This is an optimization exercise on Yosys and OpenROAD, whose aim is small area, a short achievable clock period and few clock cycles, not a production implementation. The RTL was checked by simulation tests, not by an equivalence proof against the original design. Some runs may be left out. An edit can pass the tests and still lose a function that they never use. Power figures rest on the tool's default switching activity, not on a simulated workload.

## flow/run.sh

```bash
#!/bin/bash
# synth_recipe.tcl (not shown) runs the flow's synth.tcl, then flattens the netlist and writes it again
# the make line also repeats each setting of config.mk as NAME=value (left out here)
make -C /OpenROAD-flow-scripts/flow DESIGN_CONFIG=/design/flow/config.mk WORK_HOME=/design/flow/orfs CLKGATE_MAP_FILE= SYNTH_SCRIPT=/design/flow/synth_recipe.tcl finish
```

## flow/config.mk

```make
export PLATFORM = sky130hd
export DESIGN_NAME = top
export DESIGN_NICKNAME = top
export VERILOG_FILES = /design/flow/design.v
export SDC_FILE = /design/flow/constraint.sdc
export NUM_CORES = 4
export LEC_CHECK = 0
export CAP_MARGIN = 20
export CORE_MARGIN = 2
export CORE_UTILIZATION = 40
export SLEW_MARGIN = 20
```

## flow/constraint.sdc

```tcl
create_clock -name core_clock -period 12.0 [get_ports {clk}]
set_input_delay 2.4000 -clock core_clock [delete_from_list [all_inputs] [get_ports {clk}]]
set_output_delay 2.4000 -clock core_clock [all_outputs]
set_load 0.01 [all_outputs]
```

## flow/design.v

```verilog
module alu #(
    parameter DATA_WIDTH = 32
)(
    input  logic [DATA_WIDTH-1:0]    aluOp1_i,       
    input  logic [DATA_WIDTH-1:0]    aluOp2_i,       
    input  logic [3:0]               aluCtrl_i,      
    output logic [DATA_WIDTH-1:0]    sum_o,          
    output logic                     eq_o            
);
always_comb 
    case (aluCtrl_i)
        4'b0000: sum_o = aluOp1_i + aluOp2_i;               
        4'b0001: sum_o = aluOp1_i - aluOp2_i;               
        4'b0010: sum_o = aluOp1_i & aluOp2_i;               
        4'b0011: sum_o = aluOp1_i | aluOp2_i;               
        4'b0100: sum_o = aluOp1_i << aluOp2_i[4:0];         
        4'b0101: sum_o = ($signed(aluOp1_i) < $signed(aluOp2_i)) ? {{DATA_WIDTH-1{1'b0}}, 1'b1} : {DATA_WIDTH{1'b0}};   
        4'b0110: sum_o = aluOp1_i >> aluOp2_i[4:0];         
        4'b0111: sum_o = (aluOp1_i < aluOp2_i) ? {{DATA_WIDTH-1{1'b0}}, 1'b1} : {DATA_WIDTH{1'b0}};   
        4'b1000: sum_o = $signed(aluOp1_i) >>> aluOp2_i[4:0];  
        4'b1001: sum_o = aluOp1_i ^ aluOp2_i;               
        default: sum_o = 0;
    endcase    
assign eq_o = (sum_o == 0) ? 1'b1 : 1'b0;            
endmodule
module alu_decoder( 
    input  logic [2:0]    funct3_i,
    input  logic          funct7_i,
    input  logic[1:0]    alu_op,
    input  logic[6:0]     op_i,
    output logic[3:0]     alu_control_o    
    );
 always_comb
    case (alu_op)   
        2'b00: alu_control_o = 4'b0000;   
        2'b01: 
            case(funct3_i[2:1])
            2'b00: alu_control_o = 4'b0001;  
            2'b10: alu_control_o = 4'b0101;  
            default: alu_control_o = 4'b0111;  
            endcase
        2'b10:
            case(funct3_i)
              3'b000:
                if (op_i[5]==1 & funct7_i==1) 
                alu_control_o = 4'b0001;   
                else alu_control_o=4'b0000;   
              3'b010: alu_control_o=4'b0101;   
              3'b011: alu_control_o=4'b0111;   
              3'b110: alu_control_o=4'b0011;   
              3'b111: alu_control_o=4'b0010;   
              3'b001: alu_control_o=4'b0100;  
              3'b101: if(funct7_i == 0) alu_control_o = 4'b0110;  
              else alu_control_o = 4'b1000;  
              3'b100: alu_control_o = 4'b1001;  
              default: alu_control_o = 4'b0000; 
            endcase
        default: alu_control_o = 4'b0000;
    endcase
endmodule
module maindecoder(
    input logic [6:0]   op_i,
    input logic [2:0]   funct3_i,
    input logic     zero,
    input logic     lt,
    output logic[1:0]    result_src,
    output logic    mem_write,
    output logic    alu_src,
    output logic    alu_a_pc,
    output logic[2:0]   imm_src,
    output logic    reg_write,
    output logic[1:0]  alu_op,
    output logic    pc_src,
    output logic    branch,
    output logic[1:0]    jump
);
always_comb
case(op_i)
    default: begin
                reg_write = 1'b0;  
                imm_src = 3'b000;
                alu_src = 1'b0;
                alu_a_pc = 1'b0;
                mem_write = 1'b0;
                result_src = 2'b00;
                branch = 1'b0;
                alu_op = 2'b00;
                jump = 2'b00;
            end
    7'b0000011: begin 
                reg_write = 1'b1;
                imm_src = 3'b000;
                alu_src = 1'b1;
                alu_a_pc = 1'b0;
                mem_write = 1'b0;
                result_src = 2'b01;
                branch = 1'b0;
                alu_op = 2'b00;
                jump = 2'b00;
    end
    7'b0010011: begin 
                reg_write = 1'b1;
                imm_src = 3'b000;
                alu_src = 1'b1;
                alu_a_pc = 1'b0;
                mem_write = 1'b0;
                result_src = 2'b00;
                branch = 1'b0;
                alu_op = 2'b10;
                jump = 2'b00;
    end
    7'b0100011: begin  
                reg_write = 1'b0;
                imm_src = 3'b001;
                alu_src = 1'b1;
                alu_a_pc = 1'b0;
                mem_write = 1'b1;
                result_src = 2'b00;
                branch = 1'b0;
                alu_op = 2'b00;
                jump = 2'b00;
    end 
    7'b0110011: begin  
                reg_write = 1'b1;
                imm_src = 3'b000;
                alu_src = 1'b0;
                alu_a_pc = 1'b0;
                mem_write = 1'b0;
                result_src = 2'b00;
                branch = 1'b0;
                alu_op = 2'b10;
                jump = 2'b00;
    end 
    7'b1100011: begin  
                reg_write = 1'b0;
                imm_src = 3'b010;
                alu_src = 1'b0;
                alu_a_pc = 1'b0;
                mem_write = 1'b0;
                result_src = 2'b00;
                branch = 1'b1;
                alu_op = 2'b01;
                jump = 2'b00;
    end 
    7'b0110111: begin 
                reg_write = 1'b1;
                imm_src = 3'b100;
                alu_src = 1'b1; 
                alu_a_pc = 1'b0;
                mem_write = 1'b0; 
                result_src = 2'b11; 
                branch = 1'b0; 
                alu_op = 2'b00;
                jump = 2'b00;
    end 
    7'b0010111: begin 
                reg_write = 1'b1;
                imm_src = 3'b100;
                alu_src = 1'b1; 
                alu_a_pc = 1'b1;
                mem_write = 1'b0; 
                result_src = 2'b00; 
                branch = 1'b0; 
                alu_op = 2'b00;
                jump = 2'b00;
    end 
    7'b1101111: begin  
                reg_write = 1'b1;
                imm_src = 3'b011;
                alu_src = 1'b0;  
                alu_a_pc = 1'b0;
                mem_write = 1'b0;  
                result_src = 2'b10;  
                branch = 1'b0;  
                alu_op = 2'b00; 
                jump = 2'b01;
    end
    7'b1100111: begin  
                reg_write = 1'b1;
                imm_src = 3'b000;
                alu_src = 1'b1;
                alu_a_pc = 1'b0;
                mem_write = 1'b0;
                result_src = 2'b10; 
                branch = 1'b0;  
                alu_op = 2'b00;
                jump = 2'b10;
    end 
endcase
assign pc_src = branch & (funct3_i[0] ^ (funct3_i[2] ? lt : zero));
endmodule
module controlunit(
    input logic [31:0] instr,
    input logic zero,
    input logic lt,
    output logic [1:0] result_src,
    output logic mem_write,
    output logic alu_src,
    output logic alu_a_pc,
    output logic[2:0] imm_src,
    output logic reg_write,
    output logic  pc_src,
    output logic[3:0]  alu_control_o,
    output logic[1:0]  jump
);
logic [6:0] op_i;
logic [2:0] funct3_i;
logic funct7_i;
assign op_i = instr[6:0];
assign funct3_i = instr[14:12];
assign funct7_i = instr[30];
logic [1:0] alu_op;
logic branch;
maindecoder maindecoder(
    .op_i(op_i),
    .funct3_i(funct3_i),
    .zero(zero),
    .lt(lt),
    .branch(branch),
    .jump(jump),
    .result_src(result_src),
    .mem_write(mem_write),
    .alu_src(alu_src),
    .alu_a_pc(alu_a_pc),
    .imm_src(imm_src),
    .reg_write(reg_write),
    .alu_op(alu_op),
    .pc_src(pc_src)
);
alu_decoder aludecoder
(
    .op_i(op_i),
    .funct3_i(funct3_i),
    .funct7_i(funct7_i),
    .alu_op(alu_op),
    .alu_control_o(alu_control_o)
);
endmodule
module sign_extend #(
    parameter DATA_WIDTH = 32
)(
    input   [DATA_WIDTH-1:7] instr,
    input   [2:0]       imm_src,
    output reg [DATA_WIDTH-1:0] imm_ext 
);
    always_comb begin  
        case (imm_src)
            3'b000 : imm_ext = {{20{instr[31]}}, instr[31:20]};  
            3'b001 : imm_ext = {{20{instr[31]}}, instr[31:25], instr[11:7]};  
            3'b010 : imm_ext = {{20{instr[31]}}, instr[7], instr[30:25], instr[11:8], 1'b0};  
            3'b011 : imm_ext = {{12{instr[31]}}, instr[19:12], instr[20], instr[30:21], 1'b0};  
            3'b100 : imm_ext = {instr[31:12], 12'b0};  
            default : imm_ext = {{20{instr[31]}}, instr[31:20]}; 
        endcase
    end
endmodule 
module reg_file #(
    parameter ADDR_WDTH = 5,
    parameter DATA_WDTH = 32
)(
    input                     clk_i,
    input [ADDR_WDTH - 1 : 0] ad1_i,
    input [ADDR_WDTH - 1 : 0] ad2_i,
    input [ADDR_WDTH - 1 : 0] ad3_i,
    input                     we3_i,
    input [DATA_WDTH - 1 : 0] wd3_i,
    output [DATA_WDTH - 1 : 0]rd1_o,
    output [DATA_WDTH - 1 : 0]rd2_o
);
    logic [DATA_WDTH-1:0] reg_data [32];     
    always_ff @ (posedge clk_i) begin
        if (we3_i) reg_data[ad3_i] <= wd3_i;
    end
    assign rd1_o = (ad1_i != 0) ? reg_data[ad1_i] : {DATA_WDTH{1'b0}};
    assign rd2_o = (ad2_i != 0) ? reg_data[ad2_i] : {DATA_WDTH{1'b0}};
endmodule
module alu_top #(
    parameter ADDR_WIDTH = 5,
    parameter DATA_WIDTH = 32
)(
    input logic                     clk_i,            
    input logic [ADDR_WIDTH-1:0]    rs1_i,            
    input logic [ADDR_WIDTH-1:0]    rs2_i,            
    input logic [ADDR_WIDTH-1:0]    rd_i,             
    input logic                     reg_write_i,      
    input logic [DATA_WIDTH-1:0]    imm_op_i,         
    input logic                     alu_src_i,        
    input logic                     alu_a_pc_i,       
    input logic [3:0]               alu_ctrl_i,       
    input logic [1:0]               result_src_i,     
    input logic [DATA_WIDTH-1:0]    pc_i,             
    input logic [DATA_WIDTH-1:0]    pc_plus4_i,       
    input logic [DATA_WIDTH-1:0]    read_data_i,      
    output logic [DATA_WIDTH-1:0]   alu_result_o,     
    output logic [DATA_WIDTH-1:0]   write_data_o,     
    output logic                    eq_o              
);
logic [DATA_WIDTH-1:0] alu_op1;    
logic [DATA_WIDTH-1:0] alu_op2;    
logic [DATA_WIDTH-1:0] reg_op1;    
logic [DATA_WIDTH-1:0] reg_op2;    
logic [DATA_WIDTH-1:0] result;     
reg_file regfile (
    .clk_i (clk_i),
    .ad1_i (rs1_i),
    .ad2_i (rs2_i),
    .ad3_i (rd_i),
    .we3_i (reg_write_i),  
    .wd3_i (result),  
    .rd1_o (reg_op1),
    .rd2_o (reg_op2)
);
assign alu_op1 = alu_a_pc_i ? pc_i : reg_op1;  
assign alu_op2 = alu_src_i ? imm_op_i : reg_op2;  
assign write_data_o = reg_op2;
alu alu (
    .aluOp1_i (alu_op1),
    .aluOp2_i (alu_op2),
    .aluCtrl_i (alu_ctrl_i),
    .sum_o (alu_result_o),
    .eq_o (eq_o)
);
always_comb
    case (result_src_i)
        2'b00: result = alu_result_o;
        2'b01: result = read_data_i;
        2'b10: result = pc_plus4_i;
        default: result = imm_op_i;
    endcase
endmodule
module pc_reg #(
    parameter PC_WIDTH = 32
)(
    input  logic         clk,
    input  logic         rst,
    input  logic [PC_WIDTH-1:0]  next_pc,
    output logic [PC_WIDTH-1:0]  pc
);
always_ff @ (posedge clk, posedge rst) begin
    if (rst) pc<= {PC_WIDTH{1'b0}};
    else pc<= next_pc;
end
endmodule
module pc_top #(
    parameter PC_WIDTH = 32
)(
    input logic [31:0] imm_op,
    input logic clk,
    input logic rst,
    input logic pc_src,
    input logic [1:0] jump,
    input logic [PC_WIDTH-1:0] jalr_pc,  
    output logic [PC_WIDTH-1:0] pc_plus4,
    output logic [PC_WIDTH-1:0] pc_target,
    output logic [PC_WIDTH-1:0] pc
);
logic [PC_WIDTH-1:0] next_pc;
logic pc_jump;  
assign pc_jump = jump[0] | pc_src;
assign pc_plus4 = pc + 32'h4;
assign pc_target = pc + imm_op;
always_comb begin
    if (jump[1]) next_pc = {jalr_pc[PC_WIDTH-1:1], 1'b0};  
    else begin
        next_pc = pc_jump ? pc_target : pc_plus4 ; 
    end
end
pc_reg pc_reg (
    .next_pc(next_pc),
    .clk(clk),
    .rst(rst),
    .pc(pc)
);
endmodule
module top #(
    parameter ADDR_WIDTH = 5,   
              DATA_WIDTH = 32
)(
    input  logic                  clk,      
    input  logic                  rst,
    output logic [DATA_WIDTH-1:0] imem_addr_o,
    input  logic [DATA_WIDTH-1:0] imem_data_i,
    output logic [DATA_WIDTH-1:0] dmem_addr_o,
    output logic [DATA_WIDTH-1:0] dmem_wdata_o,
    output logic                  dmem_we_o,
    input  logic [DATA_WIDTH-1:0] dmem_rdata_i
);
    logic [ADDR_WIDTH-1:0] rs1; 
    logic [ADDR_WIDTH-1:0] rs2; 
    logic [ADDR_WIDTH-1:0] rd;
    logic reg_write;  
    logic alu_src; 
    logic alu_a_pc;
    logic eq; 
    logic pc_src; 
    logic [1:0] result_src;
    logic mem_write;
    logic [1:0] jump;
    logic [DATA_WIDTH-1:0] alu_out;
    logic [DATA_WIDTH-1:0] write_data;
    logic [3:0] alu_ctrl;
    logic [DATA_WIDTH-1:0] imm_op;
    logic [2:0] imm_src;
    logic [DATA_WIDTH-1:0] pc;
    logic [DATA_WIDTH-1:0] pc_plus4;
    logic [DATA_WIDTH-1:0] pc_target;
    logic [DATA_WIDTH-1:0] instr;
    assign instr = imem_data_i;
    assign imem_addr_o = pc;
    assign rs1 = instr[19:15];
    assign rs2 = instr[24:20];
    assign rd  = instr[11:7];
    assign dmem_addr_o  = alu_out;
    assign dmem_wdata_o = write_data;
    assign dmem_we_o    = mem_write;
    alu_top #(.ADDR_WIDTH(ADDR_WIDTH), .DATA_WIDTH(DATA_WIDTH)) alu_regfile (
        .clk_i(clk),
        .rs1_i(rs1),
        .rs2_i(rs2),
        .rd_i(rd),
        .reg_write_i(reg_write),
        .imm_op_i(imm_op),
        .alu_src_i(alu_src),
        .alu_a_pc_i(alu_a_pc),
        .alu_ctrl_i(alu_ctrl),
        .result_src_i(result_src),
        .pc_i(pc),
        .pc_plus4_i(pc_plus4),
        .read_data_i(dmem_rdata_i),
        .alu_result_o(alu_out),
        .write_data_o(write_data),
        .eq_o(eq)
    );
    controlunit control_unit (
        .instr(instr),
        .zero(eq),
        .lt(alu_out[0]),
        .result_src(result_src),
        .mem_write(mem_write),
        .alu_src(alu_src),
        .alu_a_pc(alu_a_pc),
        .imm_src(imm_src),
        .reg_write(reg_write),
        .pc_src(pc_src),
        .alu_control_o(alu_ctrl),
        .jump(jump)
    );
    sign_extend sign_extend (
        .instr(instr[31:7]),
        .imm_src(imm_src),
        .imm_ext(imm_op)
    );
    pc_top pc_module (
        .imm_op(imm_op),
        .clk(clk),
        .rst(rst),
        .pc_src(pc_src),
        .jump(jump),
        .jalr_pc(alu_out),
        .pc_plus4(pc_plus4),
        .pc_target(pc_target),
        .pc(pc)
    );
endmodule
```

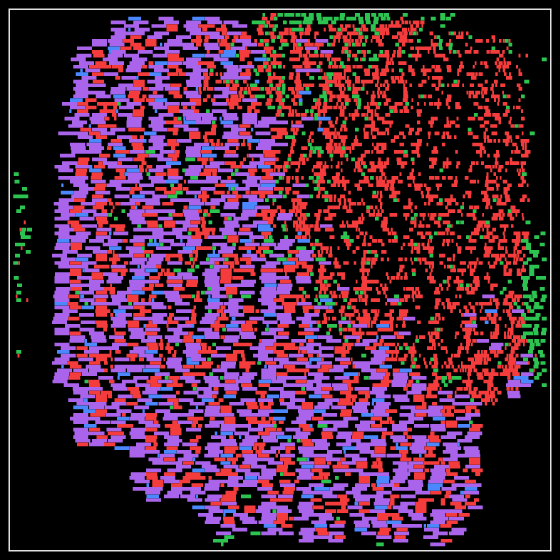
run_1/cell_classes.png
legend:
  purple:
    class: flip-flops
    cells: 1056
  green:
    class: other buffers and delay cells
    cells: 506
  red:
    class: all other logic
    cells: 3055
  blue:
    class: clock drivers and dummy loads
    cells: 199
design area: 71300 um2
Core Box Area: 154000 um2
row count: 144
final core occ: 0.465
register fraction of the total cell area: 0.442

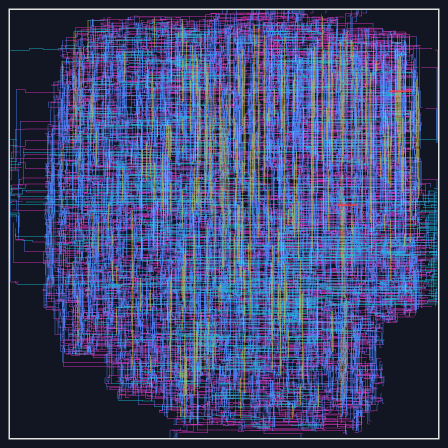
run_1/metal_stack.png
legend:
  blue:
    layer: met2
    wire_length: 119 mm
  yellow:
    layer: met4
    wire_length: 15900 um
  cyan:
    layer: met3
    wire_length: 30.0 mm
  red:
    layer: met5
    wire_length: 35.9 um
  magenta:
    layer: met1
    wire_length: 98.8 mm
final wirelength: 264 mm
DR vias: 46800
total track usage: 0.330
Routed wire per std cell: 38.4 um

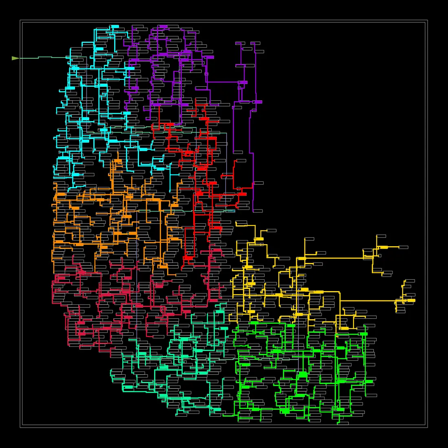
run_1/cts_layout.png
CTS Buf Count: 107
H-tree Lvls: 3

==> notes.md, run 1 <==
status finished clean; largest net degree at the start of global routing 95; Nets 4926; placed cell area 67700 um2; met3 Usage GRT 0.0868; met2 Resource Use GR 0.509; CP Class primary input to output pin; # DRC 0; Multi-In Gates 2893; Worst Path Required 9600 ps; Ant. Diodes 4; first-pass GRT wire length 362 mm; switching share of power 0.345; P_comb 0.00377 W; P_int 0.00785 W; Area growth, synth to finish 15.7%; R2R Setup Slk 2890 ps; CP Capture Type output pin; reg-to-reg critical path startpoint alu_regfile.regfile.reg_data[19][6]$_DFFE_PP_; Reg area 31600 um2; Max Fclk 0.0852 GHz; clock latency at the later pin of the worst-skew pair 770 ps; number of synthesized flops with an enable pin 1024; Layout Skew 52.2 ps; Worst Hold End pc_module.pc_reg.pc[1]$_DFFE_PP0P_; depth of the most critical reg-to-reg path 30; Initial Utilization 0.402; FF+latch count 1056; multi-input gate share of total cell area 0.400; Vias/cell 6.81; Vert. Die Dim 397 um; HPWL after DPL 178 mm; CP startpoint kind primary input; Worst slew margin 0.202; CP arrival 9340 ps; HP Start pc_module.pc_reg.pc[1]$_DFFE_PP0P_; Layout clock buffers 128; Max Used Layer met5; Hold Path Class register to register; Sink Count 1056; TritonRoute pass-1 iters 8; Setup Fix Bufs, Post-CTS 0; WP depth 22; worst reg2reg endpoint pc_module.pc_reg.pc[24]$_DFF_PP0_; number of max-cap violations 0; Ys Warns 8; Inverters, non-clock 162; Met1 Wirelength 98.8 mm; P_leak 24.4 nW; P_seq 0.00475 W; IO buf count 162; ys flop type edfxtp_1; Bufs and invs on worst path 5; largest family of logic cells by synthesized area multiplexers; 1st-iter DRT viols 6629; commonest non-fill, non-tap cell in the layout edfxtp_1; Area-dominant class flip-flops and latches; Clk pin slew, worst setup/hold paths 70 ps; Setup violations, final 0; crit path to dmem_addr_o[0]; vias in the first global route 45400; Mapped Cells 4443; Hold Slack 743 ps; GPL Wtd Cong 1.02; Post-CTS Hold Buffers 0; number of fillers in the final layout 13500; Period minus WS final 11740 ps; Power Dens Cells 168 nW/um2
Testbench counts for the RTL of run 1, summed over its fixed seeds: cycles 23,777.
==> run 1: through the flow <==
step,setup TNS [ps],cells,total power (W),worst slack [ps]
floorplan,0,4443,0.00671,617
global placement,-343,6660,0.00845,-116
detailed placement,0,6661,0.00847,197
CTS,0,6860,0.0119,209
global route,0,6861,0.0123,12.1
finish,0,6864,0.0120,260
==> run 1: synthesized netlist by cell type, types with 22 or more instances <==
cell,number,area (um2)
a211oi_1,72,541
ha_1,131,1640
a31oi_1,23,144
edfxtp_1,1024,30700
buf_1,66,248
nor3_1,74,370
o22ai_1,41,257
mux2i_1,228,2280
o211ai_1,33,248
dfrtp_1,32,801
a32o_1,22,220
nor2b_1,27,169
nor2_1,249,935
o21bai_1,23,173
and3_1,27,169
buf_2,56,280
nand3_1,66,330
buf_6,26,293
a211o_1,46,403
clkbuf_1,168,631
o21ai_0,127,636
mux2_2,55,619
mux4_2,489,11000
xor2_1,28,245
a22o_1,64,561
a21o_1,33,248
a22oi_1,83,623
a221oi_1,29,254
a21oi_1,217,1090
xnor2_1,33,289
nand2_1,258,968
inv_1,148,556
o221ai_1,63,552
run_1/port_nets.png
Bar = 100 um.
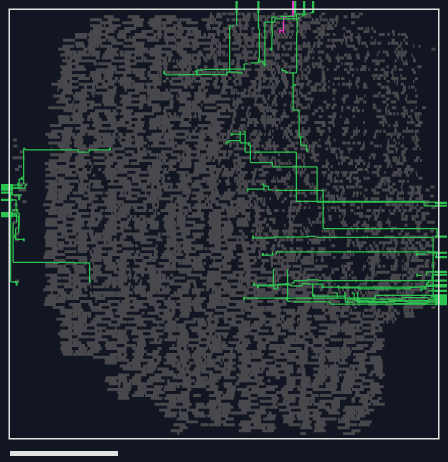

--- run 2 (changed files replaced; the others as in run 1) ---
==> flow/design.v <==
module alu (
    input  logic [31:0] a_i,
    input  logic [31:0] b_i,
    input  logic [2:0]  f3_i,         
    input  logic        sub_i,        
    input  logic        sra_i,        
    input  logic        cmp_signed_i,
    output logic [31:0] sum_o,        
    output logic [31:0] res_o,
    output logic        eq_o,
    output logic        lt_o
);
    logic [32:0] aext, bext, sum33;
    assign aext  = {cmp_signed_i & a_i[31], a_i};
    assign bext  = {cmp_signed_i & b_i[31], b_i};
    assign sum33 = aext + (sub_i ? ~bext : bext) + {32'd0, sub_i};
    assign sum_o = sum33[31:0];
    assign lt_o  = sum33[32];
    assign eq_o  = (a_i == b_i);
    logic [31:0] sh_in, sh_out, a_rev, sh_rev;
    logic        left;
    assign left = ~f3_i[2];
    always_comb
        for (int i = 0; i < 32; i++) begin
            a_rev[i]  = a_i[31-i];
            sh_rev[i] = sh_out[31-i];
        end
    assign sh_in = left ? a_rev : a_i;
    logic signed [32:0] sh_ext;
    assign sh_ext = $signed({sra_i & f3_i[2] & a_i[31], sh_in}) >>> b_i[4:0];
    assign sh_out = sh_ext[31:0];
    always_comb
        case (f3_i)
            3'b000:  res_o = sum_o;
            3'b001:  res_o = sh_rev;
            3'b010,
            3'b011:  res_o = {31'd0, lt_o};
            3'b100:  res_o = a_i ^ b_i;
            3'b101:  res_o = sh_out;
            3'b110:  res_o = a_i | b_i;
            default: res_o = a_i & b_i;
        endcase
endmodule
module reg_file (
    input  logic        clk_i,
    input  logic [4:0]  ad1_i,
    input  logic [4:0]  ad2_i,
    input  logic [4:0]  ad3_i,
    input  logic        we3_i,
    input  logic [31:0] wd3_i,
    output logic [31:0] rd1_o,
    output logic [31:0] rd2_o
);
    logic [31:0] regs [1:31];
    always_ff @(posedge clk_i)
        if (we3_i) regs[ad3_i] <= wd3_i;
    assign rd1_o = (ad1_i != 5'd0) ? regs[ad1_i] : 32'd0;
    assign rd2_o = (ad2_i != 5'd0) ? regs[ad2_i] : 32'd0;
endmodule
module top #(
    parameter ADDR_WIDTH = 5,
              DATA_WIDTH = 32
)(
    input  logic                  clk,
    input  logic                  rst,
    output logic [DATA_WIDTH-1:0] imem_addr_o,
    input  logic [DATA_WIDTH-1:0] imem_data_i,
    output logic [DATA_WIDTH-1:0] dmem_addr_o,
    output logic [DATA_WIDTH-1:0] dmem_wdata_o,
    output logic                  dmem_we_o,
    input  logic [DATA_WIDTH-1:0] dmem_rdata_i
);
    logic [31:0] pc_f;
    logic [31:0] instr_d, pc_d;
    logic        valid_d;
    logic [31:0] a_e, b_e, t_e;
    logic [4:0]  rd_e;
    logic [2:0]  f3_e;
    logic        we_e, load_e, store_e, br_e, jalr_e, pred_e;
    logic        sub_e, sra_e, cmps_e, selt_e;
    logic        fa_m_e, fa_w_e, fb_m_e, fb_w_e, ft_m_e, ft_w_e;
    logic [31:0] res_m, sd_m;
    logic [4:0]  rd_m;
    logic        we_m, load_m, store_m;
    logic [31:0] wd_w;
    logic [4:0]  rd_w;
    logic        we_w;
    logic [6:0] op_d;
    logic [4:0] rd_d, rs1_d, rs2_d;
    logic [2:0] f3_d;
    assign op_d  = instr_d[6:0];
    assign rd_d  = instr_d[11:7];
    assign f3_d  = instr_d[14:12];
    assign rs1_d = instr_d[19:15];
    assign rs2_d = instr_d[24:20];
    logic is_lui, is_auipc, is_jal, is_jalr, is_br, is_load, is_store, is_opimm, is_op;
    assign is_br    =  op_d[6] & ~op_d[2];
    assign is_jalr  =  op_d[6] &  op_d[2] & ~op_d[3];
    assign is_jal   =  op_d[6] &  op_d[3];
    assign is_lui   = ~op_d[6] &  op_d[2] &  op_d[5];
    assign is_auipc = ~op_d[6] &  op_d[2] & ~op_d[5];
    assign is_op    = ~op_d[6] & ~op_d[2] &  op_d[4] &  op_d[5];
    assign is_opimm = ~op_d[6] & ~op_d[2] &  op_d[4] & ~op_d[5];
    assign is_store = ~op_d[6] & ~op_d[2] & ~op_d[4] &  op_d[5];
    assign is_load  = ~op_d[6] & ~op_d[2] & ~op_d[4] & ~op_d[5];
    logic uses1_d, uses2_d, we_d;
    assign uses1_d = ~(is_lui | is_auipc | is_jal);
    assign uses2_d = is_op | is_br | is_store;
    assign we_d    = ~(is_br | is_store) & (rd_d != 5'd0);
    logic [31:0] imm_i, imm_s, imm_b, imm_u, imm_j;
    assign imm_i = {{20{instr_d[31]}}, instr_d[31:20]};
    assign imm_s = {{20{instr_d[31]}}, instr_d[31:25], instr_d[11:7]};
    assign imm_b = {{20{instr_d[31]}}, instr_d[7], instr_d[30:25], instr_d[11:8], 1'b0};
    assign imm_u = {instr_d[31:12], 12'b0};
    assign imm_j = {{12{instr_d[31]}}, instr_d[19:12], instr_d[20], instr_d[30:21], 1'b0};
    logic [31:0] pc_imm, pc_4, rel_imm;
    assign rel_imm = is_br ? imm_b : (is_jal ? imm_j : imm_u);
    assign pc_imm  = pc_d + rel_imm;
    assign pc_4    = pc_d + 32'd4;
    logic [31:0] rf1, rf2, rv1, rv2;
    reg_file regfile (
        .clk_i (clk),
        .ad1_i (rs1_d),
        .ad2_i (rs2_d),
        .ad3_i (rd_w),
        .we3_i (we_w),
        .wd3_i (wd_w),
        .rd1_o (rf1),
        .rd2_o (rf2)
    );
    assign rv1 = (we_w && rd_w == rs1_d) ? wd_w : rf1;
    assign rv2 = (we_w && rd_w == rs2_d) ? wd_w : rf2;
    logic back_d, stall, id_redirect, ex_redirect;
    logic [31:0] ex_target;
    assign back_d      = is_br & instr_d[31];
    assign stall       = valid_d & load_e &
                         ((uses1_d & rs1_d == rd_e) | (uses2_d & rs2_d == rd_e));
    assign id_redirect = valid_d & (is_jal | back_d);
    assign imem_addr_o = pc_f;
    always_ff @(posedge clk, posedge rst)
        if (rst) begin
            pc_f    <= 32'd0;
            valid_d <= 1'b0;
        end else if (ex_redirect) begin
            pc_f    <= ex_target;
            valid_d <= 1'b0;
        end else if (!stall) begin
            pc_f    <= id_redirect ? pc_imm : pc_f + 32'd4;
            valid_d <= ~id_redirect;
        end
    always_ff @(posedge clk)
        if (!stall) begin
            instr_d <= imem_data_i;
            pc_d    <= pc_f;
        end
    logic issue;
    assign issue = valid_d & ~stall & ~ex_redirect;
    always_ff @(posedge clk, posedge rst)
        if (rst) begin
            we_e    <= 1'b0;
            load_e  <= 1'b0;
            store_e <= 1'b0;
            br_e    <= 1'b0;
            jalr_e  <= 1'b0;
        end else begin
            we_e    <= issue & we_d;
            load_e  <= issue & is_load & (rd_d != 5'd0);
            store_e <= issue & is_store;
            br_e    <= issue & is_br;
            jalr_e  <= issue & is_jalr;
        end
    always_ff @(posedge clk) begin
        rd_e   <= rd_d;
        pred_e <= instr_d[31];
        a_e    <= rv1;
        b_e    <= (is_op | is_br) ? rv2 : (is_store ? imm_s : imm_i);
        if (is_store)                 t_e <= rv2;
        else if (is_lui)              t_e <= imm_u;
        else if (is_jal | is_jalr | back_d) t_e <= pc_4;
        else                          t_e <= pc_imm;
        f3_e   <= (is_op | is_opimm) ? f3_d : 3'b000;
        sub_e  <= is_br | ((is_op | is_opimm) & f3_d[2:1] == 2'b01) |
                  (is_op & f3_d == 3'b000 & instr_d[30]);
        sra_e  <= instr_d[30];
        cmps_e <= is_br ? ~f3_d[1] : ~f3_d[0];
        selt_e <= is_lui | is_auipc | is_jal | is_jalr;
        if (is_br) f3_e <= f3_d;
        fa_m_e <= we_e & (rs1_d == rd_e);
        fa_w_e <= we_m & (rs1_d == rd_m);
        fb_m_e <= (is_op | is_br) & we_e & (rs2_d == rd_e);
        fb_w_e <= (is_op | is_br) & we_m & (rs2_d == rd_m);
        ft_m_e <= is_store & we_e & (rs2_d == rd_e);
        ft_w_e <= is_store & we_m & (rs2_d == rd_m);
    end
    logic [31:0] a, b, t, sum, alu_res;
    logic eq, lt, taken;
    assign a = fa_m_e ? res_m : (fa_w_e ? wd_w : a_e);
    assign b = fb_m_e ? res_m : (fb_w_e ? wd_w : b_e);
    assign t = ft_m_e ? res_m : (ft_w_e ? wd_w : t_e);
    alu alu (
        .a_i          (a),
        .b_i          (b),
        .f3_i         (f3_e),
        .sub_i        (sub_e),
        .sra_i        (sra_e),
        .cmp_signed_i (cmps_e),
        .sum_o        (sum),
        .res_o        (alu_res),
        .eq_o         (eq),
        .lt_o         (lt)
    );
    assign taken       = f3_e[0] ^ (f3_e[2] ? lt : eq);
    assign ex_redirect = jalr_e | (br_e & (taken ^ pred_e));
    assign ex_target   = jalr_e ? {sum[31:1], 1'b0} : t_e;
    always_ff @(posedge clk, posedge rst)
        if (rst) begin
            we_m    <= 1'b0;
            store_m <= 1'b0;
        end else begin
            we_m    <= we_e;
            store_m <= store_e;
        end
    always_ff @(posedge clk) begin
        res_m  <= selt_e ? t_e : alu_res;
        sd_m   <= t;
        rd_m   <= rd_e;
        load_m <= load_e;
    end
    assign dmem_addr_o  = res_m;
    assign dmem_wdata_o = sd_m;
    assign dmem_we_o    = store_m;
    always_ff @(posedge clk, posedge rst)
        if (rst) we_w <= 1'b0;
        else     we_w <= we_m;
    always_ff @(posedge clk) begin
        wd_w <= load_m ? dmem_rdata_i : res_m;
        rd_w <= rd_m;
    end
endmodule
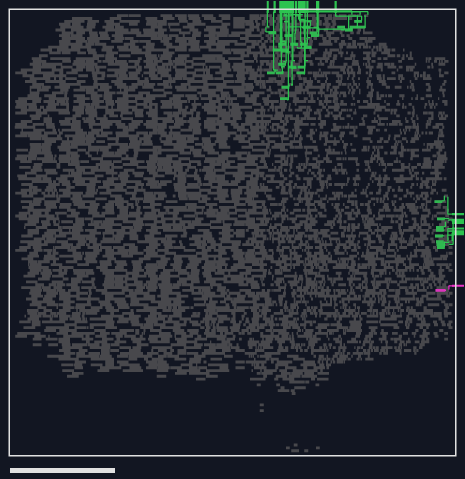
run_2/port_nets.png
Bar = 100 um.
legend:
  green:
    port: `dmem_wdata_o`
    bits: 32
    direction: output
    end_cells: 32
    buffers: 32
    wire: 1410 um
  magenta:
    port: `dmem_we_o`
    bits: 1
    direction: output
    end_cells: 1
    buffers: 1
    wire: 9.90 um
Ports: 163
IO buf count: 160

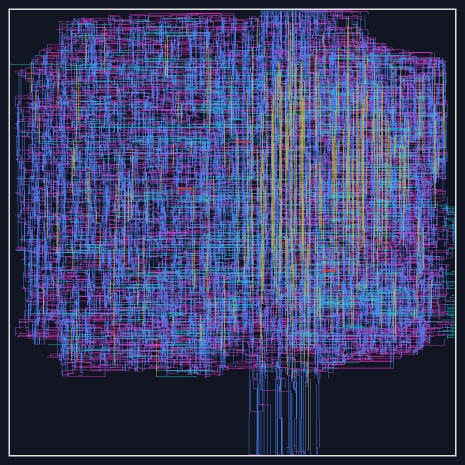
run_2/metal_stack.png
legend:
  cyan:
    layer: met3
    wire_length: 23.8 mm
  magenta:
    layer: met1
    wire_length: 98.6 mm
  red:
    layer: met5
    wire_length: 40.5 um
  yellow:
    layer: met4
    wire_length: 15100 um
  blue:
    layer: met2
    wire_length: 118 mm
DR vias: 49200
Routed wire per std cell: 33.6 um

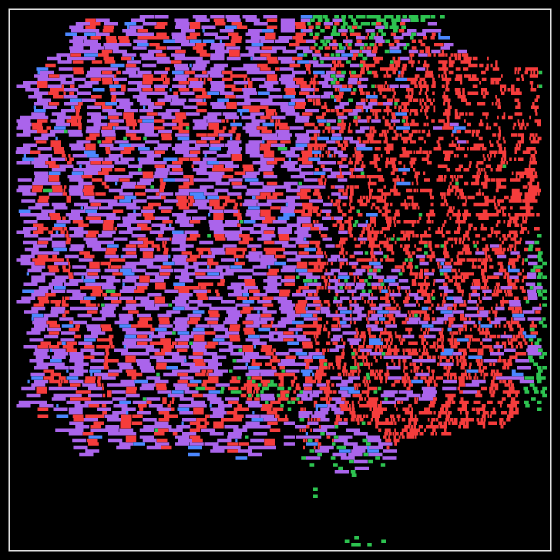
run_2/cell_classes.png
design area: 79100 um2
Core Box Area: 174000 um2
row count: 153

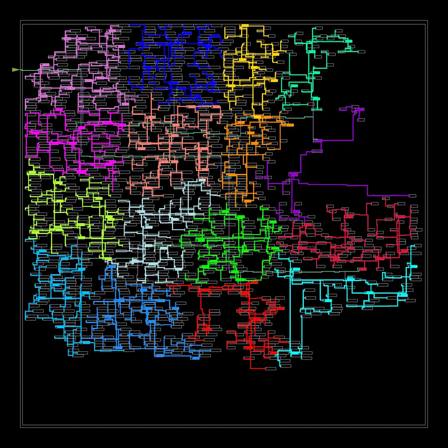
run_2/cts_layout.png
H-tree Lvls: 4
CTS Buf Count: 142

==> notes.md, run 2 <==
Synth area leaders edfxtp_1 (45%), mux4_2 (19%), dfxtp_1 (6.6%); total track usage 0.281 (-0.0492); largest family of logic cells by synthesized area multiplexers; clock latency at the later pin of the worst-skew pair 790 ps (+20 ps); Clk pin slew, worst setup/hold paths 60 ps (about the same); Post-CTS Hold Buffers 0 (unchanged); Worst Path Required 12650 ps (+3050 ps); depth of the most critical reg-to-reg path 16 (-47%); GPL Wtd Cong 1.01 (-1.6%); Worst Path Max Fanout 50; Die Wd 423 um; ys flop type edfxtp_1; met3 Usage GRT 0.0542 (-0.0326); HPWL after DPL 166 mm (-7.0%); placed cell area 74600 um2 (+10%); Power Dens Cells 190 nW/um2 (+13%); Layout Skew 59.5 ps (+7.28 ps); Max Fclk 0.167 GHz (+96%); number of synthesized flops with an enable pin 1054 (+2.9%); 1st-iter DRT viols 6445 (-2.8%); most common cell in the netlist edfxtp_1; commonest non-fill, non-tap cells in the layout edfxtp_1 (1054), mux4_2 (577), nand2_1 (364); CP Capture Type register; CP Class register to register; post-synth top area cell edfxtp_1; Worst slew margin 0.144 (-0.0584); Hold Path Class register to register; commonest non-fill, non-tap cell in the layout edfxtp_1; Nets 5379 (+9.2%); P_comb 0.00415 W (+10%); P_seq 0.00652 W (+37%); vias in the first global route 47700 (+5.0%); placed cell count 7365 (+11%); Hold Slack 398 ps (-346 ps); Vias/cell 6.46 (-5.2%); CP arrival 6640 ps (-2700 ps); Max Used Layer met5; status finished clean; # DRC 0 (unchanged); number of max-cap violations 0 (unchanged); met2 Resource Use GR 0.440 (-0.0683); Mapped Cells 5134 (+16%); P_int 0.00975 W (+24%); Sink Count 1327 (+26%); Finished Layout Cells 7619 (+11%); Setup TNS 0 ps (unchanged); post-route setup slack 6010 ps (+5750 ps); Met1 Wirelength 98.6 mm (-0.24%); P_leak 26.6 nW (+9.1%); Commonest cells post-synth edfxtp_1 (1054), mux4_2 (577), nand2_1 (364); CP startpoint kind register; Power, Total 0.0150 W (+25%); Ys Warns 3 (-5); switching share of power 0.350 (+0.00492); final wirelength 256 mm (-3.0%); period utilisation layout 0.499; Initial Utilization 0.403 (+0.00160); Area growth, synth to finish 12.7%; largest net degree at the start of global routing 128 (+35%); Place WS 6310 ps (+6120 ps); Setup Fix Bufs, Post-CTS 0 (unchanged); TritonRoute pass-1 iters 6 (-2); first-pass GRT wire length 359 mm (-0.96%); Period minus WS final 5990 ps (-5750 ps); Setup violations, final 0 (unchanged)
Testbench counts for the RTL of run 2, summed over its fixed seeds: cycles 29,488.
-- run 2: worst paths after layout --
check	from	endpoint	slack [ps]
max	fb_m_e$_DFF_P_	res_m[20]$_DFF_P_	6010
min	rd_e[3]$_DFF_P_	rd_m[3]$_DFF_P_	400
max reg2reg	fb_m_e$_DFF_P_	res_m[20]$_DFF_P_	6010
min reg2reg	rd_e[3]$_DFF_P_	rd_m[3]$_DFF_P_	400
max in group asynchronous	rst	load_e$_DFF_PP0_	9190
min in group asynchronous	rst	pc_f[29]$_DFFE_PP0P_	2170
-- run 2: critical path, cell delays in order (launching register included) --
cell	delay, ps
dfxtp_2	510
buf_4	530
nor2b_1	350
a21oi_4	40
buf_4	260
inv_4	520
a21oi_1	200
fa_1	500
nand2b_1	190
a211o_1	320
a2111oi_0	700
or2_2	280
a31oi_1	130
o21bai_1	210
xor2_1	610
a211oi_1	160
a21oi_1	230
-- run 2: final cells by class --
type                    count  area [um2]
fillers                 15400       94900
flip-flops and latches   1327       37400
multi-input cells        3314       31200
clock buffers             189        3870
well taps                2325        2910
repair buffers            299        2720
clock inverters            64         632
inverters                 100         379
diodes                      1        2.50
--- run 3 (diff from run 2) ---
--- a/flow/design.v
+++ b/flow/design.v
@@ -43,19 +43,23 @@
 endmodule
 module reg_file (
     input  logic        clk_i,
-    input  logic [4:0]  ad1_i,
-    input  logic [4:0]  ad2_i,
-    input  logic [4:0]  ad3_i,
+    input  logic [4:0]  ad1_i, ad2_i, ad3_i,
     input  logic        we3_i,
     input  logic [31:0] wd3_i,
-    output logic [31:0] rd1_o,
-    output logic [31:0] rd2_o
+    output logic [31:0] rd1_o, rd2_o
 );
     logic [31:0] regs [1:31];
     always_ff @(posedge clk_i)
         if (we3_i) regs[ad3_i] <= wd3_i;
-    assign rd1_o = (ad1_i != 5'd0) ? regs[ad1_i] : 32'd0;
-    assign rd2_o = (ad2_i != 5'd0) ? regs[ad2_i] : 32'd0;
+    logic [31:1] s1, s2;
+    always_comb begin
+        rd1_o = '0; rd2_o = '0;
+        for (int i = 1; i < 32; i++) begin
+            s1[i] = (ad1_i == i); s2[i] = (ad2_i == i);
+            rd1_o = rd1_o | ({32{s1[i]}} & regs[i]);
+            rd2_o = rd2_o | ({32{s2[i]}} & regs[i]);
+        end
+    end
 endmodule
 module top #(
     parameter ADDR_WIDTH = 5,
@@ -70,8 +74,9 @@
     output logic                  dmem_we_o,
     input  logic [DATA_WIDTH-1:0] dmem_rdata_i
 );
-    logic [31:0] pc_f;
-    logic [31:0] instr_d, pc_d;
+    logic [11:2] pc_f;
+    logic [31:0] instr_d;
+    logic [11:2] pc_d;
     logic        valid_d;
     logic [31:0] a_e, b_e, t_e;
     logic [4:0]  rd_e;
@@ -113,10 +118,11 @@
     assign imm_b = {{20{instr_d[31]}}, instr_d[7], instr_d[30:25], instr_d[11:8], 1'b0};
     assign imm_u = {instr_d[31:12], 12'b0};
     assign imm_j = {{12{instr_d[31]}}, instr_d[19:12], instr_d[20], instr_d[30:21], 1'b0};
-    logic [31:0] pc_imm, pc_4, rel_imm;
-    assign rel_imm = is_br ? imm_b : (is_jal ? imm_j : imm_u);
+    logic [11:2] pc_imm, rel_imm;
+    logic [12:2] pc_4;
+    assign rel_imm = is_br ? imm_b[11:2] : imm_j[11:2];
     assign pc_imm  = pc_d + rel_imm;
-    assign pc_4    = pc_d + 32'd4;
+    assign pc_4    = {1'b0, pc_d} + 11'd1;
     logic [31:0] rf1, rf2, rv1, rv2;
     reg_file regfile (
         .clk_i (clk),
@@ -131,28 +137,27 @@
     assign rv1 = (we_w && rd_w == rs1_d) ? wd_w : rf1;
     assign rv2 = (we_w && rd_w == rs2_d) ? wd_w : rf2;
     logic back_d, stall, id_redirect, ex_redirect;
-    logic [31:0] ex_target;
+    logic [11:2] ex_target;
     assign back_d      = is_br & instr_d[31];
     assign stall       = valid_d & load_e &
                          ((uses1_d & rs1_d == rd_e) | (uses2_d & rs2_d == rd_e));
     assign id_redirect = valid_d & (is_jal | back_d);
-    assign imem_addr_o = pc_f;
+    assign imem_addr_o = {20'd0, pc_f, 2'b00};
     always_ff @(posedge clk, posedge rst)
         if (rst) begin
-            pc_f    <= 32'd0;
+            pc_f    <= 10'd0;
             valid_d <= 1'b0;
-        end else if (ex_redirect) begin
-            pc_f    <= ex_target;
-            valid_d <= 1'b0;
-        end else if (!stall) begin
-            pc_f    <= id_redirect ? pc_imm : pc_f + 32'd4;
-            valid_d <= ~id_redirect;
-        end
-    always_ff @(posedge clk)
-        if (!stall) begin
-            instr_d <= imem_data_i;
-            pc_d    <= pc_f;
-        end
+        end else begin
+            if (ex_redirect)      pc_f <= ex_target;
+            else if (stall)       pc_f <= pc_d;
+            else if (id_redirect) pc_f <= pc_imm;
+            else                  pc_f <= pc_f + 10'd1;
+            valid_d <= ~(ex_redirect | stall | id_redirect);
+        end
+    always_ff @(posedge clk) begin
+        instr_d <= imem_data_i;
+        pc_d    <= pc_f;
+    end
     logic issue;
     assign issue = valid_d & ~stall & ~ex_redirect;
     always_ff @(posedge clk, posedge rst)
@@ -176,8 +181,9 @@
         b_e    <= (is_op | is_br) ? rv2 : (is_store ? imm_s : imm_i);
         if (is_store)                 t_e <= rv2;
         else if (is_lui)              t_e <= imm_u;
-        else if (is_jal | is_jalr | back_d) t_e <= pc_4;
-        else                          t_e <= pc_imm;
+        else if (is_auipc)            t_e <= {imm_u[31:12], pc_d, 2'b00};
+        else if (is_jal | is_jalr | back_d) t_e <= {19'd0, pc_4, 2'b00};
+        else                          t_e <= {20'd0, pc_imm, 2'b00};
         f3_e   <= (is_op | is_opimm) ? f3_d : 3'b000;
         sub_e  <= is_br | ((is_op | is_opimm) & f3_d[2:1] == 2'b01) |
                   (is_op & f3_d == 3'b000 & instr_d[30]);
@@ -211,7 +217,7 @@
     );
     assign taken       = f3_e[0] ^ (f3_e[2] ? lt : eq);
     assign ex_redirect = jalr_e | (br_e & (taken ^ pred_e));
-    assign ex_target   = jalr_e ? {sum[31:1], 1'b0} : t_e;
+    assign ex_target   = jalr_e ? sum[11:2] : t_e[11:2];
     always_ff @(posedge clk, posedge rst)
         if (rst) begin
             we_m    <= 1'b0;
==> flow/flow/run.sh (new file) <==
#!/bin/bash
set -e
export SETUP_SLACK_MARGIN=${MARGIN:-8}
bash standard.sh > standard.log 2>&1
==> flow/standard.sh (new file) <==
#!/bin/bash
# synth_recipe.tcl (not shown) runs the flow's synth.tcl, then flattens the netlist and writes it again
# the make line also repeats each setting of config.mk as NAME=value (left out here)
make -C /OpenROAD-flow-scripts/flow DESIGN_CONFIG=/design/flow/config.mk WORK_HOME=/design/flow/orfs CLKGATE_MAP_FILE= SYNTH_SCRIPT=/design/flow/synth_recipe.tcl "${@:-finish}"
removed: flow/run.sh
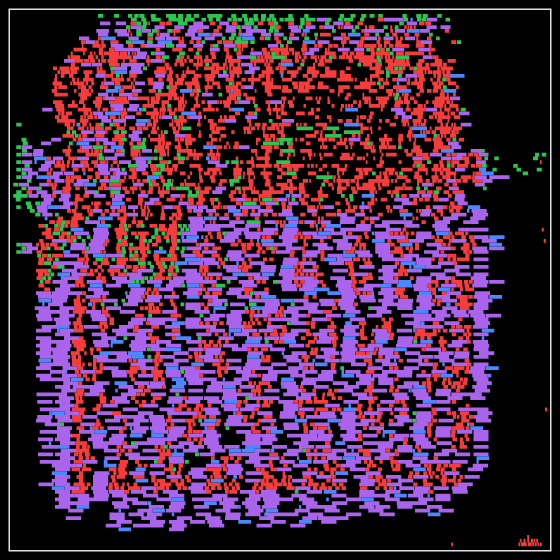
run_3/cell_classes.png
legend:
  purple:
    class: flip-flops
    cells: 1273
  red:
    class: all other logic
    cells: 3285
  blue:
    class: clock drivers and dummy loads
    cells: 256
  green:
    class: other buffers and delay cells
    cells: 424
Core Box Area: 150000 um2
final core occ: 0.480
register fraction of the total cell area: 0.497

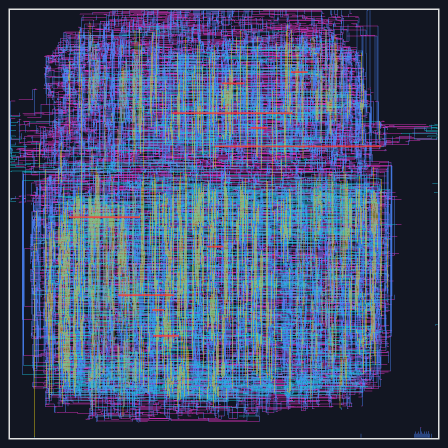
run_3/metal_stack.png
legend:
  blue:
    layer: met2
    wire_length: 120 mm
  yellow:
    layer: met4
    wire_length: 26.5 mm
  red:
    layer: met5
    wire_length: 465 um
  cyan:
    layer: met3
    wire_length: 51.8 mm
  magenta:
    layer: met1
    wire_length: 108 mm
final wirelength: 307 mm
DR vias: 53600

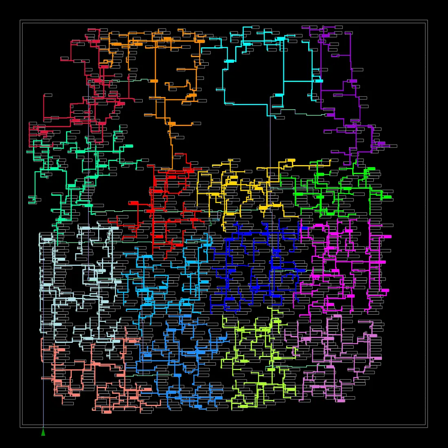
run_3/cts_layout.png
Root Driver: clkbuf_16
FF+latch count: 1273

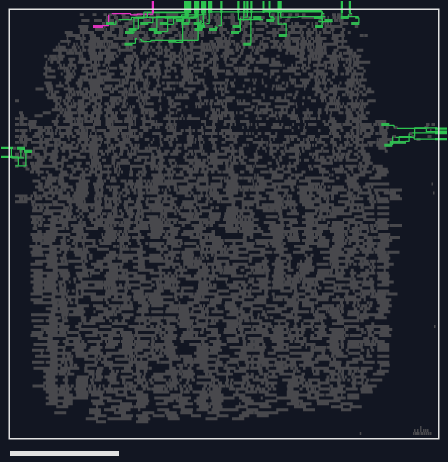
run_3/port_nets.png
Bar = 100 um.
IO buf count: 138

==> notes.md, run 3 <==
register share of total power 0.432; most used routing layer met2; Bufs and invs on worst path 4 (+1); Area growth, synth to finish 19.3%; Multi-In Gates 3192 (-3.7%); Setup violations, final 0 (unchanged); Met2 Routed Length 120 mm; Clock-cell share 0.0646 (+0.00759); ys flop type edfxtp_1; Ant. Diodes 5 (+4); Comb pwr share 0.227; Vias/cell 7.39 (+14%); number of flip-flops in the largest register 992; HPWL after DPL 171 mm (+3.1%); grt ovf 0; Die ar. 154000 um2; Mapped Cells 4934 (-3.9%); Sink Count 1273 (-4.1%); CP arrival 4940 ps (-1700 ps); post-synth top area cell edfxtp_1; mapped cell area 60200 um2; Period minus WS final 4230 ps (-1760 ps); Ports 163 (unchanged); antenna violations before repair 12; Hold Path Class register to register; P_seq 0.00556 W (-15%); Max Used Layer met5; endpoints failing hold 0; total track usage 0.386 (+0.105); Vert. Die Dim 392 um; CP Capture Type register; post-route setup slack 7770 ps (+1760 ps); share of the synthesized area in the top cell type 0.495; largest net degree at the start of global routing 65 (-49%); H-tree Lvls 4 (unchanged); count of cell types in the netlist 84; number of synthesized flops with an enable pin 992 (-5.9%); placed cell count 6895 (-6.4%); Area-dominant class flip-flops and latches; commonest non-fill, non-tap cells in the layout edfxtp_1 (992), a22oi_1 (409), a22o_1 (265); Nets 5295 (-1.6%); status finished clean; Reg area 35700 um2 (-4.6%); Place WS 6170 ps (-147 ps); Hold Slack 352 ps (-45.8 ps); Sw Pwr 0.00420 W; Layout clock buffers 165 (-13%); switching share of power 0.326 (-0.0244); layout cells sized above 1 0.185; TritonRoute pass-1 iters 12 (+6); met3 Usage GRT 0.153 (+0.0988); Tap Count 2016 (-13%); # DRC 0 (unchanged); P_leak 24.2 nW (-9.0%); design area 71800 um2 (-9.2%); hold path depth 0; placed cell area 64700 um2 (-13%); clock share of power 0.341; GR met1 Demand/Resource 0.504; worst reg2reg endpoint load_e$_DFF_PP0_; Syn Area/Cell 12.2 um2; met2 Resource Use GR 0.525 (+0.0844); Worst-Margin Slew 1420 ps; commonest non-fill, non-tap cell in the layout edfxtp_1; Routed wire per std cell 42.3 um (+26%); power in the clock group 0.00439 W; Inverters, non-clock 93 (-7.0%); depth of the most critical reg-to-reg path 18 (+2); CTS tree done; CP startpoint kind register; P_comb 0.00292 W (-30%); Post-CTS Hold Buffers 0 (unchanged); Commonest cells post-synth edfxtp_1 (992), a22oi_1 (411), nor2_1 (317); Worst path top cell family by delay compound AO/OA/AOI/OAI gates; Setup Fix Bufs, Post-CTS 40 (+40); Max Fclk 0.237 GHz (+42%); Antenna Nets Post-Route 0; WP depth 18 (+2); max-slew violations 0; cts repair resizes 331; Clk pin slew, worst setup/hold paths 60 ps (about the same); post-synthesis sequential area ratio 0.590; Die Wd 392 um (-7.3%); period utilisation layout 0.352 (-0.147); row count 142 (-7.2%); vias in the first global route 49400 (+3.5%); 1st-iter DRT viols 12900 (+100%); number of max-cap violations 0 (unchanged); reg-to-reg critical path startpoint fb_w_e$_DFF_P_; CP startpoint fb_w_e$_DFF_P_; RSZ-0062 raised after global routing yes; Ys Warns 3 (unchanged); P_int 0.00868 W (-11%); Layout Skew 54.5 ps (-4.94 ps); Finished Layout Cells 7259 (-4.7%); Initial Utilization 0.402 (-0.00112); Worst slew margin 0.0445 (-0.0992); R2R Setup Slk 7770 ps (+1760 ps); Worst Path Max Fanout 8 (-84%); most common cell in the netlist edfxtp_1; Worst VDD drop 148 uV; GPL Wtd Cong 1.01 (+0.86%); Clock Tree Buf Depth 3; Met1 Wirelength 108 mm (+9.3%); Worst Path Required 12720 ps (+70 ps); HP Start store_e$_DFF_PP0_; first-pass GRT wire length 407 mm (+13%); crit path to load_e$_DFF_PP0_; Pwr top sequential cells; number of fillers in the final layout 13300 (-14%); Reg with most FFs regfile.regs; Worst path max stage delay 460 ps (-240 ps); Power, Total 0.0129 W (-14%); Synth area leaders edfxtp_1 (50%), dfxtp_1 (8.7%), a22oi_1 (5.1%); Synth Register Bits 1273; Worst Hold End store_m$_DFF_PP0_; WL met3 51.8 mm; CP Class register to register; Power Dens Cells 179 nW/um2 (-5.5%); number of non-clock buffers 424 (+42%); slowest stage cell, crit path dfxtp_4; Post-synth ARST share 0.0149; clock latency at the later pin of the worst-skew pair 860 ps (+70 ps); multi-input gate share of total cell area 0.343 (-0.0519); CTS Buf Count 137 (-3.5%); Multi-input gate area 24600 um2 (-21%); Setup TNS 0 ps (unchanged); crit-path cells buf_16 > mux2i_1 > nor2_1 > a21oi_2 > xnor2_2 > ha_4 > a21o_1 > a21o_1 > a21oi_4 > o211ai_1 > buf_4 > a32oi_4 > buf_12 > mux2i_4 > a21o_4 > nand4_1 > buf_4 > nor4b_4; Data buffer area share 0.0554 (+0.0210)
Testbench counts for the RTL of run 3, summed over its fixed seeds: cycles 29,556.
==> run 3: changes by cell type in the layout (fill, tap and decap cells not counted), moves of 113 or more <==
cell      change
mux4_2      -551
a22oi_1     +401
a22o_1      +258
a221oi_1    +241
nand2_1     -148
a21oi_1     -131
nand4_1     +127
buf_4       +113
o21ai_0     -113
==> run 3: cell families after synthesis <==
| logic type | after synthesis | share of synthesized area |
|---|---|---|
| AND/OR/NAND/NOR | 1055 | 0.0839 |
| XOR/XNOR | 102 | 0.0148 |
| multiplexers | 264 | 0.0507 |
| AO/OA/AOI/OAI | 1639 | 0.204 |
| buffers and inverters | 492 | 0.0335 |
| flip-flops | 1273 | 0.590 |
| adder cells (fa/ha/maj) | 108 | 0.0227 |
| other | 1 | 0.0000623 |
==> run 3: worst register-to-register path, stage by stage (launching register included) <==
cell      delay (ps)
dfxtp_4          460
buf_16           210
mux2i_1          250
nor2_1            80
a21oi_2          250
xnor2_2          170
ha_4             250
a21o_1           260
a21o_1           250
a21oi_4          210
o211ai_1         130
buf_4            160
a32oi_4          210
buf_12           160
mux2i_4          330
a21o_4           220
nand4_1          150
buf_4            190
nor4b_4          200
run_3/gate_families.png
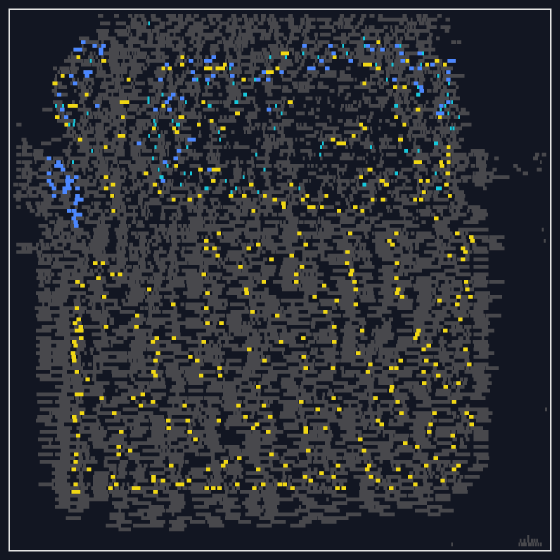

--- run 4 (diff from run 3) ---
==> flow/run.sh (new file) <==
#!/bin/bash
# synth_recipe.tcl (not shown) runs the flow's synth.tcl, then flattens the netlist and writes it again
# the make line also repeats each setting of config.mk as NAME=value (left out here)
make -C /OpenROAD-flow-scripts/flow DESIGN_CONFIG=/design/flow/config.mk WORK_HOME=/design/flow/orfs CLKGATE_MAP_FILE= SYNTH_SCRIPT=/design/flow/synth_recipe.tcl finish
removed: flow/flow/run.sh
removed: flow/standard.sh
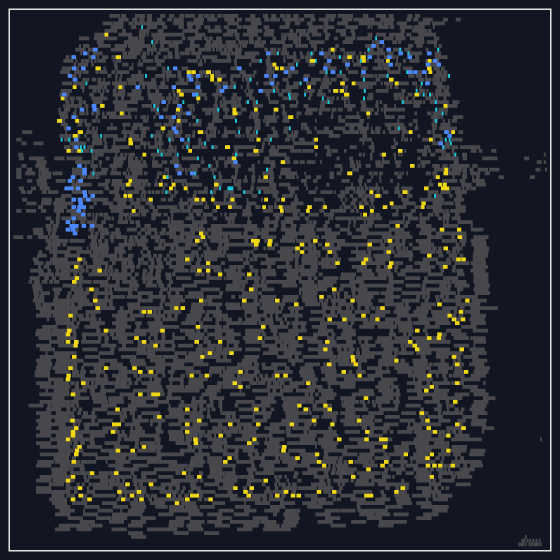
run_4/gate_families.png
legend:
  cyan:
    family: inverters
    cells: 93
  blue:
    family: XOR/XNOR gates
    cells: 102
  yellow:
    family: AND-OR and OR-AND gates
    cells: 364
    where: widely spread
commonest non-fill, non-tap cell in the layout: edfxtp_1
Finished Layout Cells: 7167
multi-input gate share of total cell area: 0.339

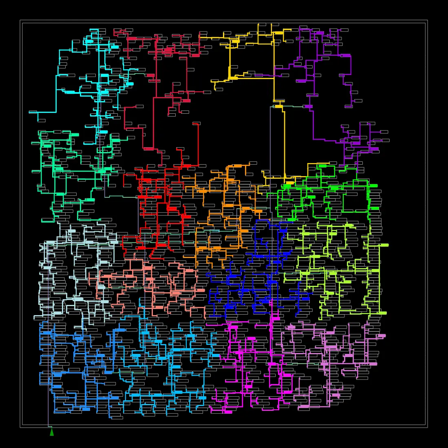
run_4/cts_layout.png
CTS Buf Count: 135
Sink Count: 1273

==> notes.md, run 4 <==
Power, Total 0.0125 W (-3.3%); Ant. Diodes 9 (+4); Place WS 6440 ps (+273 ps); CP Class register to register; Met2 Routed Length 118 mm (-1.5%); Setup TNS 0 ps (unchanged); CTS tree done; crit path to pc_f[9]$_DFF_PP0_; vias in the first global route 49100 (-0.58%); 1st-iter DRT viols 12600 (-2.2%); Vias/cell 7.38 (-0.15%); post-synthesis sequential area ratio 0.590 (unchanged); layout cells sized above 1 0.126 (-0.0594); status finished clean; placed cell area 64800 um2 (+0.13%); first-pass GRT wire length 401 mm (-1.6%); Worst-Margin Slew 1290 ps (-131 ps); Layout clock buffers 160 (-3.0%); commonest non-fill, non-tap cells in the layout edfxtp_1 (992), a22oi_1 (411), a221oi_1 (265), a22o_1 (265), dfxtp_1 (252); Setup Fix Bufs, Post-CTS 0 (-100%); grt ovf 0 (unchanged); met2 Resource Use GR 0.518 (-0.00671); P_comb 0.00269 W (-7.9%); most common cell in the netlist edfxtp_1; Hold Slack 352 ps (+0.370 ps); Worst Path Max Fanout 48 (+40); Worst slew margin 0.133 (+0.0882); FF+latch count 1273 (unchanged); register fraction of the total cell area 0.513 (+0.0158); antenna violations before repair 11 (-1); P_leak 23.2 nW (-4.3%); period utilisation layout 0.489 (+0.136); clock latency at the later pin of the worst-skew pair 800 ps (-60 ps); power in the clock group 0.00427 W (-3%); Max Used Layer met5; HPWL after DPL 172 mm (+0.56%); Post-synth ARST share 0.0149 (unchanged); Die ar. 154000 um2 (unchanged); number of max-cap violations 0 (unchanged); Worst VDD drop 128 uV (-14%); CP arrival 6500 ps (+1560 ps); reg-to-reg critical path startpoint fb_w_e$_DFF_P_; Sw Pwr 0.00401 W (-4.5%); post-route setup slack 6140 ps (-1640 ps); Period minus WS final 5860 ps (+1640 ps); Pwr top sequential cells; Synth Register Bits 1273 (unchanged); mapped cell area 60200 um2 (unchanged); post-synth top area cell edfxtp_1; switching share of power 0.322 (-0.00424); Clock Tree Buf Depth 3 (unchanged); Setup violations, final 0 (unchanged); Vert. Die Dim 392 um (unchanged); Met1 Wirelength 106 mm (-1.2%); max-slew violations 0 (unchanged); Post-CTS Hold Buffers 0 (unchanged); CP startpoint kind register; R2R Setup Slk 6140 ps (-1640 ps); H-tree Lvls 4 (unchanged); Ys Warns 3 (unchanged); Commonest cells post-synth edfxtp_1 (992), a22oi_1 (411), nor2_1 (317); Antenna Nets Post-Route 0 (unchanged); GPL Wtd Cong 1.03 (+1.4%); hold path depth 0 (unchanged)
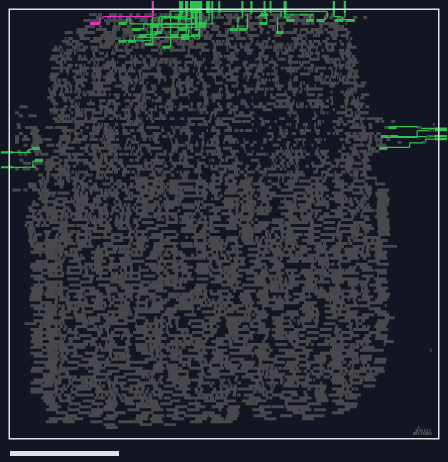
run_4/port_nets.png
Bar = 100 um.

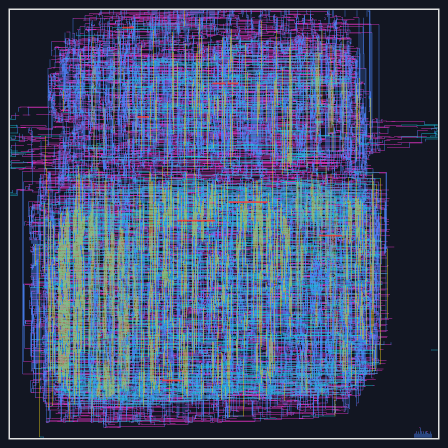
run_4/metal_stack.png
legend:
  red:
    layer: met5
    wire_length: 138 um
  blue:
    layer: met2
    wire_length: 118 mm
  yellow:
    layer: met4
    wire_length: 24.8 mm
  magenta:
    layer: met1
    wire_length: 106 mm
  cyan:
    layer: met3
    wire_length: 49.6 mm
final wirelength: 299 mm
total track usage: 0.378
Routed wire per std cell: 41.8 um
DR vias: 52900

-- run 4: changes by cell type in the layout (fill, tap and decap cells not counted), sizes merged --
cell	delta
bufinv	-2
buf	-76
and4	-1
clkdlybuf4s50	+75
clkbuf	-8
clkdlybuf4s15	-12
a21oi	-1
inv	+6
clkinvlp	-7
clkinv	-2
diode	+4
bufbuf	-5
dlygate4sd2	-63
-- run 4: logic make-up (layout without fill, tap and decap cells) --
group,count (synthesis),in the layout,share of synthesized area
buf+inv,492,679,0.0335
other cells,1,31,0.0000623
compound gates,1639,1639,0.204
mux,264,264,0.0507
xor+xnor,102,102,0.0148
simple gates,1055,1055,0.0839
flops,1273,1273,0.590
fa+ha+maj,108,108,0.0227
-- run 4: worst max-delay path: stages (launching register included) --
cell and delay (ps):
dfxtp_2 310, buf_4 600, mux2i_1 280, o21a_2 130, buf_4 530, xnor2_1 220, inv_1 90, fa_1 430
nand2b_1 210, a21oi_1 350, o21bai_1 360, o21ai_0 280, buf_4 190, a32oi_1 160, mux2i_1 560, a21oi_1 420
a2111oi_0 450, o31ai_1 110
run_4/cell_classes.png
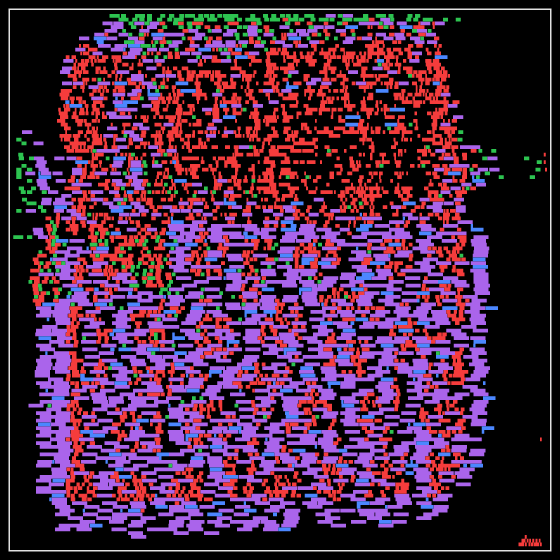

==> run 5: a larger rewrite; changed files in full <==
removed: flow/run.sh
==> flow/design.v <==
module alu (
    input  logic [31:0] a_i,
    input  logic [31:0] b_i,          
    input  logic [4:0]  shamt_i,      
    input  logic [2:0]  f3_i,         
    input  logic        sub_i,        
    input  logic        sra_i,        
    input  logic        cmp_signed_i,
    output logic [31:0] sum_o,        
    output logic [31:0] res_o,
    output logic        eq_o,         
    output logic        lt_o
);
    logic [32:0] aext, bext, sum33;
    assign aext  = {cmp_signed_i & a_i[31], a_i};
    assign bext  = {~cmp_signed_i | b_i[31], b_i};
    assign sum33 = aext + bext + {32'd0, sub_i};
    assign sum_o = sum33[31:0];
    assign lt_o  = sum33[32];
    assign eq_o  = &(a_i ^ b_i);
    logic [31:0] sh_in, sh_out, a_rev, sh_rev;
    logic        left;
    assign left = ~f3_i[2];
    always_comb
        for (int i = 0; i < 32; i++) begin
            a_rev[i]  = a_i[31-i];
            sh_rev[i] = sh_out[31-i];
        end
    assign sh_in = left ? a_rev : a_i;
    logic signed [32:0] sh_ext;
    assign sh_ext = $signed({sra_i & f3_i[2] & a_i[31], sh_in}) >>> shamt_i;
    assign sh_out = sh_ext[31:0];
    always_comb
        case (f3_i)
            3'b000:  res_o = sum_o;
            3'b001:  res_o = sh_rev;
            3'b010,
            3'b011:  res_o = {31'd0, lt_o};
            3'b100:  res_o = a_i ^ b_i;
            3'b101:  res_o = sh_out;
            3'b110:  res_o = a_i | b_i;
            default: res_o = a_i & b_i;
        endcase
endmodule
module reg_file (
    input  logic        clk_i,
    input  logic [4:0]  ad1_i, ad2_i, ad3_i,
    input  logic        we3_i,
    input  logic [31:0] wd3_i,
    output logic [31:0] rd1_o, rd2_o
);
    logic [31:0] regs [1:31];
    always_ff @(posedge clk_i)
        if (we3_i) regs[ad3_i] <= wd3_i;
    logic [31:1] s1, s2;
    always_comb begin
        rd1_o = '0; rd2_o = '0;
        for (int i = 1; i < 32; i++) begin
            s1[i] = (ad1_i == i); s2[i] = (ad2_i == i);
            rd1_o = rd1_o | ({32{s1[i]}} & regs[i]);
            rd2_o = rd2_o | ({32{s2[i]}} & regs[i]);
        end
    end
endmodule
module top #(
    parameter ADDR_WIDTH = 5,
              DATA_WIDTH = 32
)(
    input  logic                  clk,
    input  logic                  rst,
    output logic [DATA_WIDTH-1:0] imem_addr_o,
    input  logic [DATA_WIDTH-1:0] imem_data_i,
    output logic [DATA_WIDTH-1:0] dmem_addr_o,
    output logic [DATA_WIDTH-1:0] dmem_wdata_o,
    output logic                  dmem_we_o,
    input  logic [DATA_WIDTH-1:0] dmem_rdata_i
);
    logic [11:2] pc_f;
    logic [31:0] instr_d;
    logic [11:2] pc_d;
    logic        valid_d, fused_d;
    logic [31:0] a_e, b_e, t_e;
    logic [4:0]  rd_e, shamt_e;
    logic [2:0]  f3_e;
    logic        we_e, load_e, store_e, br_e, jalr_e, pred_e;
    logic        sub_e, sra_e, cmps_e, selt_e;
    logic [31:0] res_m, sd_m;
    logic [4:0]  rd_m;
    logic        we_m, load_m, store_m;
    logic [31:0] wd_w;
    logic [4:0]  rd_w;
    logic        we_w;
    logic [6:0] op_d;
    logic [4:0] rd_d, rs1_d, rs2_d;
    logic [2:0] f3_d;
    assign op_d  = instr_d[6:0];
    assign rd_d  = instr_d[11:7];
    assign f3_d  = instr_d[14:12];
    assign rs1_d = instr_d[19:15];
    assign rs2_d = instr_d[24:20];
    logic is_lui, is_auipc, is_jal, is_jalr, is_br, is_load, is_store, is_opimm, is_op;
    assign is_br    =  op_d[6] & ~op_d[2];
    assign is_jalr  =  op_d[6] &  op_d[2] & ~op_d[3];
    assign is_jal   =  op_d[6] &  op_d[3];
    assign is_lui   = ~op_d[6] &  op_d[2] &  op_d[5];
    assign is_auipc = ~op_d[6] &  op_d[2] & ~op_d[5];
    assign is_op    = ~op_d[6] & ~op_d[2] &  op_d[4] &  op_d[5];
    assign is_opimm = ~op_d[6] & ~op_d[2] &  op_d[4] & ~op_d[5];
    assign is_store = ~op_d[6] & ~op_d[2] & ~op_d[4] &  op_d[5];
    assign is_load  = ~op_d[6] & ~op_d[2] & ~op_d[4] & ~op_d[5];
    logic uses1_d, uses2_d, we_d;
    assign uses1_d = ~(is_lui | is_auipc | is_jal);
    assign uses2_d = is_op | is_br | is_store;
    assign we_d    = ~(is_br | is_store) & (rd_d != 5'd0);
    logic [31:0] imm_i, imm_s, imm_b, imm_u, imm_j;
    assign imm_i = {{20{instr_d[31]}}, instr_d[31:20]};
    assign imm_s = {{20{instr_d[31]}}, instr_d[31:25], instr_d[11:7]};
    assign imm_b = {{20{instr_d[31]}}, instr_d[7], instr_d[30:25], instr_d[11:8], 1'b0};
    assign imm_u = {instr_d[31:12], 12'b0};
    assign imm_j = {{12{instr_d[31]}}, instr_d[19:12], instr_d[20], instr_d[30:21], 1'b0};
    logic [11:2] pc_imm;
    logic [12:2] pc_4;
    assign pc_imm  = pc_d + imm_b[11:2];
    assign pc_4    = {1'b0, pc_d} + 11'd1;
    logic [31:0] rf1, rf2;
    reg_file regfile (
        .clk_i (clk),
        .ad1_i (rs1_d),
        .ad2_i (rs2_d),
        .ad3_i (rd_w),
        .we3_i (we_w),
        .wd3_i (wd_w),
        .rd1_o (rf1),
        .rd2_o (rf2)
    );
    logic [31:0] ex_res, mem_val;
    logic        e1, m1, w1, e2, m2, w2;
    assign e1 = we_e & (rs1_d == rd_e);
    assign m1 = we_m & (rs1_d == rd_m);
    assign w1 = we_w & (rs1_d == rd_w);
    assign e2 = we_e & (rs2_d == rd_e);
    assign m2 = we_m & (rs2_d == rd_m);
    assign w2 = we_w & (rs2_d == rd_w);
    logic [31:0] old1, old2, src1, src2;
    assign old1 = m1 ? mem_val : (w1 ? wd_w : rf1);
    assign old2 = m2 ? mem_val : (w2 ? wd_w : rf2);
    assign src1 = e1 ? ex_res : old1;
    assign src2 = e2 ? ex_res : old2;
    logic sub_d;
    assign sub_d = is_br | ((is_op | is_opimm) & f3_d[2:1] == 2'b01) |
                   (is_op & f3_d == 3'b000 & instr_d[30]);
    logic back_d, stall, ex_redirect;
    logic [11:2] ex_target;
    assign back_d      = is_br & instr_d[31];
    assign stall       = valid_d & load_e &
                         ((uses1_d & rs1_d == rd_e) | (uses2_d & rs2_d == rd_e));
    assign imem_addr_o = {20'd0, pc_f, 2'b00};
    logic [31:0] iw;
    logic        if_jal, if_fuse, if_redirect;
    logic [11:2] if_target, fuse_target;
    assign iw          = imem_data_i;
    assign if_jal      = iw[6] & iw[3];
    assign if_redirect = if_jal | (iw[6] & ~iw[2] & iw[31]);
    assign if_target   = pc_f + (if_jal ? {iw[20], iw[30:22]} : {iw[7], iw[30:25], iw[11:9]});
    assign if_fuse     = valid_d & is_auipc & (rd_d != 5'd0) &
                         iw[6] & iw[2] & ~iw[3] & (iw[19:15] == rd_d);
    assign fuse_target = pc_d + iw[31:22];
    always_ff @(posedge clk, posedge rst)
        if (rst) begin
            pc_f    <= 10'd0;
            valid_d <= 1'b0;
        end else begin
            if (ex_redirect)      pc_f <= ex_target;
            else if (stall)       pc_f <= pc_d;
            else if (if_fuse)     pc_f <= fuse_target;
            else if (if_redirect) pc_f <= if_target;
            else                  pc_f <= pc_f + 10'd1;
            valid_d <= ~(ex_redirect | stall);
        end
    always_ff @(posedge clk) begin
        instr_d <= imem_data_i;
        pc_d    <= pc_f;
        fused_d <= if_fuse;
    end
    logic issue;
    assign issue = valid_d & ~stall & ~ex_redirect;
    always_ff @(posedge clk, posedge rst)
        if (rst) begin
            we_e    <= 1'b0;
            load_e  <= 1'b0;
            store_e <= 1'b0;
            br_e    <= 1'b0;
            jalr_e  <= 1'b0;
        end else begin
            we_e    <= issue & we_d;
            load_e  <= issue & is_load & (rd_d != 5'd0);
            store_e <= issue & is_store;
            br_e    <= issue & is_br;
            jalr_e  <= issue & is_jalr & ~fused_d;
        end
    always_ff @(posedge clk) begin
        rd_e   <= rd_d;
        pred_e <= instr_d[31];
        a_e    <= src1;
        b_e    <= {32{sub_d}} ^ ((is_op | is_br) ? src2 : (is_store ? imm_s : imm_i));
        if (is_store)                       t_e <= src2;
        else if (is_lui)                    t_e <= imm_u;
        else if (is_auipc)                  t_e <= {imm_u[31:12], pc_d, 2'b00};
        else if (is_jal | is_jalr | back_d) t_e <= {19'd0, pc_4, 2'b00};
        else                                t_e <= {20'd0, pc_imm, 2'b00};
        f3_e   <= (is_op | is_opimm | is_br) ? f3_d : 3'b000;
        sub_e  <= sub_d;
        shamt_e <= is_op ? src2[4:0] : instr_d[24:20];
        sra_e  <= instr_d[30];
        cmps_e <= is_br ? ~f3_d[1] : ~f3_d[0];
        selt_e <= is_lui | is_auipc | is_jal | is_jalr;
    end
    logic [31:0] sum, alu_res;
    logic eq, lt, taken;
    alu alu (
        .a_i          (a_e),
        .b_i          (b_e),
        .shamt_i      (shamt_e),
        .f3_i         (f3_e),
        .sub_i        (sub_e),
        .sra_i        (sra_e),
        .cmp_signed_i (cmps_e),
        .sum_o        (sum),
        .res_o        (alu_res),
        .eq_o         (eq),
        .lt_o         (lt)
    );
    assign ex_res      = selt_e ? t_e : alu_res;
    assign taken       = f3_e[0] ^ (f3_e[2] ? lt : eq);
    assign ex_redirect = jalr_e | (br_e & (taken ^ pred_e));
    assign ex_target   = jalr_e ? sum[11:2] : t_e[11:2];
    always_ff @(posedge clk, posedge rst)
        if (rst) begin
            we_m    <= 1'b0;
            store_m <= 1'b0;
        end else begin
            we_m    <= we_e;
            store_m <= store_e;
        end
    always_ff @(posedge clk) begin
        res_m  <= ex_res;
        sd_m   <= t_e;
        rd_m   <= rd_e;
        load_m <= load_e;
    end
    assign dmem_addr_o  = res_m;
    assign dmem_wdata_o = sd_m;
    assign dmem_we_o    = store_m;
    assign mem_val      = load_m ? dmem_rdata_i : res_m;
    always_ff @(posedge clk, posedge rst)
        if (rst) we_w <= 1'b0;
        else     we_w <= we_m;
    always_ff @(posedge clk) begin
        wd_w <= mem_val;
        rd_w <= rd_m;
    end
endmodule
==> flow/flow/run.sh <==
#!/bin/bash
set -e
export SETUP_SLACK_MARGIN=8
bash standard.sh > standard.log 2>&1
==> flow/standard.sh <==
#!/bin/bash
# synth_recipe.tcl (not shown) runs the flow's synth.tcl, then flattens the netlist and writes it again
# the make line also repeats each setting of config.mk as NAME=value (left out here)
make -C /OpenROAD-flow-scripts/flow DESIGN_CONFIG=/design/flow/config.mk WORK_HOME=/design/flow/orfs CLKGATE_MAP_FILE= SYNTH_SCRIPT=/design/flow/synth_recipe.tcl "${@:-finish}"
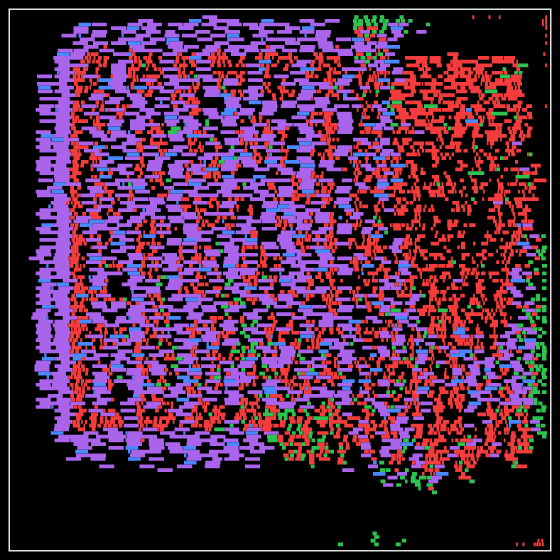
run_5/cell_classes.png
legend:
  purple:
    class: flip-flops
    cells: 1273
  green:
    class: other buffers and delay cells
    cells: 366
  red:
    class: all other logic
    cells: 3539
  blue:
    class: clock drivers and dummy loads
    cells: 249
register fraction of the total cell area: 0.497
final core occ: 0.471

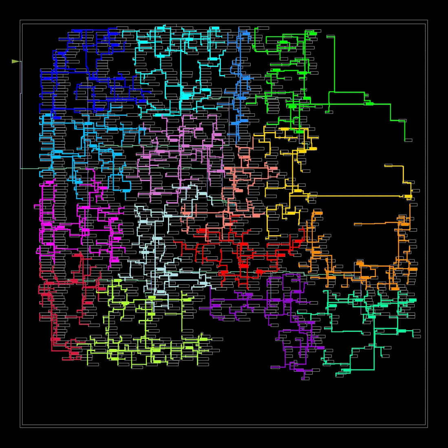
run_5/cts_layout.png

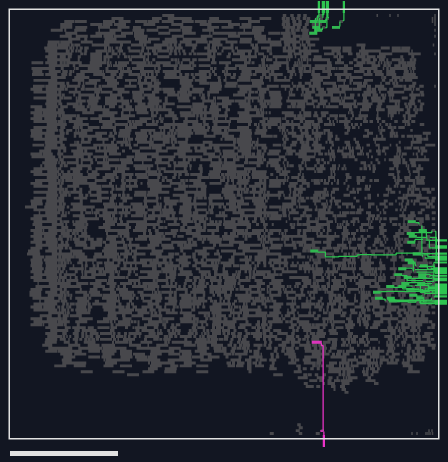
run_5/port_nets.png
Bar = 100 um.
legend:
  green:
    port: `dmem_wdata_o`
    bits: 32
    direction: output
    end_cells: 32
    buffers: 32
    wire: 920 um
  magenta:
    port: `dmem_we_o`
    bits: 1
    direction: output
    end_cells: 1
    buffers: 1
    wire: 90.5 um

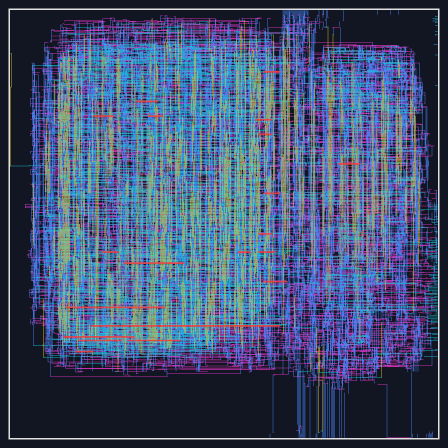
run_5/metal_stack.png
total track usage: 0.381
final wirelength: 311 mm
DR vias: 54500

==> notes.md, run 5 <==
P_leak 25.5 nW (+10%); Worst VDD drop 157 uV (+22%); Worst Path Max Fanout 3 (-94%); Finished Layout Cells 7462 (+4.1%); antenna violations before repair 20 (+9); Bufs and invs on worst path 2 (-2); CP arrival 4840 ps (-1660 ps); reg-to-reg critical path startpoint instr_d[19]$_DFF_P_; CP startpoint kind primary input; hold path depth 0 (unchanged); grt ovf 0 (unchanged); Setup violations, final 0 (unchanged); post-route setup slack 7880 ps (+1750 ps); Commonest cells post-synth edfxtp_1 (992), a22oi_1 (848), nand2_1 (397); XOR/XNOR share of the synthesized area 0.0156 (+0.000725); adder-cell share of the synthesized area 0.0204 (-0.00230); Worst Hold End sd_m[15]$_DFF_P_; 1st-iter DRT viols 12300 (-2.6%); Antenna Nets Post-Route 0 (unchanged); Worst slew margin 0.165 (+0.0320); slowest stage cell, crit path fa_2; complex-gate fraction of the synthesized area 0.191 (-0.0133); layout cells sized above 1 0.158 (+0.0323); met2 Resource Use GR 0.543 (+0.0246); Comb pwr share 0.209; clock latency at the later pin of the worst-skew pair 800 ps (about the same); Post-CTS Hold Buffers 0 (unchanged); commonest non-fill, non-tap cells in the layout edfxtp_1 (992), a22oi_1 (846), nand2_1 (394); mapped cell area 61300 um2 (+1.9%); Ys Warns 3 (unchanged); max-slew violations 0 (unchanged); Synth Register Bits 1273 (unchanged); Hold Slack 358 ps (+5.47 ps); power in the clock group 0.00439 W (+3%); Setup TNS 0 ps (unchanged); Initial Utilization 0.403; number of max-cap violations 0 (unchanged); H-tree Lvls 4 (unchanged); Pwr top sequential cells; R2R Setup Slk 7900 ps (+1760 ps); switching share of power 0.320 (-0.00206); period utilisation layout 0.343 (-0.146); WP depth 17 (unchanged); Die Wd 395 um; post-synthesis sequential area ratio 0.579 (-0.0109); Simple-Gate Fraction of Synth Area 0.104 (+0.0196); largest net degree at the start of global routing 65; Post-synth ARST share 0.0149 (unchanged); status finished clean; first-pass GRT wire length 414 mm (+3.3%); GPL Wtd Cong 1.00 (-2.4%); Worst path top cell family by delay compound AO/OA/AOI/OAI gates; crit path to pc_f[8]$_DFF_PP0_; Worst path max stage delay 370 ps (-230 ps); CTS Buf Count 135 (unchanged); Worst-Margin Slew 1240 ps (-51.1 ps); CTS tree done; HPWL after DPL 176 mm (+2.4%); commonest non-fill, non-tap cell in the layout edfxtp_1; Clock Tree Buf Depth 3 (unchanged); multiplexer area fraction after synthesis 0.0533 (+0.00261); Setup Fix Bufs, Post-CTS 39 (+39); Vias/cell 7.30 (-0.96%); Sw Pwr 0.00412 W (+2.7%); largest family of logic cells by synthesized area compound AO/OA/AOI/OAI gates; Die ar. 156000 um2 (+1.9%); post-synth top area cell edfxtp_1; P_comb 0.00269 W (about the same); Place WS 6320 ps (-114 ps); Period minus WS final 4120 ps (-1750 ps)
Testbench counts for the RTL of run 5, summed over its fixed seeds: cycles 26,771.
## run 5: cell types whose count changed after synthesis, moves of 49 or more
cell	change
nand3_1	+64
mux4_2	+49
and3_1	+51
nand2_1	+178
a22o_1	-232
nand4_1	-53
mux2i_1	-93
a221oi_1	-232
a22oi_1	+437
## run 5: final cells by class
class,instances,area [um2],share of cell area
timing repair buffer,366,3430,0.0479
sequential,1273,35600,0.497
multi-input combinational,3412,25000,0.349
clock buffer,180,3720,0.0520
antenna,5,12.5,0.000175
clock inverter,69,842,0.0118
timing repair inverter,1,5.00,0.0000699
tap,2030,2540,0.0355
inverter,126,484,0.00677
## run 5: per-layer routing
metal	up-vias	part of all wire
met3	1737	0.17
met4	40	0.094
li1	20700	-
met5	-	0.0022
met2	5838	0.41
met1	26200	0.33
## run 5: stage by stage
stage / utilization / power (W) / cell area (um2)
after global routing: 0.471 / 0.0132 / 71600
after global placement: 0.430 / 0.00827 / 65300
after detailed placement: 0.430 / 0.00828 / 65300
final: 0.471 / 0.0129 / 71600
after floorplan: - / 0.00706 / 61400
after CTS: 0.466 / 0.0126 / 70900
run_5/gate_families.png
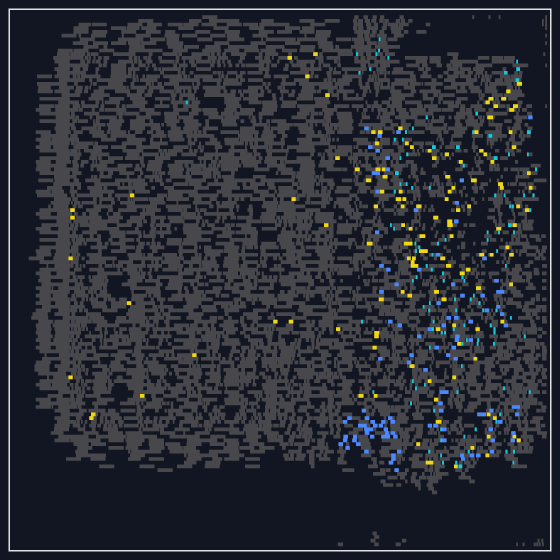

--- run 6 (changed files replaced; the others as in run 5) ---
==> flow/design.v <==
module alu (
    input  logic [31:0] a_i,
    input  logic [31:0] b_i,          
    input  logic [31:0] t_i,          
    input  logic [4:0]  shamt_i,      
    input  logic        sub_i,        
    input  logic        shl_i,        
    input  logic        fill_i,       
    input  logic        cmp_signed_i,
    input  logic [7:0]  sel_i,        
    output logic [31:0] sum_o,        
    output logic [31:0] res_o,
    output logic        eq_o,         
    output logic        lt_o
);
    logic [32:0] aext, bext, sum33;
    assign aext  = {cmp_signed_i & a_i[31], a_i};
    assign bext  = {~cmp_signed_i | b_i[31], b_i};
    assign sum33 = aext + bext + {32'd0, sub_i};
    assign sum_o = sum33[31:0];
    assign lt_o  = sum33[32];
    assign eq_o  = &(a_i ^ b_i);
    logic [31:0] sh_in, sh_out, a_rev, sh_rev;
    always_comb
        for (int i = 0; i < 32; i++) begin
            a_rev[i]  = a_i[31-i];
            sh_rev[i] = sh_out[31-i];
        end
    assign sh_in = shl_i ? a_rev : a_i;
    logic signed [32:0] sh_ext;
    assign sh_ext = $signed({fill_i & a_i[31], sh_in}) >>> shamt_i;
    assign sh_out = sh_ext[31:0];
    assign res_o = ({32{sel_i[0]}} & sum_o)
                 | ({32{sel_i[1]}} & sh_rev)
                 | {31'd0, sel_i[2] & lt_o}
                 | ({32{sel_i[3]}} & (a_i ^ b_i))
                 | ({32{sel_i[4]}} & sh_out)
                 | ({32{sel_i[5]}} & (a_i | b_i))
                 | ({32{sel_i[6]}} & (a_i & b_i))
                 | ({32{sel_i[7]}} & t_i);
endmodule
module reg_file (
    input  logic        clk_i,
    input  logic [4:0]  ad1_i, ad2_i, ad3_i,
    input  logic        we3_i,
    input  logic [31:0] wd3_i,
    output logic [31:0] rd1_o, rd2_o
);
    logic [31:0] regs [1:31];
    always_ff @(posedge clk_i)
        if (we3_i) regs[ad3_i] <= wd3_i;
    logic [31:1] s1, s2;
    always_comb begin
        rd1_o = '0; rd2_o = '0;
        for (int i = 1; i < 32; i++) begin
            s1[i] = (ad1_i == i); s2[i] = (ad2_i == i);
            rd1_o = rd1_o | ({32{s1[i]}} & regs[i]);
            rd2_o = rd2_o | ({32{s2[i]}} & regs[i]);
        end
    end
endmodule
module top #(
    parameter ADDR_WIDTH = 5,
              DATA_WIDTH = 32
)(
    input  logic                  clk,
    input  logic                  rst,
    output logic [DATA_WIDTH-1:0] imem_addr_o,
    input  logic [DATA_WIDTH-1:0] imem_data_i,
    output logic [DATA_WIDTH-1:0] dmem_addr_o,
    output logic [DATA_WIDTH-1:0] dmem_wdata_o,
    output logic                  dmem_we_o,
    input  logic [DATA_WIDTH-1:0] dmem_rdata_i
);
    logic [11:2] pc_f;
    logic [31:0] instr_d;
    logic [11:2] pc_d;
    logic        valid_d, fused_d;
    logic [31:0] a_e, b_e, t_e;
    logic [4:0]  rd_e, shamt_e;
    logic [2:0]  f3_e;
    logic        we_e, load_e, store_e, br_e, jalr_e, pred_e;
    logic        sub_e, shl_e, fill_e, cmps_e;
    logic [7:0]  sel_e;
    logic [31:0] res_m, sd_m;
    logic [4:0]  rd_m;
    logic        we_m, load_m, store_m;
    logic [6:0] op_d;
    logic [4:0] rd_d, rs1_d, rs2_d;
    logic [2:0] f3_d;
    assign op_d  = instr_d[6:0];
    assign rd_d  = instr_d[11:7];
    assign f3_d  = instr_d[14:12];
    assign rs1_d = instr_d[19:15];
    assign rs2_d = instr_d[24:20];
    logic is_lui, is_auipc, is_jal, is_jalr, is_br, is_load, is_store, is_opimm, is_op;
    assign is_br    =  op_d[6] & ~op_d[2];
    assign is_jalr  =  op_d[6] &  op_d[2] & ~op_d[3];
    assign is_jal   =  op_d[6] &  op_d[3];
    assign is_lui   = ~op_d[6] &  op_d[2] &  op_d[5];
    assign is_auipc = ~op_d[6] &  op_d[2] & ~op_d[5];
    assign is_op    = ~op_d[6] & ~op_d[2] &  op_d[4] &  op_d[5];
    assign is_opimm = ~op_d[6] & ~op_d[2] &  op_d[4] & ~op_d[5];
    assign is_store = ~op_d[6] & ~op_d[2] & ~op_d[4] &  op_d[5];
    assign is_load  = ~op_d[6] & ~op_d[2] & ~op_d[4] & ~op_d[5];
    logic uses1_d, uses2_d, we_d;
    assign uses1_d = ~(is_lui | is_auipc | is_jal);
    assign uses2_d = is_op | is_br | is_store;
    assign we_d    = ~(is_br | is_store) & (rd_d != 5'd0);
    logic [31:0] imm_i, imm_s, imm_b, imm_u, imm_j;
    assign imm_i = {{20{instr_d[31]}}, instr_d[31:20]};
    assign imm_s = {{20{instr_d[31]}}, instr_d[31:25], instr_d[11:7]};
    assign imm_b = {{20{instr_d[31]}}, instr_d[7], instr_d[30:25], instr_d[11:8], 1'b0};
    assign imm_u = {instr_d[31:12], 12'b0};
    assign imm_j = {{12{instr_d[31]}}, instr_d[19:12], instr_d[20], instr_d[30:21], 1'b0};
    logic [11:2] pc_imm;
    logic [12:2] pc_4;
    assign pc_imm  = pc_d + imm_b[11:2];
    assign pc_4    = {1'b0, pc_d} + 11'd1;
    logic [31:0] rf1, rf2;
    reg_file regfile (
        .clk_i (clk),
        .ad1_i (rs1_d),
        .ad2_i (rs2_d),
        .ad3_i (rd_m),
        .we3_i (we_m),
        .wd3_i (mem_val),
        .rd1_o (rf1),
        .rd2_o (rf2)
    );
    logic [31:0] ex_res, mem_val;
    logic        e1, m1, e2, m2;
    assign e1 = we_e & (rs1_d == rd_e);
    assign m1 = we_m & (rs1_d == rd_m);
    assign e2 = we_e & (rs2_d == rd_e);
    assign m2 = we_m & (rs2_d == rd_m);
    logic [31:0] old1, old2, src1, src2;
    assign old1 = m1 ? mem_val : rf1;
    assign old2 = m2 ? mem_val : rf2;
    assign src1 = e1 ? ex_res : old1;
    assign src2 = e2 ? ex_res : old2;
    logic sub_d;
    assign sub_d = is_br | ((is_op | is_opimm) & f3_d[2:1] == 2'b01) |
                   (is_op & f3_d == 3'b000 & instr_d[30]);
    logic back_d, stall, ex_redirect;
    logic [11:2] ex_target;
    assign back_d      = is_br & instr_d[31];
    assign stall       = valid_d & load_e &
                         ((uses1_d & rs1_d == rd_e) | (uses2_d & rs2_d == rd_e));
    assign imem_addr_o = {20'd0, pc_f, 2'b00};
    logic [31:0] iw;
    logic        if_jal, if_fuse, if_redirect;
    logic [11:2] jal_target, br_target, fuse_target;
    assign iw          = imem_data_i;
    assign if_jal      = iw[6] & iw[3];
    assign if_redirect = if_jal | (iw[6] & ~iw[2] & iw[31]);
    assign jal_target  = pc_f + {iw[20], iw[30:22]};
    assign br_target   = pc_f + {iw[7], iw[30:25], iw[11:9]};
    assign if_fuse     = valid_d & is_auipc & (rd_d != 5'd0) &
                         iw[6] & iw[2] & ~iw[3] & (iw[19:15] == rd_d);
    assign fuse_target = pc_d + iw[31:22];
    always_ff @(posedge clk, posedge rst)
        if (rst) begin
            pc_f    <= 10'd0;
            valid_d <= 1'b0;
        end else begin
            if (ex_redirect)      pc_f <= ex_target;
            else if (stall)       pc_f <= pc_d;
            else if (if_fuse)     pc_f <= fuse_target;
            else if (if_redirect) pc_f <= if_jal ? jal_target : br_target;
            else                  pc_f <= pc_f + 10'd1;
            valid_d <= ~(ex_redirect | stall);
        end
    always_ff @(posedge clk) begin
        instr_d <= imem_data_i;
        pc_d    <= pc_f;
        fused_d <= if_fuse;
    end
    logic issue;
    assign issue = valid_d & ~stall & ~ex_redirect;
    always_ff @(posedge clk, posedge rst)
        if (rst) begin
            we_e    <= 1'b0;
            load_e  <= 1'b0;
            store_e <= 1'b0;
            br_e    <= 1'b0;
            jalr_e  <= 1'b0;
        end else begin
            we_e    <= issue & we_d;
            load_e  <= issue & is_load & (rd_d != 5'd0);
            store_e <= issue & is_store;
            br_e    <= issue & is_br;
            jalr_e  <= issue & is_jalr & ~fused_d;
        end
    always_ff @(posedge clk) begin
        rd_e   <= rd_d;
        pred_e <= instr_d[31];
        a_e    <= src1;
        b_e    <= {32{sub_d}} ^ ((is_op | is_br) ? src2 : (is_store ? imm_s : imm_i));
        if (is_store)                       t_e <= src2;
        else if (is_lui)                    t_e <= imm_u;
        else if (is_auipc)                  t_e <= {imm_u[31:12], pc_d, 2'b00};
        else if (is_jal | is_jalr | back_d) t_e <= {19'd0, pc_4, 2'b00};
        else                                t_e <= {20'd0, pc_imm, 2'b00};
        f3_e   <= f3_d;
        sub_e  <= sub_d;
        shamt_e <= is_op ? src2[4:0] : instr_d[24:20];
        shl_e  <= f3_d == 3'b001;
        fill_e <= instr_d[30] & f3_d == 3'b101;
        cmps_e <= is_br ? ~f3_d[1] : ~f3_d[0];
        sel_e  <= {is_lui | is_auipc | is_jal | is_jalr,
                   (is_op | is_opimm) & f3_d == 3'b111,
                   (is_op | is_opimm) & f3_d == 3'b110,
                   (is_op | is_opimm) & f3_d == 3'b101,
                   (is_op | is_opimm) & f3_d == 3'b100,
                   (is_op | is_opimm) & f3_d[2:1] == 2'b01,
                   (is_op | is_opimm) & f3_d == 3'b001,
                   ((is_op | is_opimm) & f3_d == 3'b000) | is_load | is_store};
    end
    logic [31:0] sum, alu_res;
    logic eq, lt, taken;
    alu alu (
        .a_i          (a_e),
        .b_i          (b_e),
        .shamt_i      (shamt_e),
        .t_i          (t_e),
        .sub_i        (sub_e),
        .shl_i        (shl_e),
        .fill_i       (fill_e),
        .cmp_signed_i (cmps_e),
        .sel_i        (sel_e),
        .sum_o        (sum),
        .res_o        (alu_res),
        .eq_o         (eq),
        .lt_o         (lt)
    );
    assign ex_res      = alu_res;
    assign taken       = f3_e[0] ^ (f3_e[2] ? lt : eq);
    assign ex_redirect = jalr_e | (br_e & (taken ^ pred_e));
    assign ex_target   = jalr_e ? sum[11:2] : t_e[11:2];
    always_ff @(posedge clk, posedge rst)
        if (rst) begin
            we_m    <= 1'b0;
            store_m <= 1'b0;
        end else begin
            we_m    <= we_e;
            store_m <= store_e;
        end
    always_ff @(posedge clk) begin
        res_m  <= ex_res;
        sd_m   <= t_e;
        rd_m   <= rd_e;
        load_m <= load_e;
    end
    assign dmem_addr_o  = res_m;
    assign dmem_wdata_o = sd_m;
    assign dmem_we_o    = store_m;
    assign mem_val      = load_m ? dmem_rdata_i : res_m;
endmodule
==> flow/flow/run.sh <==
#!/bin/bash
set -e
export SETUP_SLACK_MARGIN=8.4
bash standard.sh > standard.log 2>&1
==> flow/config.mk <==
export PLATFORM = sky130hd
export DESIGN_NAME = top
export DESIGN_NICKNAME = top
export VERILOG_FILES = /design/flow/design.v
export SDC_FILE = /design/flow/constraint.sdc
export NUM_CORES = 4
export LEC_CHECK = 0
export CAP_MARGIN = 20
export CORE_MARGIN = 2
export CORE_UTILIZATION = 45
export SLEW_MARGIN = 20
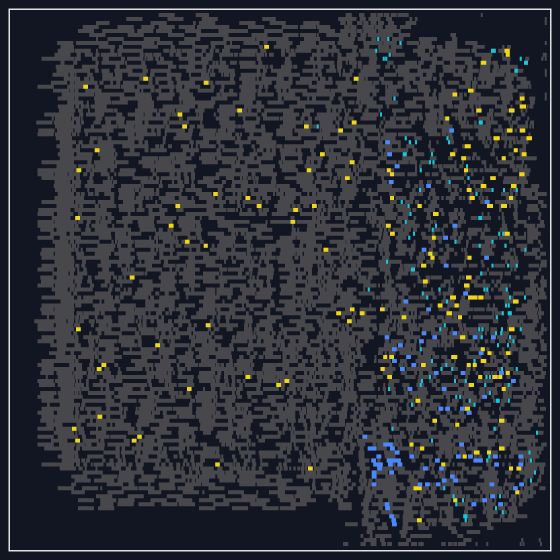
run_6/gate_families.png
legend:
  cyan:
    family: inverters
    cells: 134
    where: a vertical strip on the right
  yellow:
    family: AND-OR and OR-AND gates
    cells: 146
    where: widely spread
  blue:
    family: XOR/XNOR gates
    cells: 91
multi-input gate share of total cell area: 0.353
Finished Layout Cells: 7177

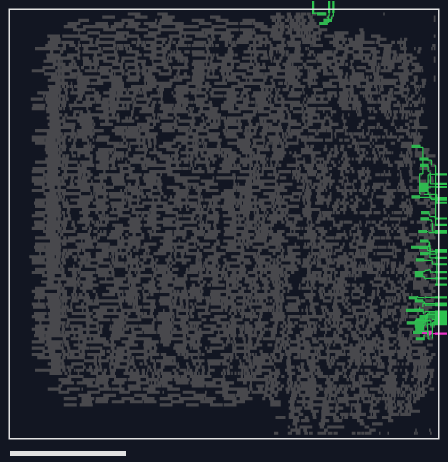
run_6/port_nets.png
Bar = 100 um.

==> notes.md, run 6 <==
post-synthesis sequential area ratio 0.581 (+0.00170); Worst slew margin 0.190 (+0.0249); Die Wd 369 um (-6.6%); Worst Hold End store_m$_DFF_PP0_; Die ar. 136000 um2 (-13%); status finished clean; Worst Path Required 12710 ps; H-tree Lvls 4 (unchanged); share of the synthesized area in the top cell type 0.496; Tap Count 1768 (-13%); vias in the first global route 49500; Post-CTS Hold Buffers 0 (unchanged); CP Class primary input to register; first-pass GRT wire length 404 mm (-2.4%); count of cell types in the netlist 101; Multi-input gate area 25200 um2 (+0.86%); Setup TNS 0 ps (unchanged); Ports 163; post-synth top area cell edfxtp_1; DR vias 54800 (+0.50%); Place WS 6380 ps (+53.9 ps); WP depth 13 (-4); P_leak 25.5 nW (+0.14%); Vias/cell 7.63 (+4.5%); Commonest cells post-synth edfxtp_1 (992), a22oi_1 (789), nand2_1 (465); Syn Area/Cell 11.9 um2; Power Dens Cells 180 nW/um2; Setup Fix Bufs, Post-CTS 86 (+120%); Layout clock buffers 176 (-2.2%); Setup violations, final 0 (unchanged); Period minus WS final 4180 ps (+59.7 ps); Hold Path Class register to register; CP startpoint imem_data_i[22]; Worst Path Max Fanout 3 (unchanged); RSZ-0062 raised after global routing yes; GPL Wtd Cong 0.988 (-1.6%); TritonRoute pass-1 iters 15; R2R Setup Slk 8290 ps (+390 ps); Clock Tree Buf Depth 3 (unchanged); commonest non-fill, non-tap cells in the layout edfxtp_1 (992), a22oi_1 (789), nand2_1 (461); largest net degree at the start of global routing 66 (+1.5%); Reg with most FFs regfile.regs; CP arrival 4880 ps (+40 ps); Ant. Diodes 21 (+16); max-slew violations 0 (unchanged); Area growth, synth to finish 18.6%; Worst path top cell family by delay compound AO/OA/AOI/OAI gates; Mapped Cells 5064; number of synthesized flops with an enable pin 992; total track usage 0.430 (+0.0482); grt ovf 0 (unchanged); commonest non-fill, non-tap cell in the layout edfxtp_1; post-route setup slack 7820 ps (-59.7 ps); Clock-cell share 0.0613 (-0.00254); Worst VDD drop 128 uV (-19%); ys flop type edfxtp_1; crit-path cells clkdlybuf4s15_2 > ha_1 > inv_1 > fa_1 > nor2b_1 > o21ai_0 > a21oi_1 > nor3_1 > o21a_1 > xnor2_1 > nand2_1 > a311o_1 > a31oi_1; depth of the most critical reg-to-reg path 9; CTS tree done; number of non-clock buffers 440 (+20%); Hold Slack 353 ps (-4.95 ps); IO buf count 138; final wirelength 309 mm (-0.75%); Power, Total 0.0128 W (-0.59%); worst reg2reg endpoint a_e[21]$_DFF_P_; mapped cell area 60100 um2 (-2.0%); Area-dominant class flip-flops and latches; Ys Warns 3 (unchanged); Inverters, non-clock 134 (+5.5%); Layout Skew 34.1 ps; HPWL after DPL 166 mm (-5.9%); placed cell area 64000 um2 (-2.1%); Vert. Die Dim 369 um; layout cells sized above 1 0.205 (+0.0472); number of max-cap violations 0 (unchanged); Synth Register Bits 1242 (-2.4%); CP Capture Type register; period utilisation layout 0.348 (+0.00497); antenna violations before repair 21 (+5.0%); placed cell count 6750; HP Start store_e$_DFF_PP0_; Clk pin slew, worst setup/hold paths 60 ps; Nets 5443; most common cell in the netlist edfxtp_1; Root Driver clkbuf_16; endpoints failing hold 0; number of fillers in the final layout 11200; Max Fclk 0.239 GHz; Data buffer area share 0.0540 (+0.00618); hold path depth 0 (unchanged); reg-to-reg critical path startpoint instr_d[17]$_DFF_P_; Bufs and invs on worst path 2 (unchanged); Worst-Margin Slew 1220 ps (-24.2 ps); Antenna Nets Post-Route 0 (unchanged); Reg area 35100 um2 (-1.5%); Worst path max stage delay 400 ps (+30 ps); cts repair resizes 648; 1st-iter DRT viols 12800 (+4.2%); number of flip-flops in the largest register 992; CP startpoint kind primary input; clock latency at the later pin of the worst-skew pair 810 ps (about the same); row count 134; Multi-In Gates 3328 (-2.5%); Post-synth ARST share 0.0145 (-0.000433); Routed wire per std cell 43.0 um; crit path to pc_f[10]$_DFF_PP0_; # DRC 0; Synth area leaders edfxtp_1 (50%), a22oi_1 (9.9%), dfxtp_1 (7.7%); Initial Utilization 0.452 (+0.0485); slowest stage cell, crit path fa_1
Testbench counts for the RTL of run 6, summed over its fixed seeds: cycles 26,771.
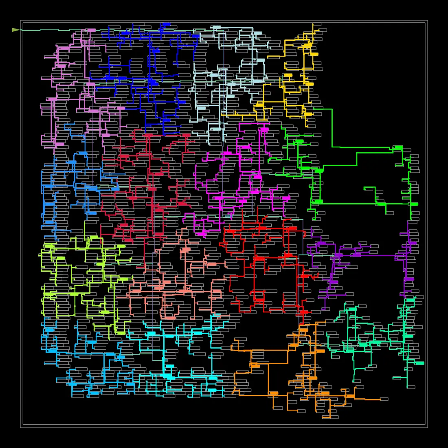
run_6/cts_layout.png
Sink Count: 1242
FF+latch count: 1242
CTS Buf Count: 134

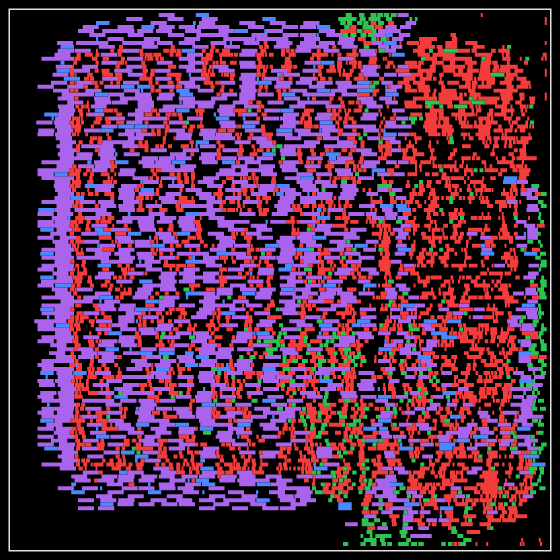
run_6/cell_classes.png
legend:
  purple:
    class: flip-flops
    cells: 1242
  red:
    class: all other logic
    cells: 3462
  green:
    class: other buffers and delay cells
    cells: 440
  blue:
    class: clock drivers and dummy loads
    cells: 244
Core Box Area: 133000 um2
design area: 71200 um2
register fraction of the total cell area: 0.492
final core occ: 0.536

run 6: cell types whose count changed after synthesis, sizes merged, moves of 36 or more:
| cell | change |
|---|---|
| nand2 | +68 |
| a21oi | -60 |
| a22oi | -59 |
| o21ai | -41 |
| and3 | +39 |
| and2 | -36 |
run 6: per-layer routing:
metal,GRT usage,wire length (um)
met5,0.00249,604
met4,0.288,27900
met3,0.192,54900
met2,0.612,124000
met1,0.522,101000
run 6: power breakdown:
group	internal, W	switching (W)	leakage [nW]
Clock	0.00236	0.00182	2.13
Combinational	0.00114	0.00201	12.1
Sequential	0.00516	0.000316	11.3
Total	0.00866	0.00414	25.5
run 6: cell families (layout without fill, tap and decap cells):
family | Yosys count | count (layout) | synth area share
AO/OA/AOI/OAI | 1547 | 1547 | 0.190
XOR/XNOR | 91 | 91 | 0.0133
adder cells (fa/ha/maj) | 97 | 97 | 0.0208
buffers and inverters | 530 | 818 | 0.0365
flip-flops | 1242 | 1242 | 0.581
multiplexers | 205 | 216 | 0.0517
other | 1 | 43 | 0.0000624
AND/OR/NAND/NOR | 1351 | 1355 | 0.106
run_6/metal_stack.png
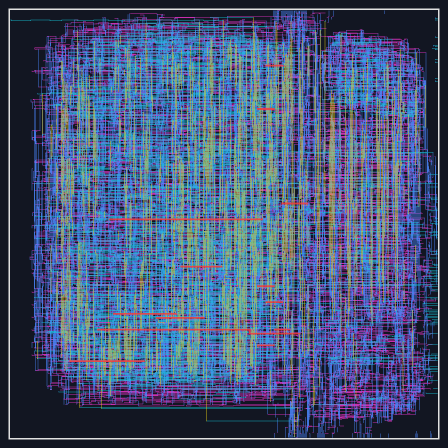

--- run 7 (diff from run 6) ---
--- a/flow/design.v
+++ b/flow/design.v
@@ -144,31 +144,42 @@
                    (is_op & f3_d == 3'b000 & instr_d[30]);
     logic back_d, stall, ex_redirect;
     logic [11:2] ex_target;
-    assign back_d      = is_br & instr_d[31];
+    assign back_d      = is_br & (instr_d[31] | f3_d == 3'b001);    
     assign stall       = valid_d & load_e &
                          ((uses1_d & rs1_d == rd_e) | (uses2_d & rs2_d == rd_e));
     assign imem_addr_o = {20'd0, pc_f, 2'b00};
     logic [31:0] iw;
-    logic        if_jal, if_fuse, if_redirect;
+    logic        if_jal, if_br, if_fuse;
     logic [11:2] jal_target, br_target, fuse_target;
     assign iw          = imem_data_i;
     assign if_jal      = iw[6] & iw[3];
-    assign if_redirect = if_jal | (iw[6] & ~iw[2] & iw[31]);
+    assign if_br       = iw[6] & ~iw[2] & (iw[31] | iw[14:12] == 3'b001);
     assign jal_target  = pc_f + {iw[20], iw[30:22]};
     assign br_target   = pc_f + {iw[7], iw[30:25], iw[11:9]};
     assign if_fuse     = valid_d & is_auipc & (rd_d != 5'd0) &
                          iw[6] & iw[2] & ~iw[3] & (iw[19:15] == rd_d);
     assign fuse_target = pc_d + iw[31:22];
+    logic        s_ex, s_st, s_keep, s_fu, s_j, s_b, s_inc;
+    logic [11:2] pc_next;
+    assign s_ex   = ex_redirect;
+    assign s_st   = ~ex_redirect & stall;
+    assign s_keep = ~ex_redirect & ~stall;
+    assign s_fu   = s_keep & if_fuse;
+    assign s_j    = s_keep & if_jal;
+    assign s_b    = s_keep & if_br;
+    assign s_inc  = s_keep & ~if_fuse & ~if_jal & ~if_br;
+    assign pc_next = ({10{s_ex}}  & ex_target)
+                   | ({10{s_st}}  & pc_d)
+                   | ({10{s_fu}}  & fuse_target)
+                   | ({10{s_j}}   & jal_target)
+                   | ({10{s_b}}   & br_target)
+                   | ({10{s_inc}} & (pc_f + 10'd1));
     always_ff @(posedge clk, posedge rst)
         if (rst) begin
             pc_f    <= 10'd0;
             valid_d <= 1'b0;
         end else begin
-            if (ex_redirect)      pc_f <= ex_target;
-            else if (stall)       pc_f <= pc_d;
-            else if (if_fuse)     pc_f <= fuse_target;
-            else if (if_redirect) pc_f <= if_jal ? jal_target : br_target;
-            else                  pc_f <= pc_f + 10'd1;
+            pc_f    <= pc_next;
             valid_d <= ~(ex_redirect | stall);
         end
     always_ff @(posedge clk) begin
@@ -194,7 +205,7 @@
         end
     always_ff @(posedge clk) begin
         rd_e   <= rd_d;
-        pred_e <= instr_d[31];
+        pred_e <= back_d;
         a_e    <= src1;
         b_e    <= {32{sub_d}} ^ ((is_op | is_br) ? src2 : (is_store ? imm_s : imm_i));
         if (is_store)                       t_e <= src2;
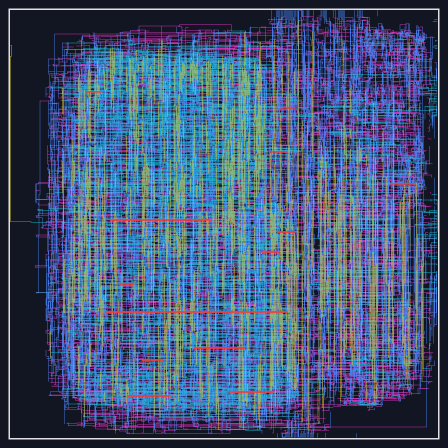
run_7/metal_stack.png
legend:
  yellow:
    layer: met4
    wire_length: 28.4 mm
  red:
    layer: met5
    wire_length: 465 um
  cyan:
    layer: met3
    wire_length: 51.2 mm
  blue:
    layer: met2
    wire_length: 121 mm
  magenta:
    layer: met1
    wire_length: 94.5 mm
final wirelength: 296 mm
Routed wire per std cell: 43.6 um
total track usage: 0.431
DR vias: 51800

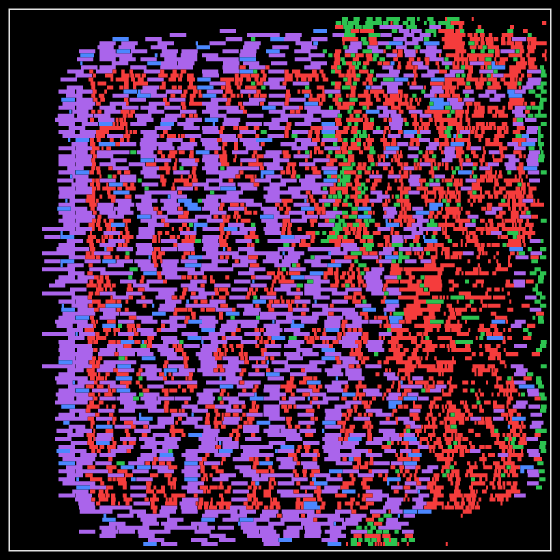
run_7/cell_classes.png
legend:
  green:
    class: other buffers and delay cells
    cells: 431
  purple:
    class: flip-flops
    cells: 1242
  red:
    class: all other logic
    cells: 3147
  blue:
    class: clock drivers and dummy loads
    cells: 229
final core occ: 0.544
register fraction of the total cell area: 0.504
Core Box Area: 128000 um2
row count: 131
design area: 69700 um2

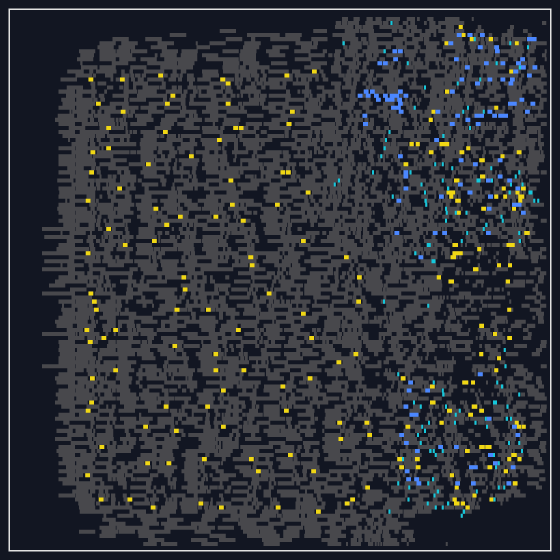
run_7/gate_families.png
Finished Layout Cells: 6789
multi-input gate share of total cell area: 0.339

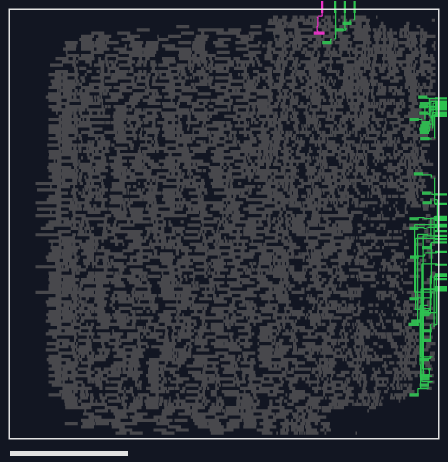
run_7/port_nets.png
Bar = 100 um.
legend:
  green:
    port: `dmem_wdata_o`
    bits: 32
    direction: output
    end_cells: 32
    buffers: 32
    wire: 1500 um
  magenta:
    port: `dmem_we_o`
    bits: 1
    direction: output
    end_cells: 1
    buffers: 1
    wire: 28.6 um

==> notes.md, run 7 <==
Met1 Wirelength 94.5 mm (-6.2%); CTS tree done; Area-dominant class flip-flops and latches; CTS Buf Count 130 (-3.0%); Antenna Nets Post-Route 0 (unchanged); Layout Skew 30.1 ps (-3.93 ps); WL met3 51.2 mm (-6.8%); largest net degree at the start of global routing 59 (-11%); Bufs and invs on worst path 2 (unchanged); Ant. Diodes 11 (-48%); layout cells sized above 1 0.215 (+0.00944); multiplexer area fraction after synthesis 0.0453 (-0.00639); complex-gate fraction of the synthesized area 0.198 (+0.00803); depth of the most critical reg-to-reg path 11 (+2); number of synthesized flops with an enable pin 992 (unchanged); Setup violations, final 0 (unchanged); Root Driver clkbuf_16; most used routing layer met2; met2 Resource Use GR 0.620 (+0.00818); Worst Path Required 12630 ps (-80 ps); clock latency at the later pin of the worst-skew pair 780 ps (-30 ps); CP arrival 4460 ps (-420 ps); Inverters, non-clock 126 (-6.0%); post-route setup slack 8170 ps (+343 ps); Commonest cells post-synth edfxtp_1 (992), a22oi_1 (722), clkbuf_1 (289); Hold Path Class register to register; Met2 Routed Length 121 mm (-2.6%); Worst path top cell family by delay compound AO/OA/AOI/OAI gates; Die Wd 364 um (-1.5%); Reg with most FFs regfile.regs; Vias/cell 7.64 (about the same); CP Class register to register; count of cell types in the netlist 80 (-21%); Worst-Margin Slew 1190 ps (-21.4 ps); first-pass GRT wire length 390 mm (-3.3%); RSZ-0062 raised after global routing yes; largest family of logic cells by synthesized area compound AO/OA/AOI/OAI gates; number of flip-flops in the largest register 992 (unchanged); number of max-cap violations 0 (unchanged); Ys Warns 3 (unchanged); antenna violations before repair 16 (-24%); mapped cell area 58200 um2 (-3.0%); HPWL after DPL 162 mm (-2.2%); P_leak 24.4 nW (-4.1%); Worst Hold End sd_m[14]$_DFF_P_; crit-path cells inv_1 > ha_1 > nand2_1 > o21a_1 > a31oi_4 > buf_12 > o2111ai_4 > a211o_4 > and4b_4 > a222oi_1 > nand4_1; placed cell area 62300 um2 (-2.7%); most common cell in the netlist edfxtp_1; 1st-iter DRT viols 11400 (-11%); post-synthesis sequential area ratio 0.599 (+0.0183); Reg area 35100 um2 (about the same); Synth area leaders edfxtp_1 (51%), a22oi_1 (9.3%), dfxtp_1 (8.0%); Data buffer area share 0.0578 (+0.00371); vias in the first global route 47500 (-4.0%); Clock Tree Buf Depth 3 (unchanged); TritonRoute pass-1 iters 12 (-3); Clock-cell share 0.0617 (+0.000462); Place WS 6640 ps (+259 ps); Max Used Layer met5; Die ar. 132000 um2 (-3.0%); Max Fclk 0.261 GHz (+8.9%); Mapped Cells 4727 (-6.7%); ys flop type edfxtp_1; placed cell count 6398 (-5.2%); GR met1 Demand/Resource 0.510 (-0.0127); R2R Setup Slk 8170 ps (-120 ps); Post-synth ARST share 0.0145 (unchanged); Nets 5120 (-5.9%); Power Dens Cells 182 nW/um2 (+1.0%); Initial Utilization 0.455 (+0.00314); grt ovf 0 (unchanged); Hold Slack 365 ps (+11.8 ps); reg-to-reg critical path startpoint a_e[13]$_DFF_P_; H-tree Lvls 4 (unchanged); Setup TNS 0 ps (unchanged); status finished clean; Worst Path Max Fanout 8 (+5); number of fillers in the final layout 10600 (-5.3%); endpoints failing hold 0 (unchanged); adder-cell share of the synthesized area 0.0227 (+0.00186); share of the synthesized area in the top cell type 0.512 (+0.0156); number of non-clock buffers 431 (-2.0%); XOR/XNOR share of the synthesized area 0.0176 (+0.00433); met3 Usage GRT 0.195 (+0.00272); commonest non-fill, non-tap cell in the layout edfxtp_1; Synth Register Bits 1242 (unchanged); CP startpoint kind register; Area growth, synth to finish 19.7%; max-slew violations 0 (unchanged); IO buf count 138 (unchanged); commonest non-fill, non-tap cells in the layout edfxtp_1 (992), a22oi_1 (719), nand2_1 (259); Syn Area/Cell 12.3 um2 (+3.9%); Post-CTS Hold Buffers 0 (unchanged); worst reg2reg endpoint pc_f[2]$_DFF_PP0_; # DRC 0 (unchanged); Worst VDD drop 117 uV (-8.0%); Period minus WS final 3830 ps (-343 ps); Worst path max stage delay 560 ps (+160 ps); period utilisation layout 0.319 (-0.0286); Vert. Die Dim 364 um (-1.5%); Sink Count 1242 (unchanged); Worst slew margin 0.204 (+0.0142); Layout clock buffers 170 (-3.4%); Multi-input gate area 23600 um2 (-6.3%); Clk pin slew, worst setup/hold paths 60 ps (about the same); Ports 163 (unchanged); slowest stage cell, crit path ha_1; hold path depth 0 (unchanged); FF+latch count 1242 (unchanged); CP Capture Type register; Multi-In Gates 3021 (-9.2%); HP Start t_e[14]$_DFF_P_; post-synth top area cell edfxtp_1; Simple-Gate Fraction of Synth Area 0.0825 (-0.0239); Tap Count 1729 (-2.2%); Power, Total 0.0126 W (-1.2%); GPL Wtd Cong 0.985 (-0.31%)
Testbench counts for the RTL of run 7, summed over its fixed seeds: cycles 26,215.
==> run 7: worst max-delay path by stage <==
| stage | startpoint | end | slack, ps | cells after the start |
|---|---|---|---|---|
| floorplan | imem_data_i[9] | pc_f[10]$_DFF_PP0_ | 7750 | 13 |
| CTS | a_e[25]$_DFF_P_ | pc_f[2]$_DFF_PP0_ | 8190 | 12 |
| global route | imem_data_i[22] | pc_f[10]$_DFF_PP0_ | 8200 | 14 |
| detailed placement | dmem_rdata_i[3] | b_e[3]$_DFF_P_ | 6640 | 8 |
| finish | a_e[13]$_DFF_P_ | pc_f[2]$_DFF_PP0_ | 8170 | 11 |
| global placement | dmem_rdata_i[3] | b_e[3]$_DFF_P_ | 6660 | 8 |
==> run 7: power breakdown <==
| part | switching, W | total (W) | leakage (nW) | internal [W] |
|---|---|---|---|---|
| clock network | 0.00174 | 0.00416 | 2.09 | 0.00242 |
| registers | 0.000287 | 0.00544 | 11.3 | 0.00516 |
| logic | 0.00192 | 0.00305 | 11.1 | 0.00113 |
==> run 7: what timing repair did <==
action	in CTS	in global routing
pin swaps	73	84
resized for setup	701	188
endpoints found under the setup margin	213	151
setup buffers	84	54
gates cloned	6	7
run_7/cts_layout.png
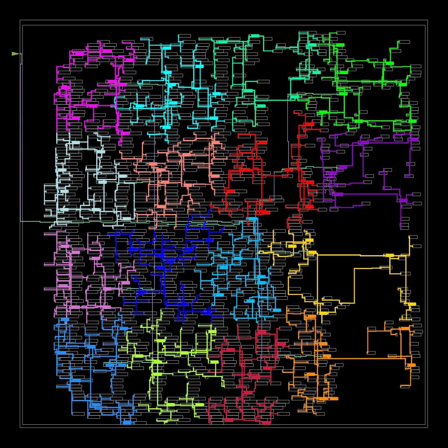

--- run 8 (diff from run 7) ---
==> flow/flow/run.sh (replaced) <==
#!/bin/bash
set -e
export SETUP_SLACK_MARGIN=8.3
export CTS_ARGS="-sink_clustering_enable -repair_clock_nets -dont_use_dummy_load -sink_clustering_size 20 -sink_clustering_max_diameter 60 -buf_list sky130_fd_sc_hd__clkbuf_16"
bash standard.sh > standard.log 2>&1
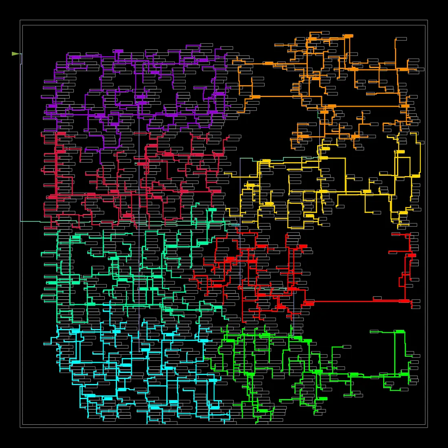
run_8/cts_layout.png
H-tree Lvls: 3
CTS Buf Count: 101

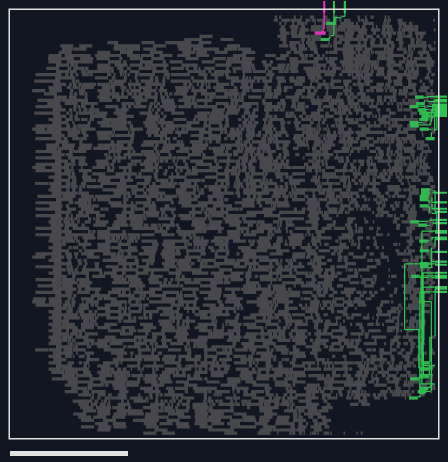
run_8/port_nets.png
Bar = 100 um.

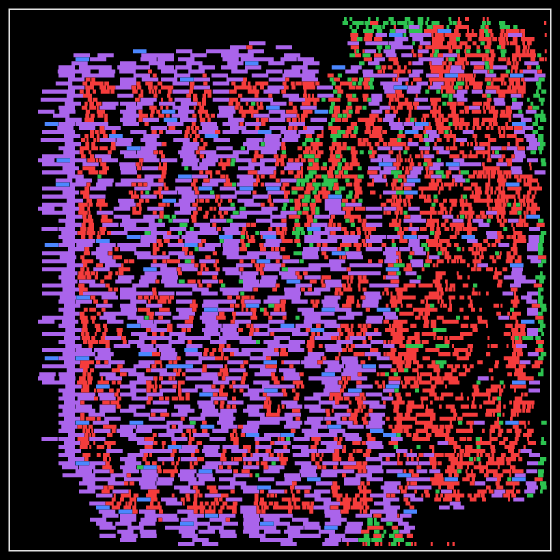
run_8/cell_classes.png
legend:
  blue:
    class: cells driving clock nets
    cells: 101
  purple:
    class: flip-flops
    cells: 1242
  red:
    class: all other logic
    cells: 3144
  green:
    class: other buffers and delay cells
    cells: 409
register fraction of the total cell area: 0.522
final core occ: 0.524
design area: 67100 um2

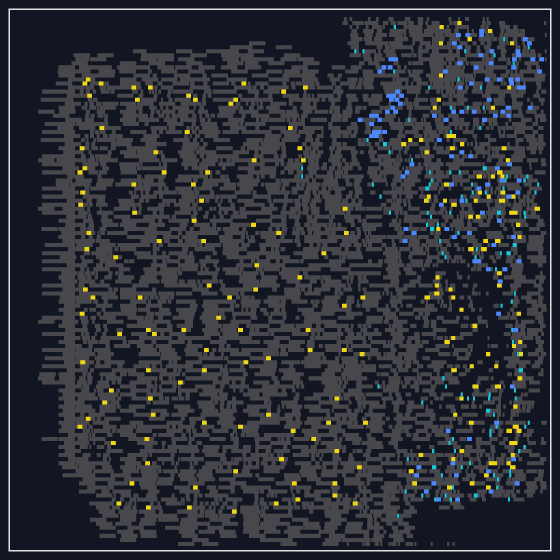
run_8/gate_families.png
Finished Layout Cells: 6638
multi-input gate share of total cell area: 0.348

==> notes.md, run 8 <==
status finished clean; HPWL after DPL 163 mm (+0.61%); XOR/XNOR share of the synthesized area 0.0176 (unchanged); Setup TNS 0 ps (unchanged); Nets 5066 (-1.1%); endpoints failing hold 0 (unchanged); reg-to-reg critical path startpoint a_e[16]$_DFF_P_; 1st-iter DRT viols 11500 (+0.78%); Layout Skew 81.1 ps (+51.0 ps); Vias/cell 7.69 (+0.70%); Multi-input gate area 23400 um2 (-0.82%); number of flip-flops in the largest register 992 (unchanged); FF+latch count 1242 (unchanged); Hold Slack 356 ps (-8.34 ps); Reg with most FFs regfile.regs; Worst path top cell family by delay flip-flops; multiplexer area fraction after synthesis 0.0453 (unchanged); Routed wire per std cell 43.8 um (+0.52%); placed cell area 62200 um2 (about the same); period utilisation layout 0.327 (+0.00760); complex-gate fraction of the synthesized area 0.198 (unchanged); Met1 Wirelength 94.5 mm (about the same); Mapped Cells 4727 (unchanged); largest family of logic cells by synthesized area compound AO/OA/AOI/OAI gates; Sink Count 1242 (unchanged); Antenna Nets Post-Route 0 (unchanged); Setup violations, final 0 (unchanged); Period minus WS final 3920 ps (+91.3 ps); # DRC 0 (unchanged); adder-cell share of the synthesized area 0.0227 (unchanged); post-synthesis sequential area ratio 0.599 (unchanged); number of non-clock buffers 409 (-5.1%); Worst Hold End store_m$_DFF_PP0_; Worst Path Max Fanout 3 (-5); share of the synthesized area in the top cell type 0.512 (unchanged); Worst path max stage delay 560 ps (about the same); Post-CTS Hold Buffers 0 (unchanged); crit-path cells clkdlybuf4s15_2; RSZ-0062 raised after global routing yes; GPL Wtd Cong 1.02 (+3.3%); DR vias 51000 (-1.5%); post-route setup slack 8080 ps (-91.3 ps); count of cell types in the netlist 80 (unchanged); number of synthesized flops with an enable pin 992 (unchanged); Ant. Diodes 13 (+2); Post-synth ARST share 0.0145 (unchanged); clock latency at the later pin of the worst-skew pair 740 ps (-40 ps); Worst slew margin 0.193 (-0.0111); largest net degree at the start of global routing 62 (+5.1%); IO buf count 138 (unchanged); Hold Path Class register to register; total track usage 0.425 (-0.00592); antenna violations before repair 13 (-3); Die ar. 132000 um2 (unchanged); Met2 Routed Length 119 mm (-1.8%); Area-dominant class flip-flops and latches; Area growth, synth to finish 15.3%; Vert. Die Dim 364 um (unchanged); Simple-Gate Fraction of Synth Area 0.0825 (unchanged); Power, Total 0.0113 W (-11%); Clock-cell share 0.0377 (-0.0241); Worst VDD drop 92.8 uV (-21%); Tap Count 1729 (unchanged); P_leak 23.3 nW (-4.8%); GR met1 Demand/Resource 0.507 (-0.00282); placed cell count 6397 (-0.016%); CP arrival 1520 ps (-2940 ps); Bufs and invs on worst path 1 (-1); Ys Warns 3 (unchanged); met3 Usage GRT 0.186 (-0.00868); Root Driver clkbuf_16; HP Start store_e$_DFF_PP0_; TritonRoute pass-1 iters 12 (unchanged); number of fillers in the final layout 10900 (+2.5%); final wirelength 291 mm (-1.7%); Reg area 35000 um2 (-0.16%); mapped cell area 58200 um2 (unchanged); Power Dens Cells 168 nW/um2 (-7.4%); most common cell in the netlist edfxtp_1; Clock Tree Buf Depth 3 (unchanged); slowest stage cell, crit path dfxtp_2; Initial Utilization 0.455 (unchanged); Die Wd 364 um (unchanged); Layout clock buffers 101 (-41%); most used routing layer met2; Max Fclk 0.255 GHz (-2.3%); met2 Resource Use GR 0.616 (-0.00415); row count 131 (unchanged); CP Capture Type output pin; WL met3 49.4 mm (-3.4%); hold path depth 0 (unchanged); commonest non-fill, non-tap cells in the layout edfxtp_1 (992), a22oi_1 (721), nand2_1 (260); R2R Setup Slk 8120 ps (-50 ps); Synth area leaders edfxtp_1 (51%), a22oi_1 (9.3%), dfxtp_1 (8.0%); number of max-cap violations 0 (unchanged); Max Used Layer met5; CP startpoint kind register; first-pass GRT wire length 386 mm (-1.2%); ys flop type edfxtp_1; depth of the most critical reg-to-reg path 11 (unchanged); layout cells sized above 1 0.182 (-0.0331); Data buffer area share 0.0521 (-0.00562); Clk pin slew, worst setup/hold paths 80 ps (+20 ps); CTS tree done; max-slew violations 0 (unchanged); CP Class register to output pin; worst reg2reg endpoint pc_f[2]$_DFF_PP0_; Ports 163 (unchanged); Syn Area/Cell 12.3 um2 (unchanged); Place WS 6910 ps (+278 ps); commonest non-fill, non-tap cell in the layout edfxtp_1; Synth Register Bits 1242 (unchanged); vias in the first global route 46800 (-1.5%); Worst-Margin Slew 1210 ps (+13.7 ps); Core Box Area 128000 um2 (unchanged); grt ovf 0 (unchanged); post-synth top area cell edfxtp_1; Inverters, non-clock 126 (unchanged); Worst Path Required 9600 ps (-3030 ps); Commonest cells post-synth edfxtp_1 (992), a22oi_1 (722), clkbuf_1 (289); Multi-In Gates 3018 (-0.099%)
## run 8: what timing repair did
| action | 4_1_cts | 5_1_grt |
|---|---|---|
| pin swaps | 66 | 64 |
| endpoints found under the setup margin | 210 | 111 |
| gates cloned | 3 | 4 |
| buffers inserted | 78 | 42 |
| resized for setup | 447 | 187 |
## run 8: how the worst max path moves through the flow
stage / startpoint / to / slack [ps] / depth (start not counted)
floorplan: imem_data_i[9] / pc_f[10]$_DFF_PP0_ / 7750 / 13
global placement: dmem_rdata_i[3] / b_e[3]$_DFF_P_ / 6900 / 9
detailed placement: dmem_rdata_i[3] / b_e[3]$_DFF_P_ / 6910 / 9
CTS: dmem_rdata_i[3] / b_e[3]$_DFF_P_ / 8110 / 9
global route: res_m[3]$_DFF_P_ / dmem_addr_o[3] / 8110 / 1
finish: res_m[3]$_DFF_P_ / dmem_addr_o[3] / 8080 / 1
## run 8: power by group
part	leakage (nW)	internal [W]	switching [W]
registers	11.3	0.00515	0.000274
clock network	1.24	0.00147	0.00149
logic	10.8	0.00104	0.00187

separate check: timing with driven ports:
Ports are ideal in the flow. The routed layouts listed here were re-timed in OpenROAD. Step 1 assumes that a clkbuf_16 drives the clock port and a buf_2 every other input. Step 2 adds t to the input delays and takes it off the output delays; t is the mean of the earliest and latest rising clock arrival at the registers after step 1. Input paths then give back, and output paths get back, about the clock's delay inside the block. Three values: ideal, step 1, step 2; two values: the first two.
run	shift t [ns]	setup slack, ns	pins driven straight from the clock port
run 1	0.829	0.260 / 0.143 / 0.084	1
run 2	0.836	6.010 / 6.010 / 6.010	1
run 3	0.917	7.772 / 7.772 / 7.772	1
run 4	0.879	6.136 / 6.136 / 6.136	1
run 5	0.862	7.884 / 7.900 / 7.050	1
run 6	0.877	7.824 / 7.879 / 7.003	1
run 7	0.843	8.167 / 8.167 / 7.502	1
run 8	0.777	8.076 / 8.002 / 7.489	1
After both steps every run listed still meets setup and hold. For run 5, which loses most, drivers alone change the setup slack by +0.016 ns; drivers and shift together by -0.834 ns.
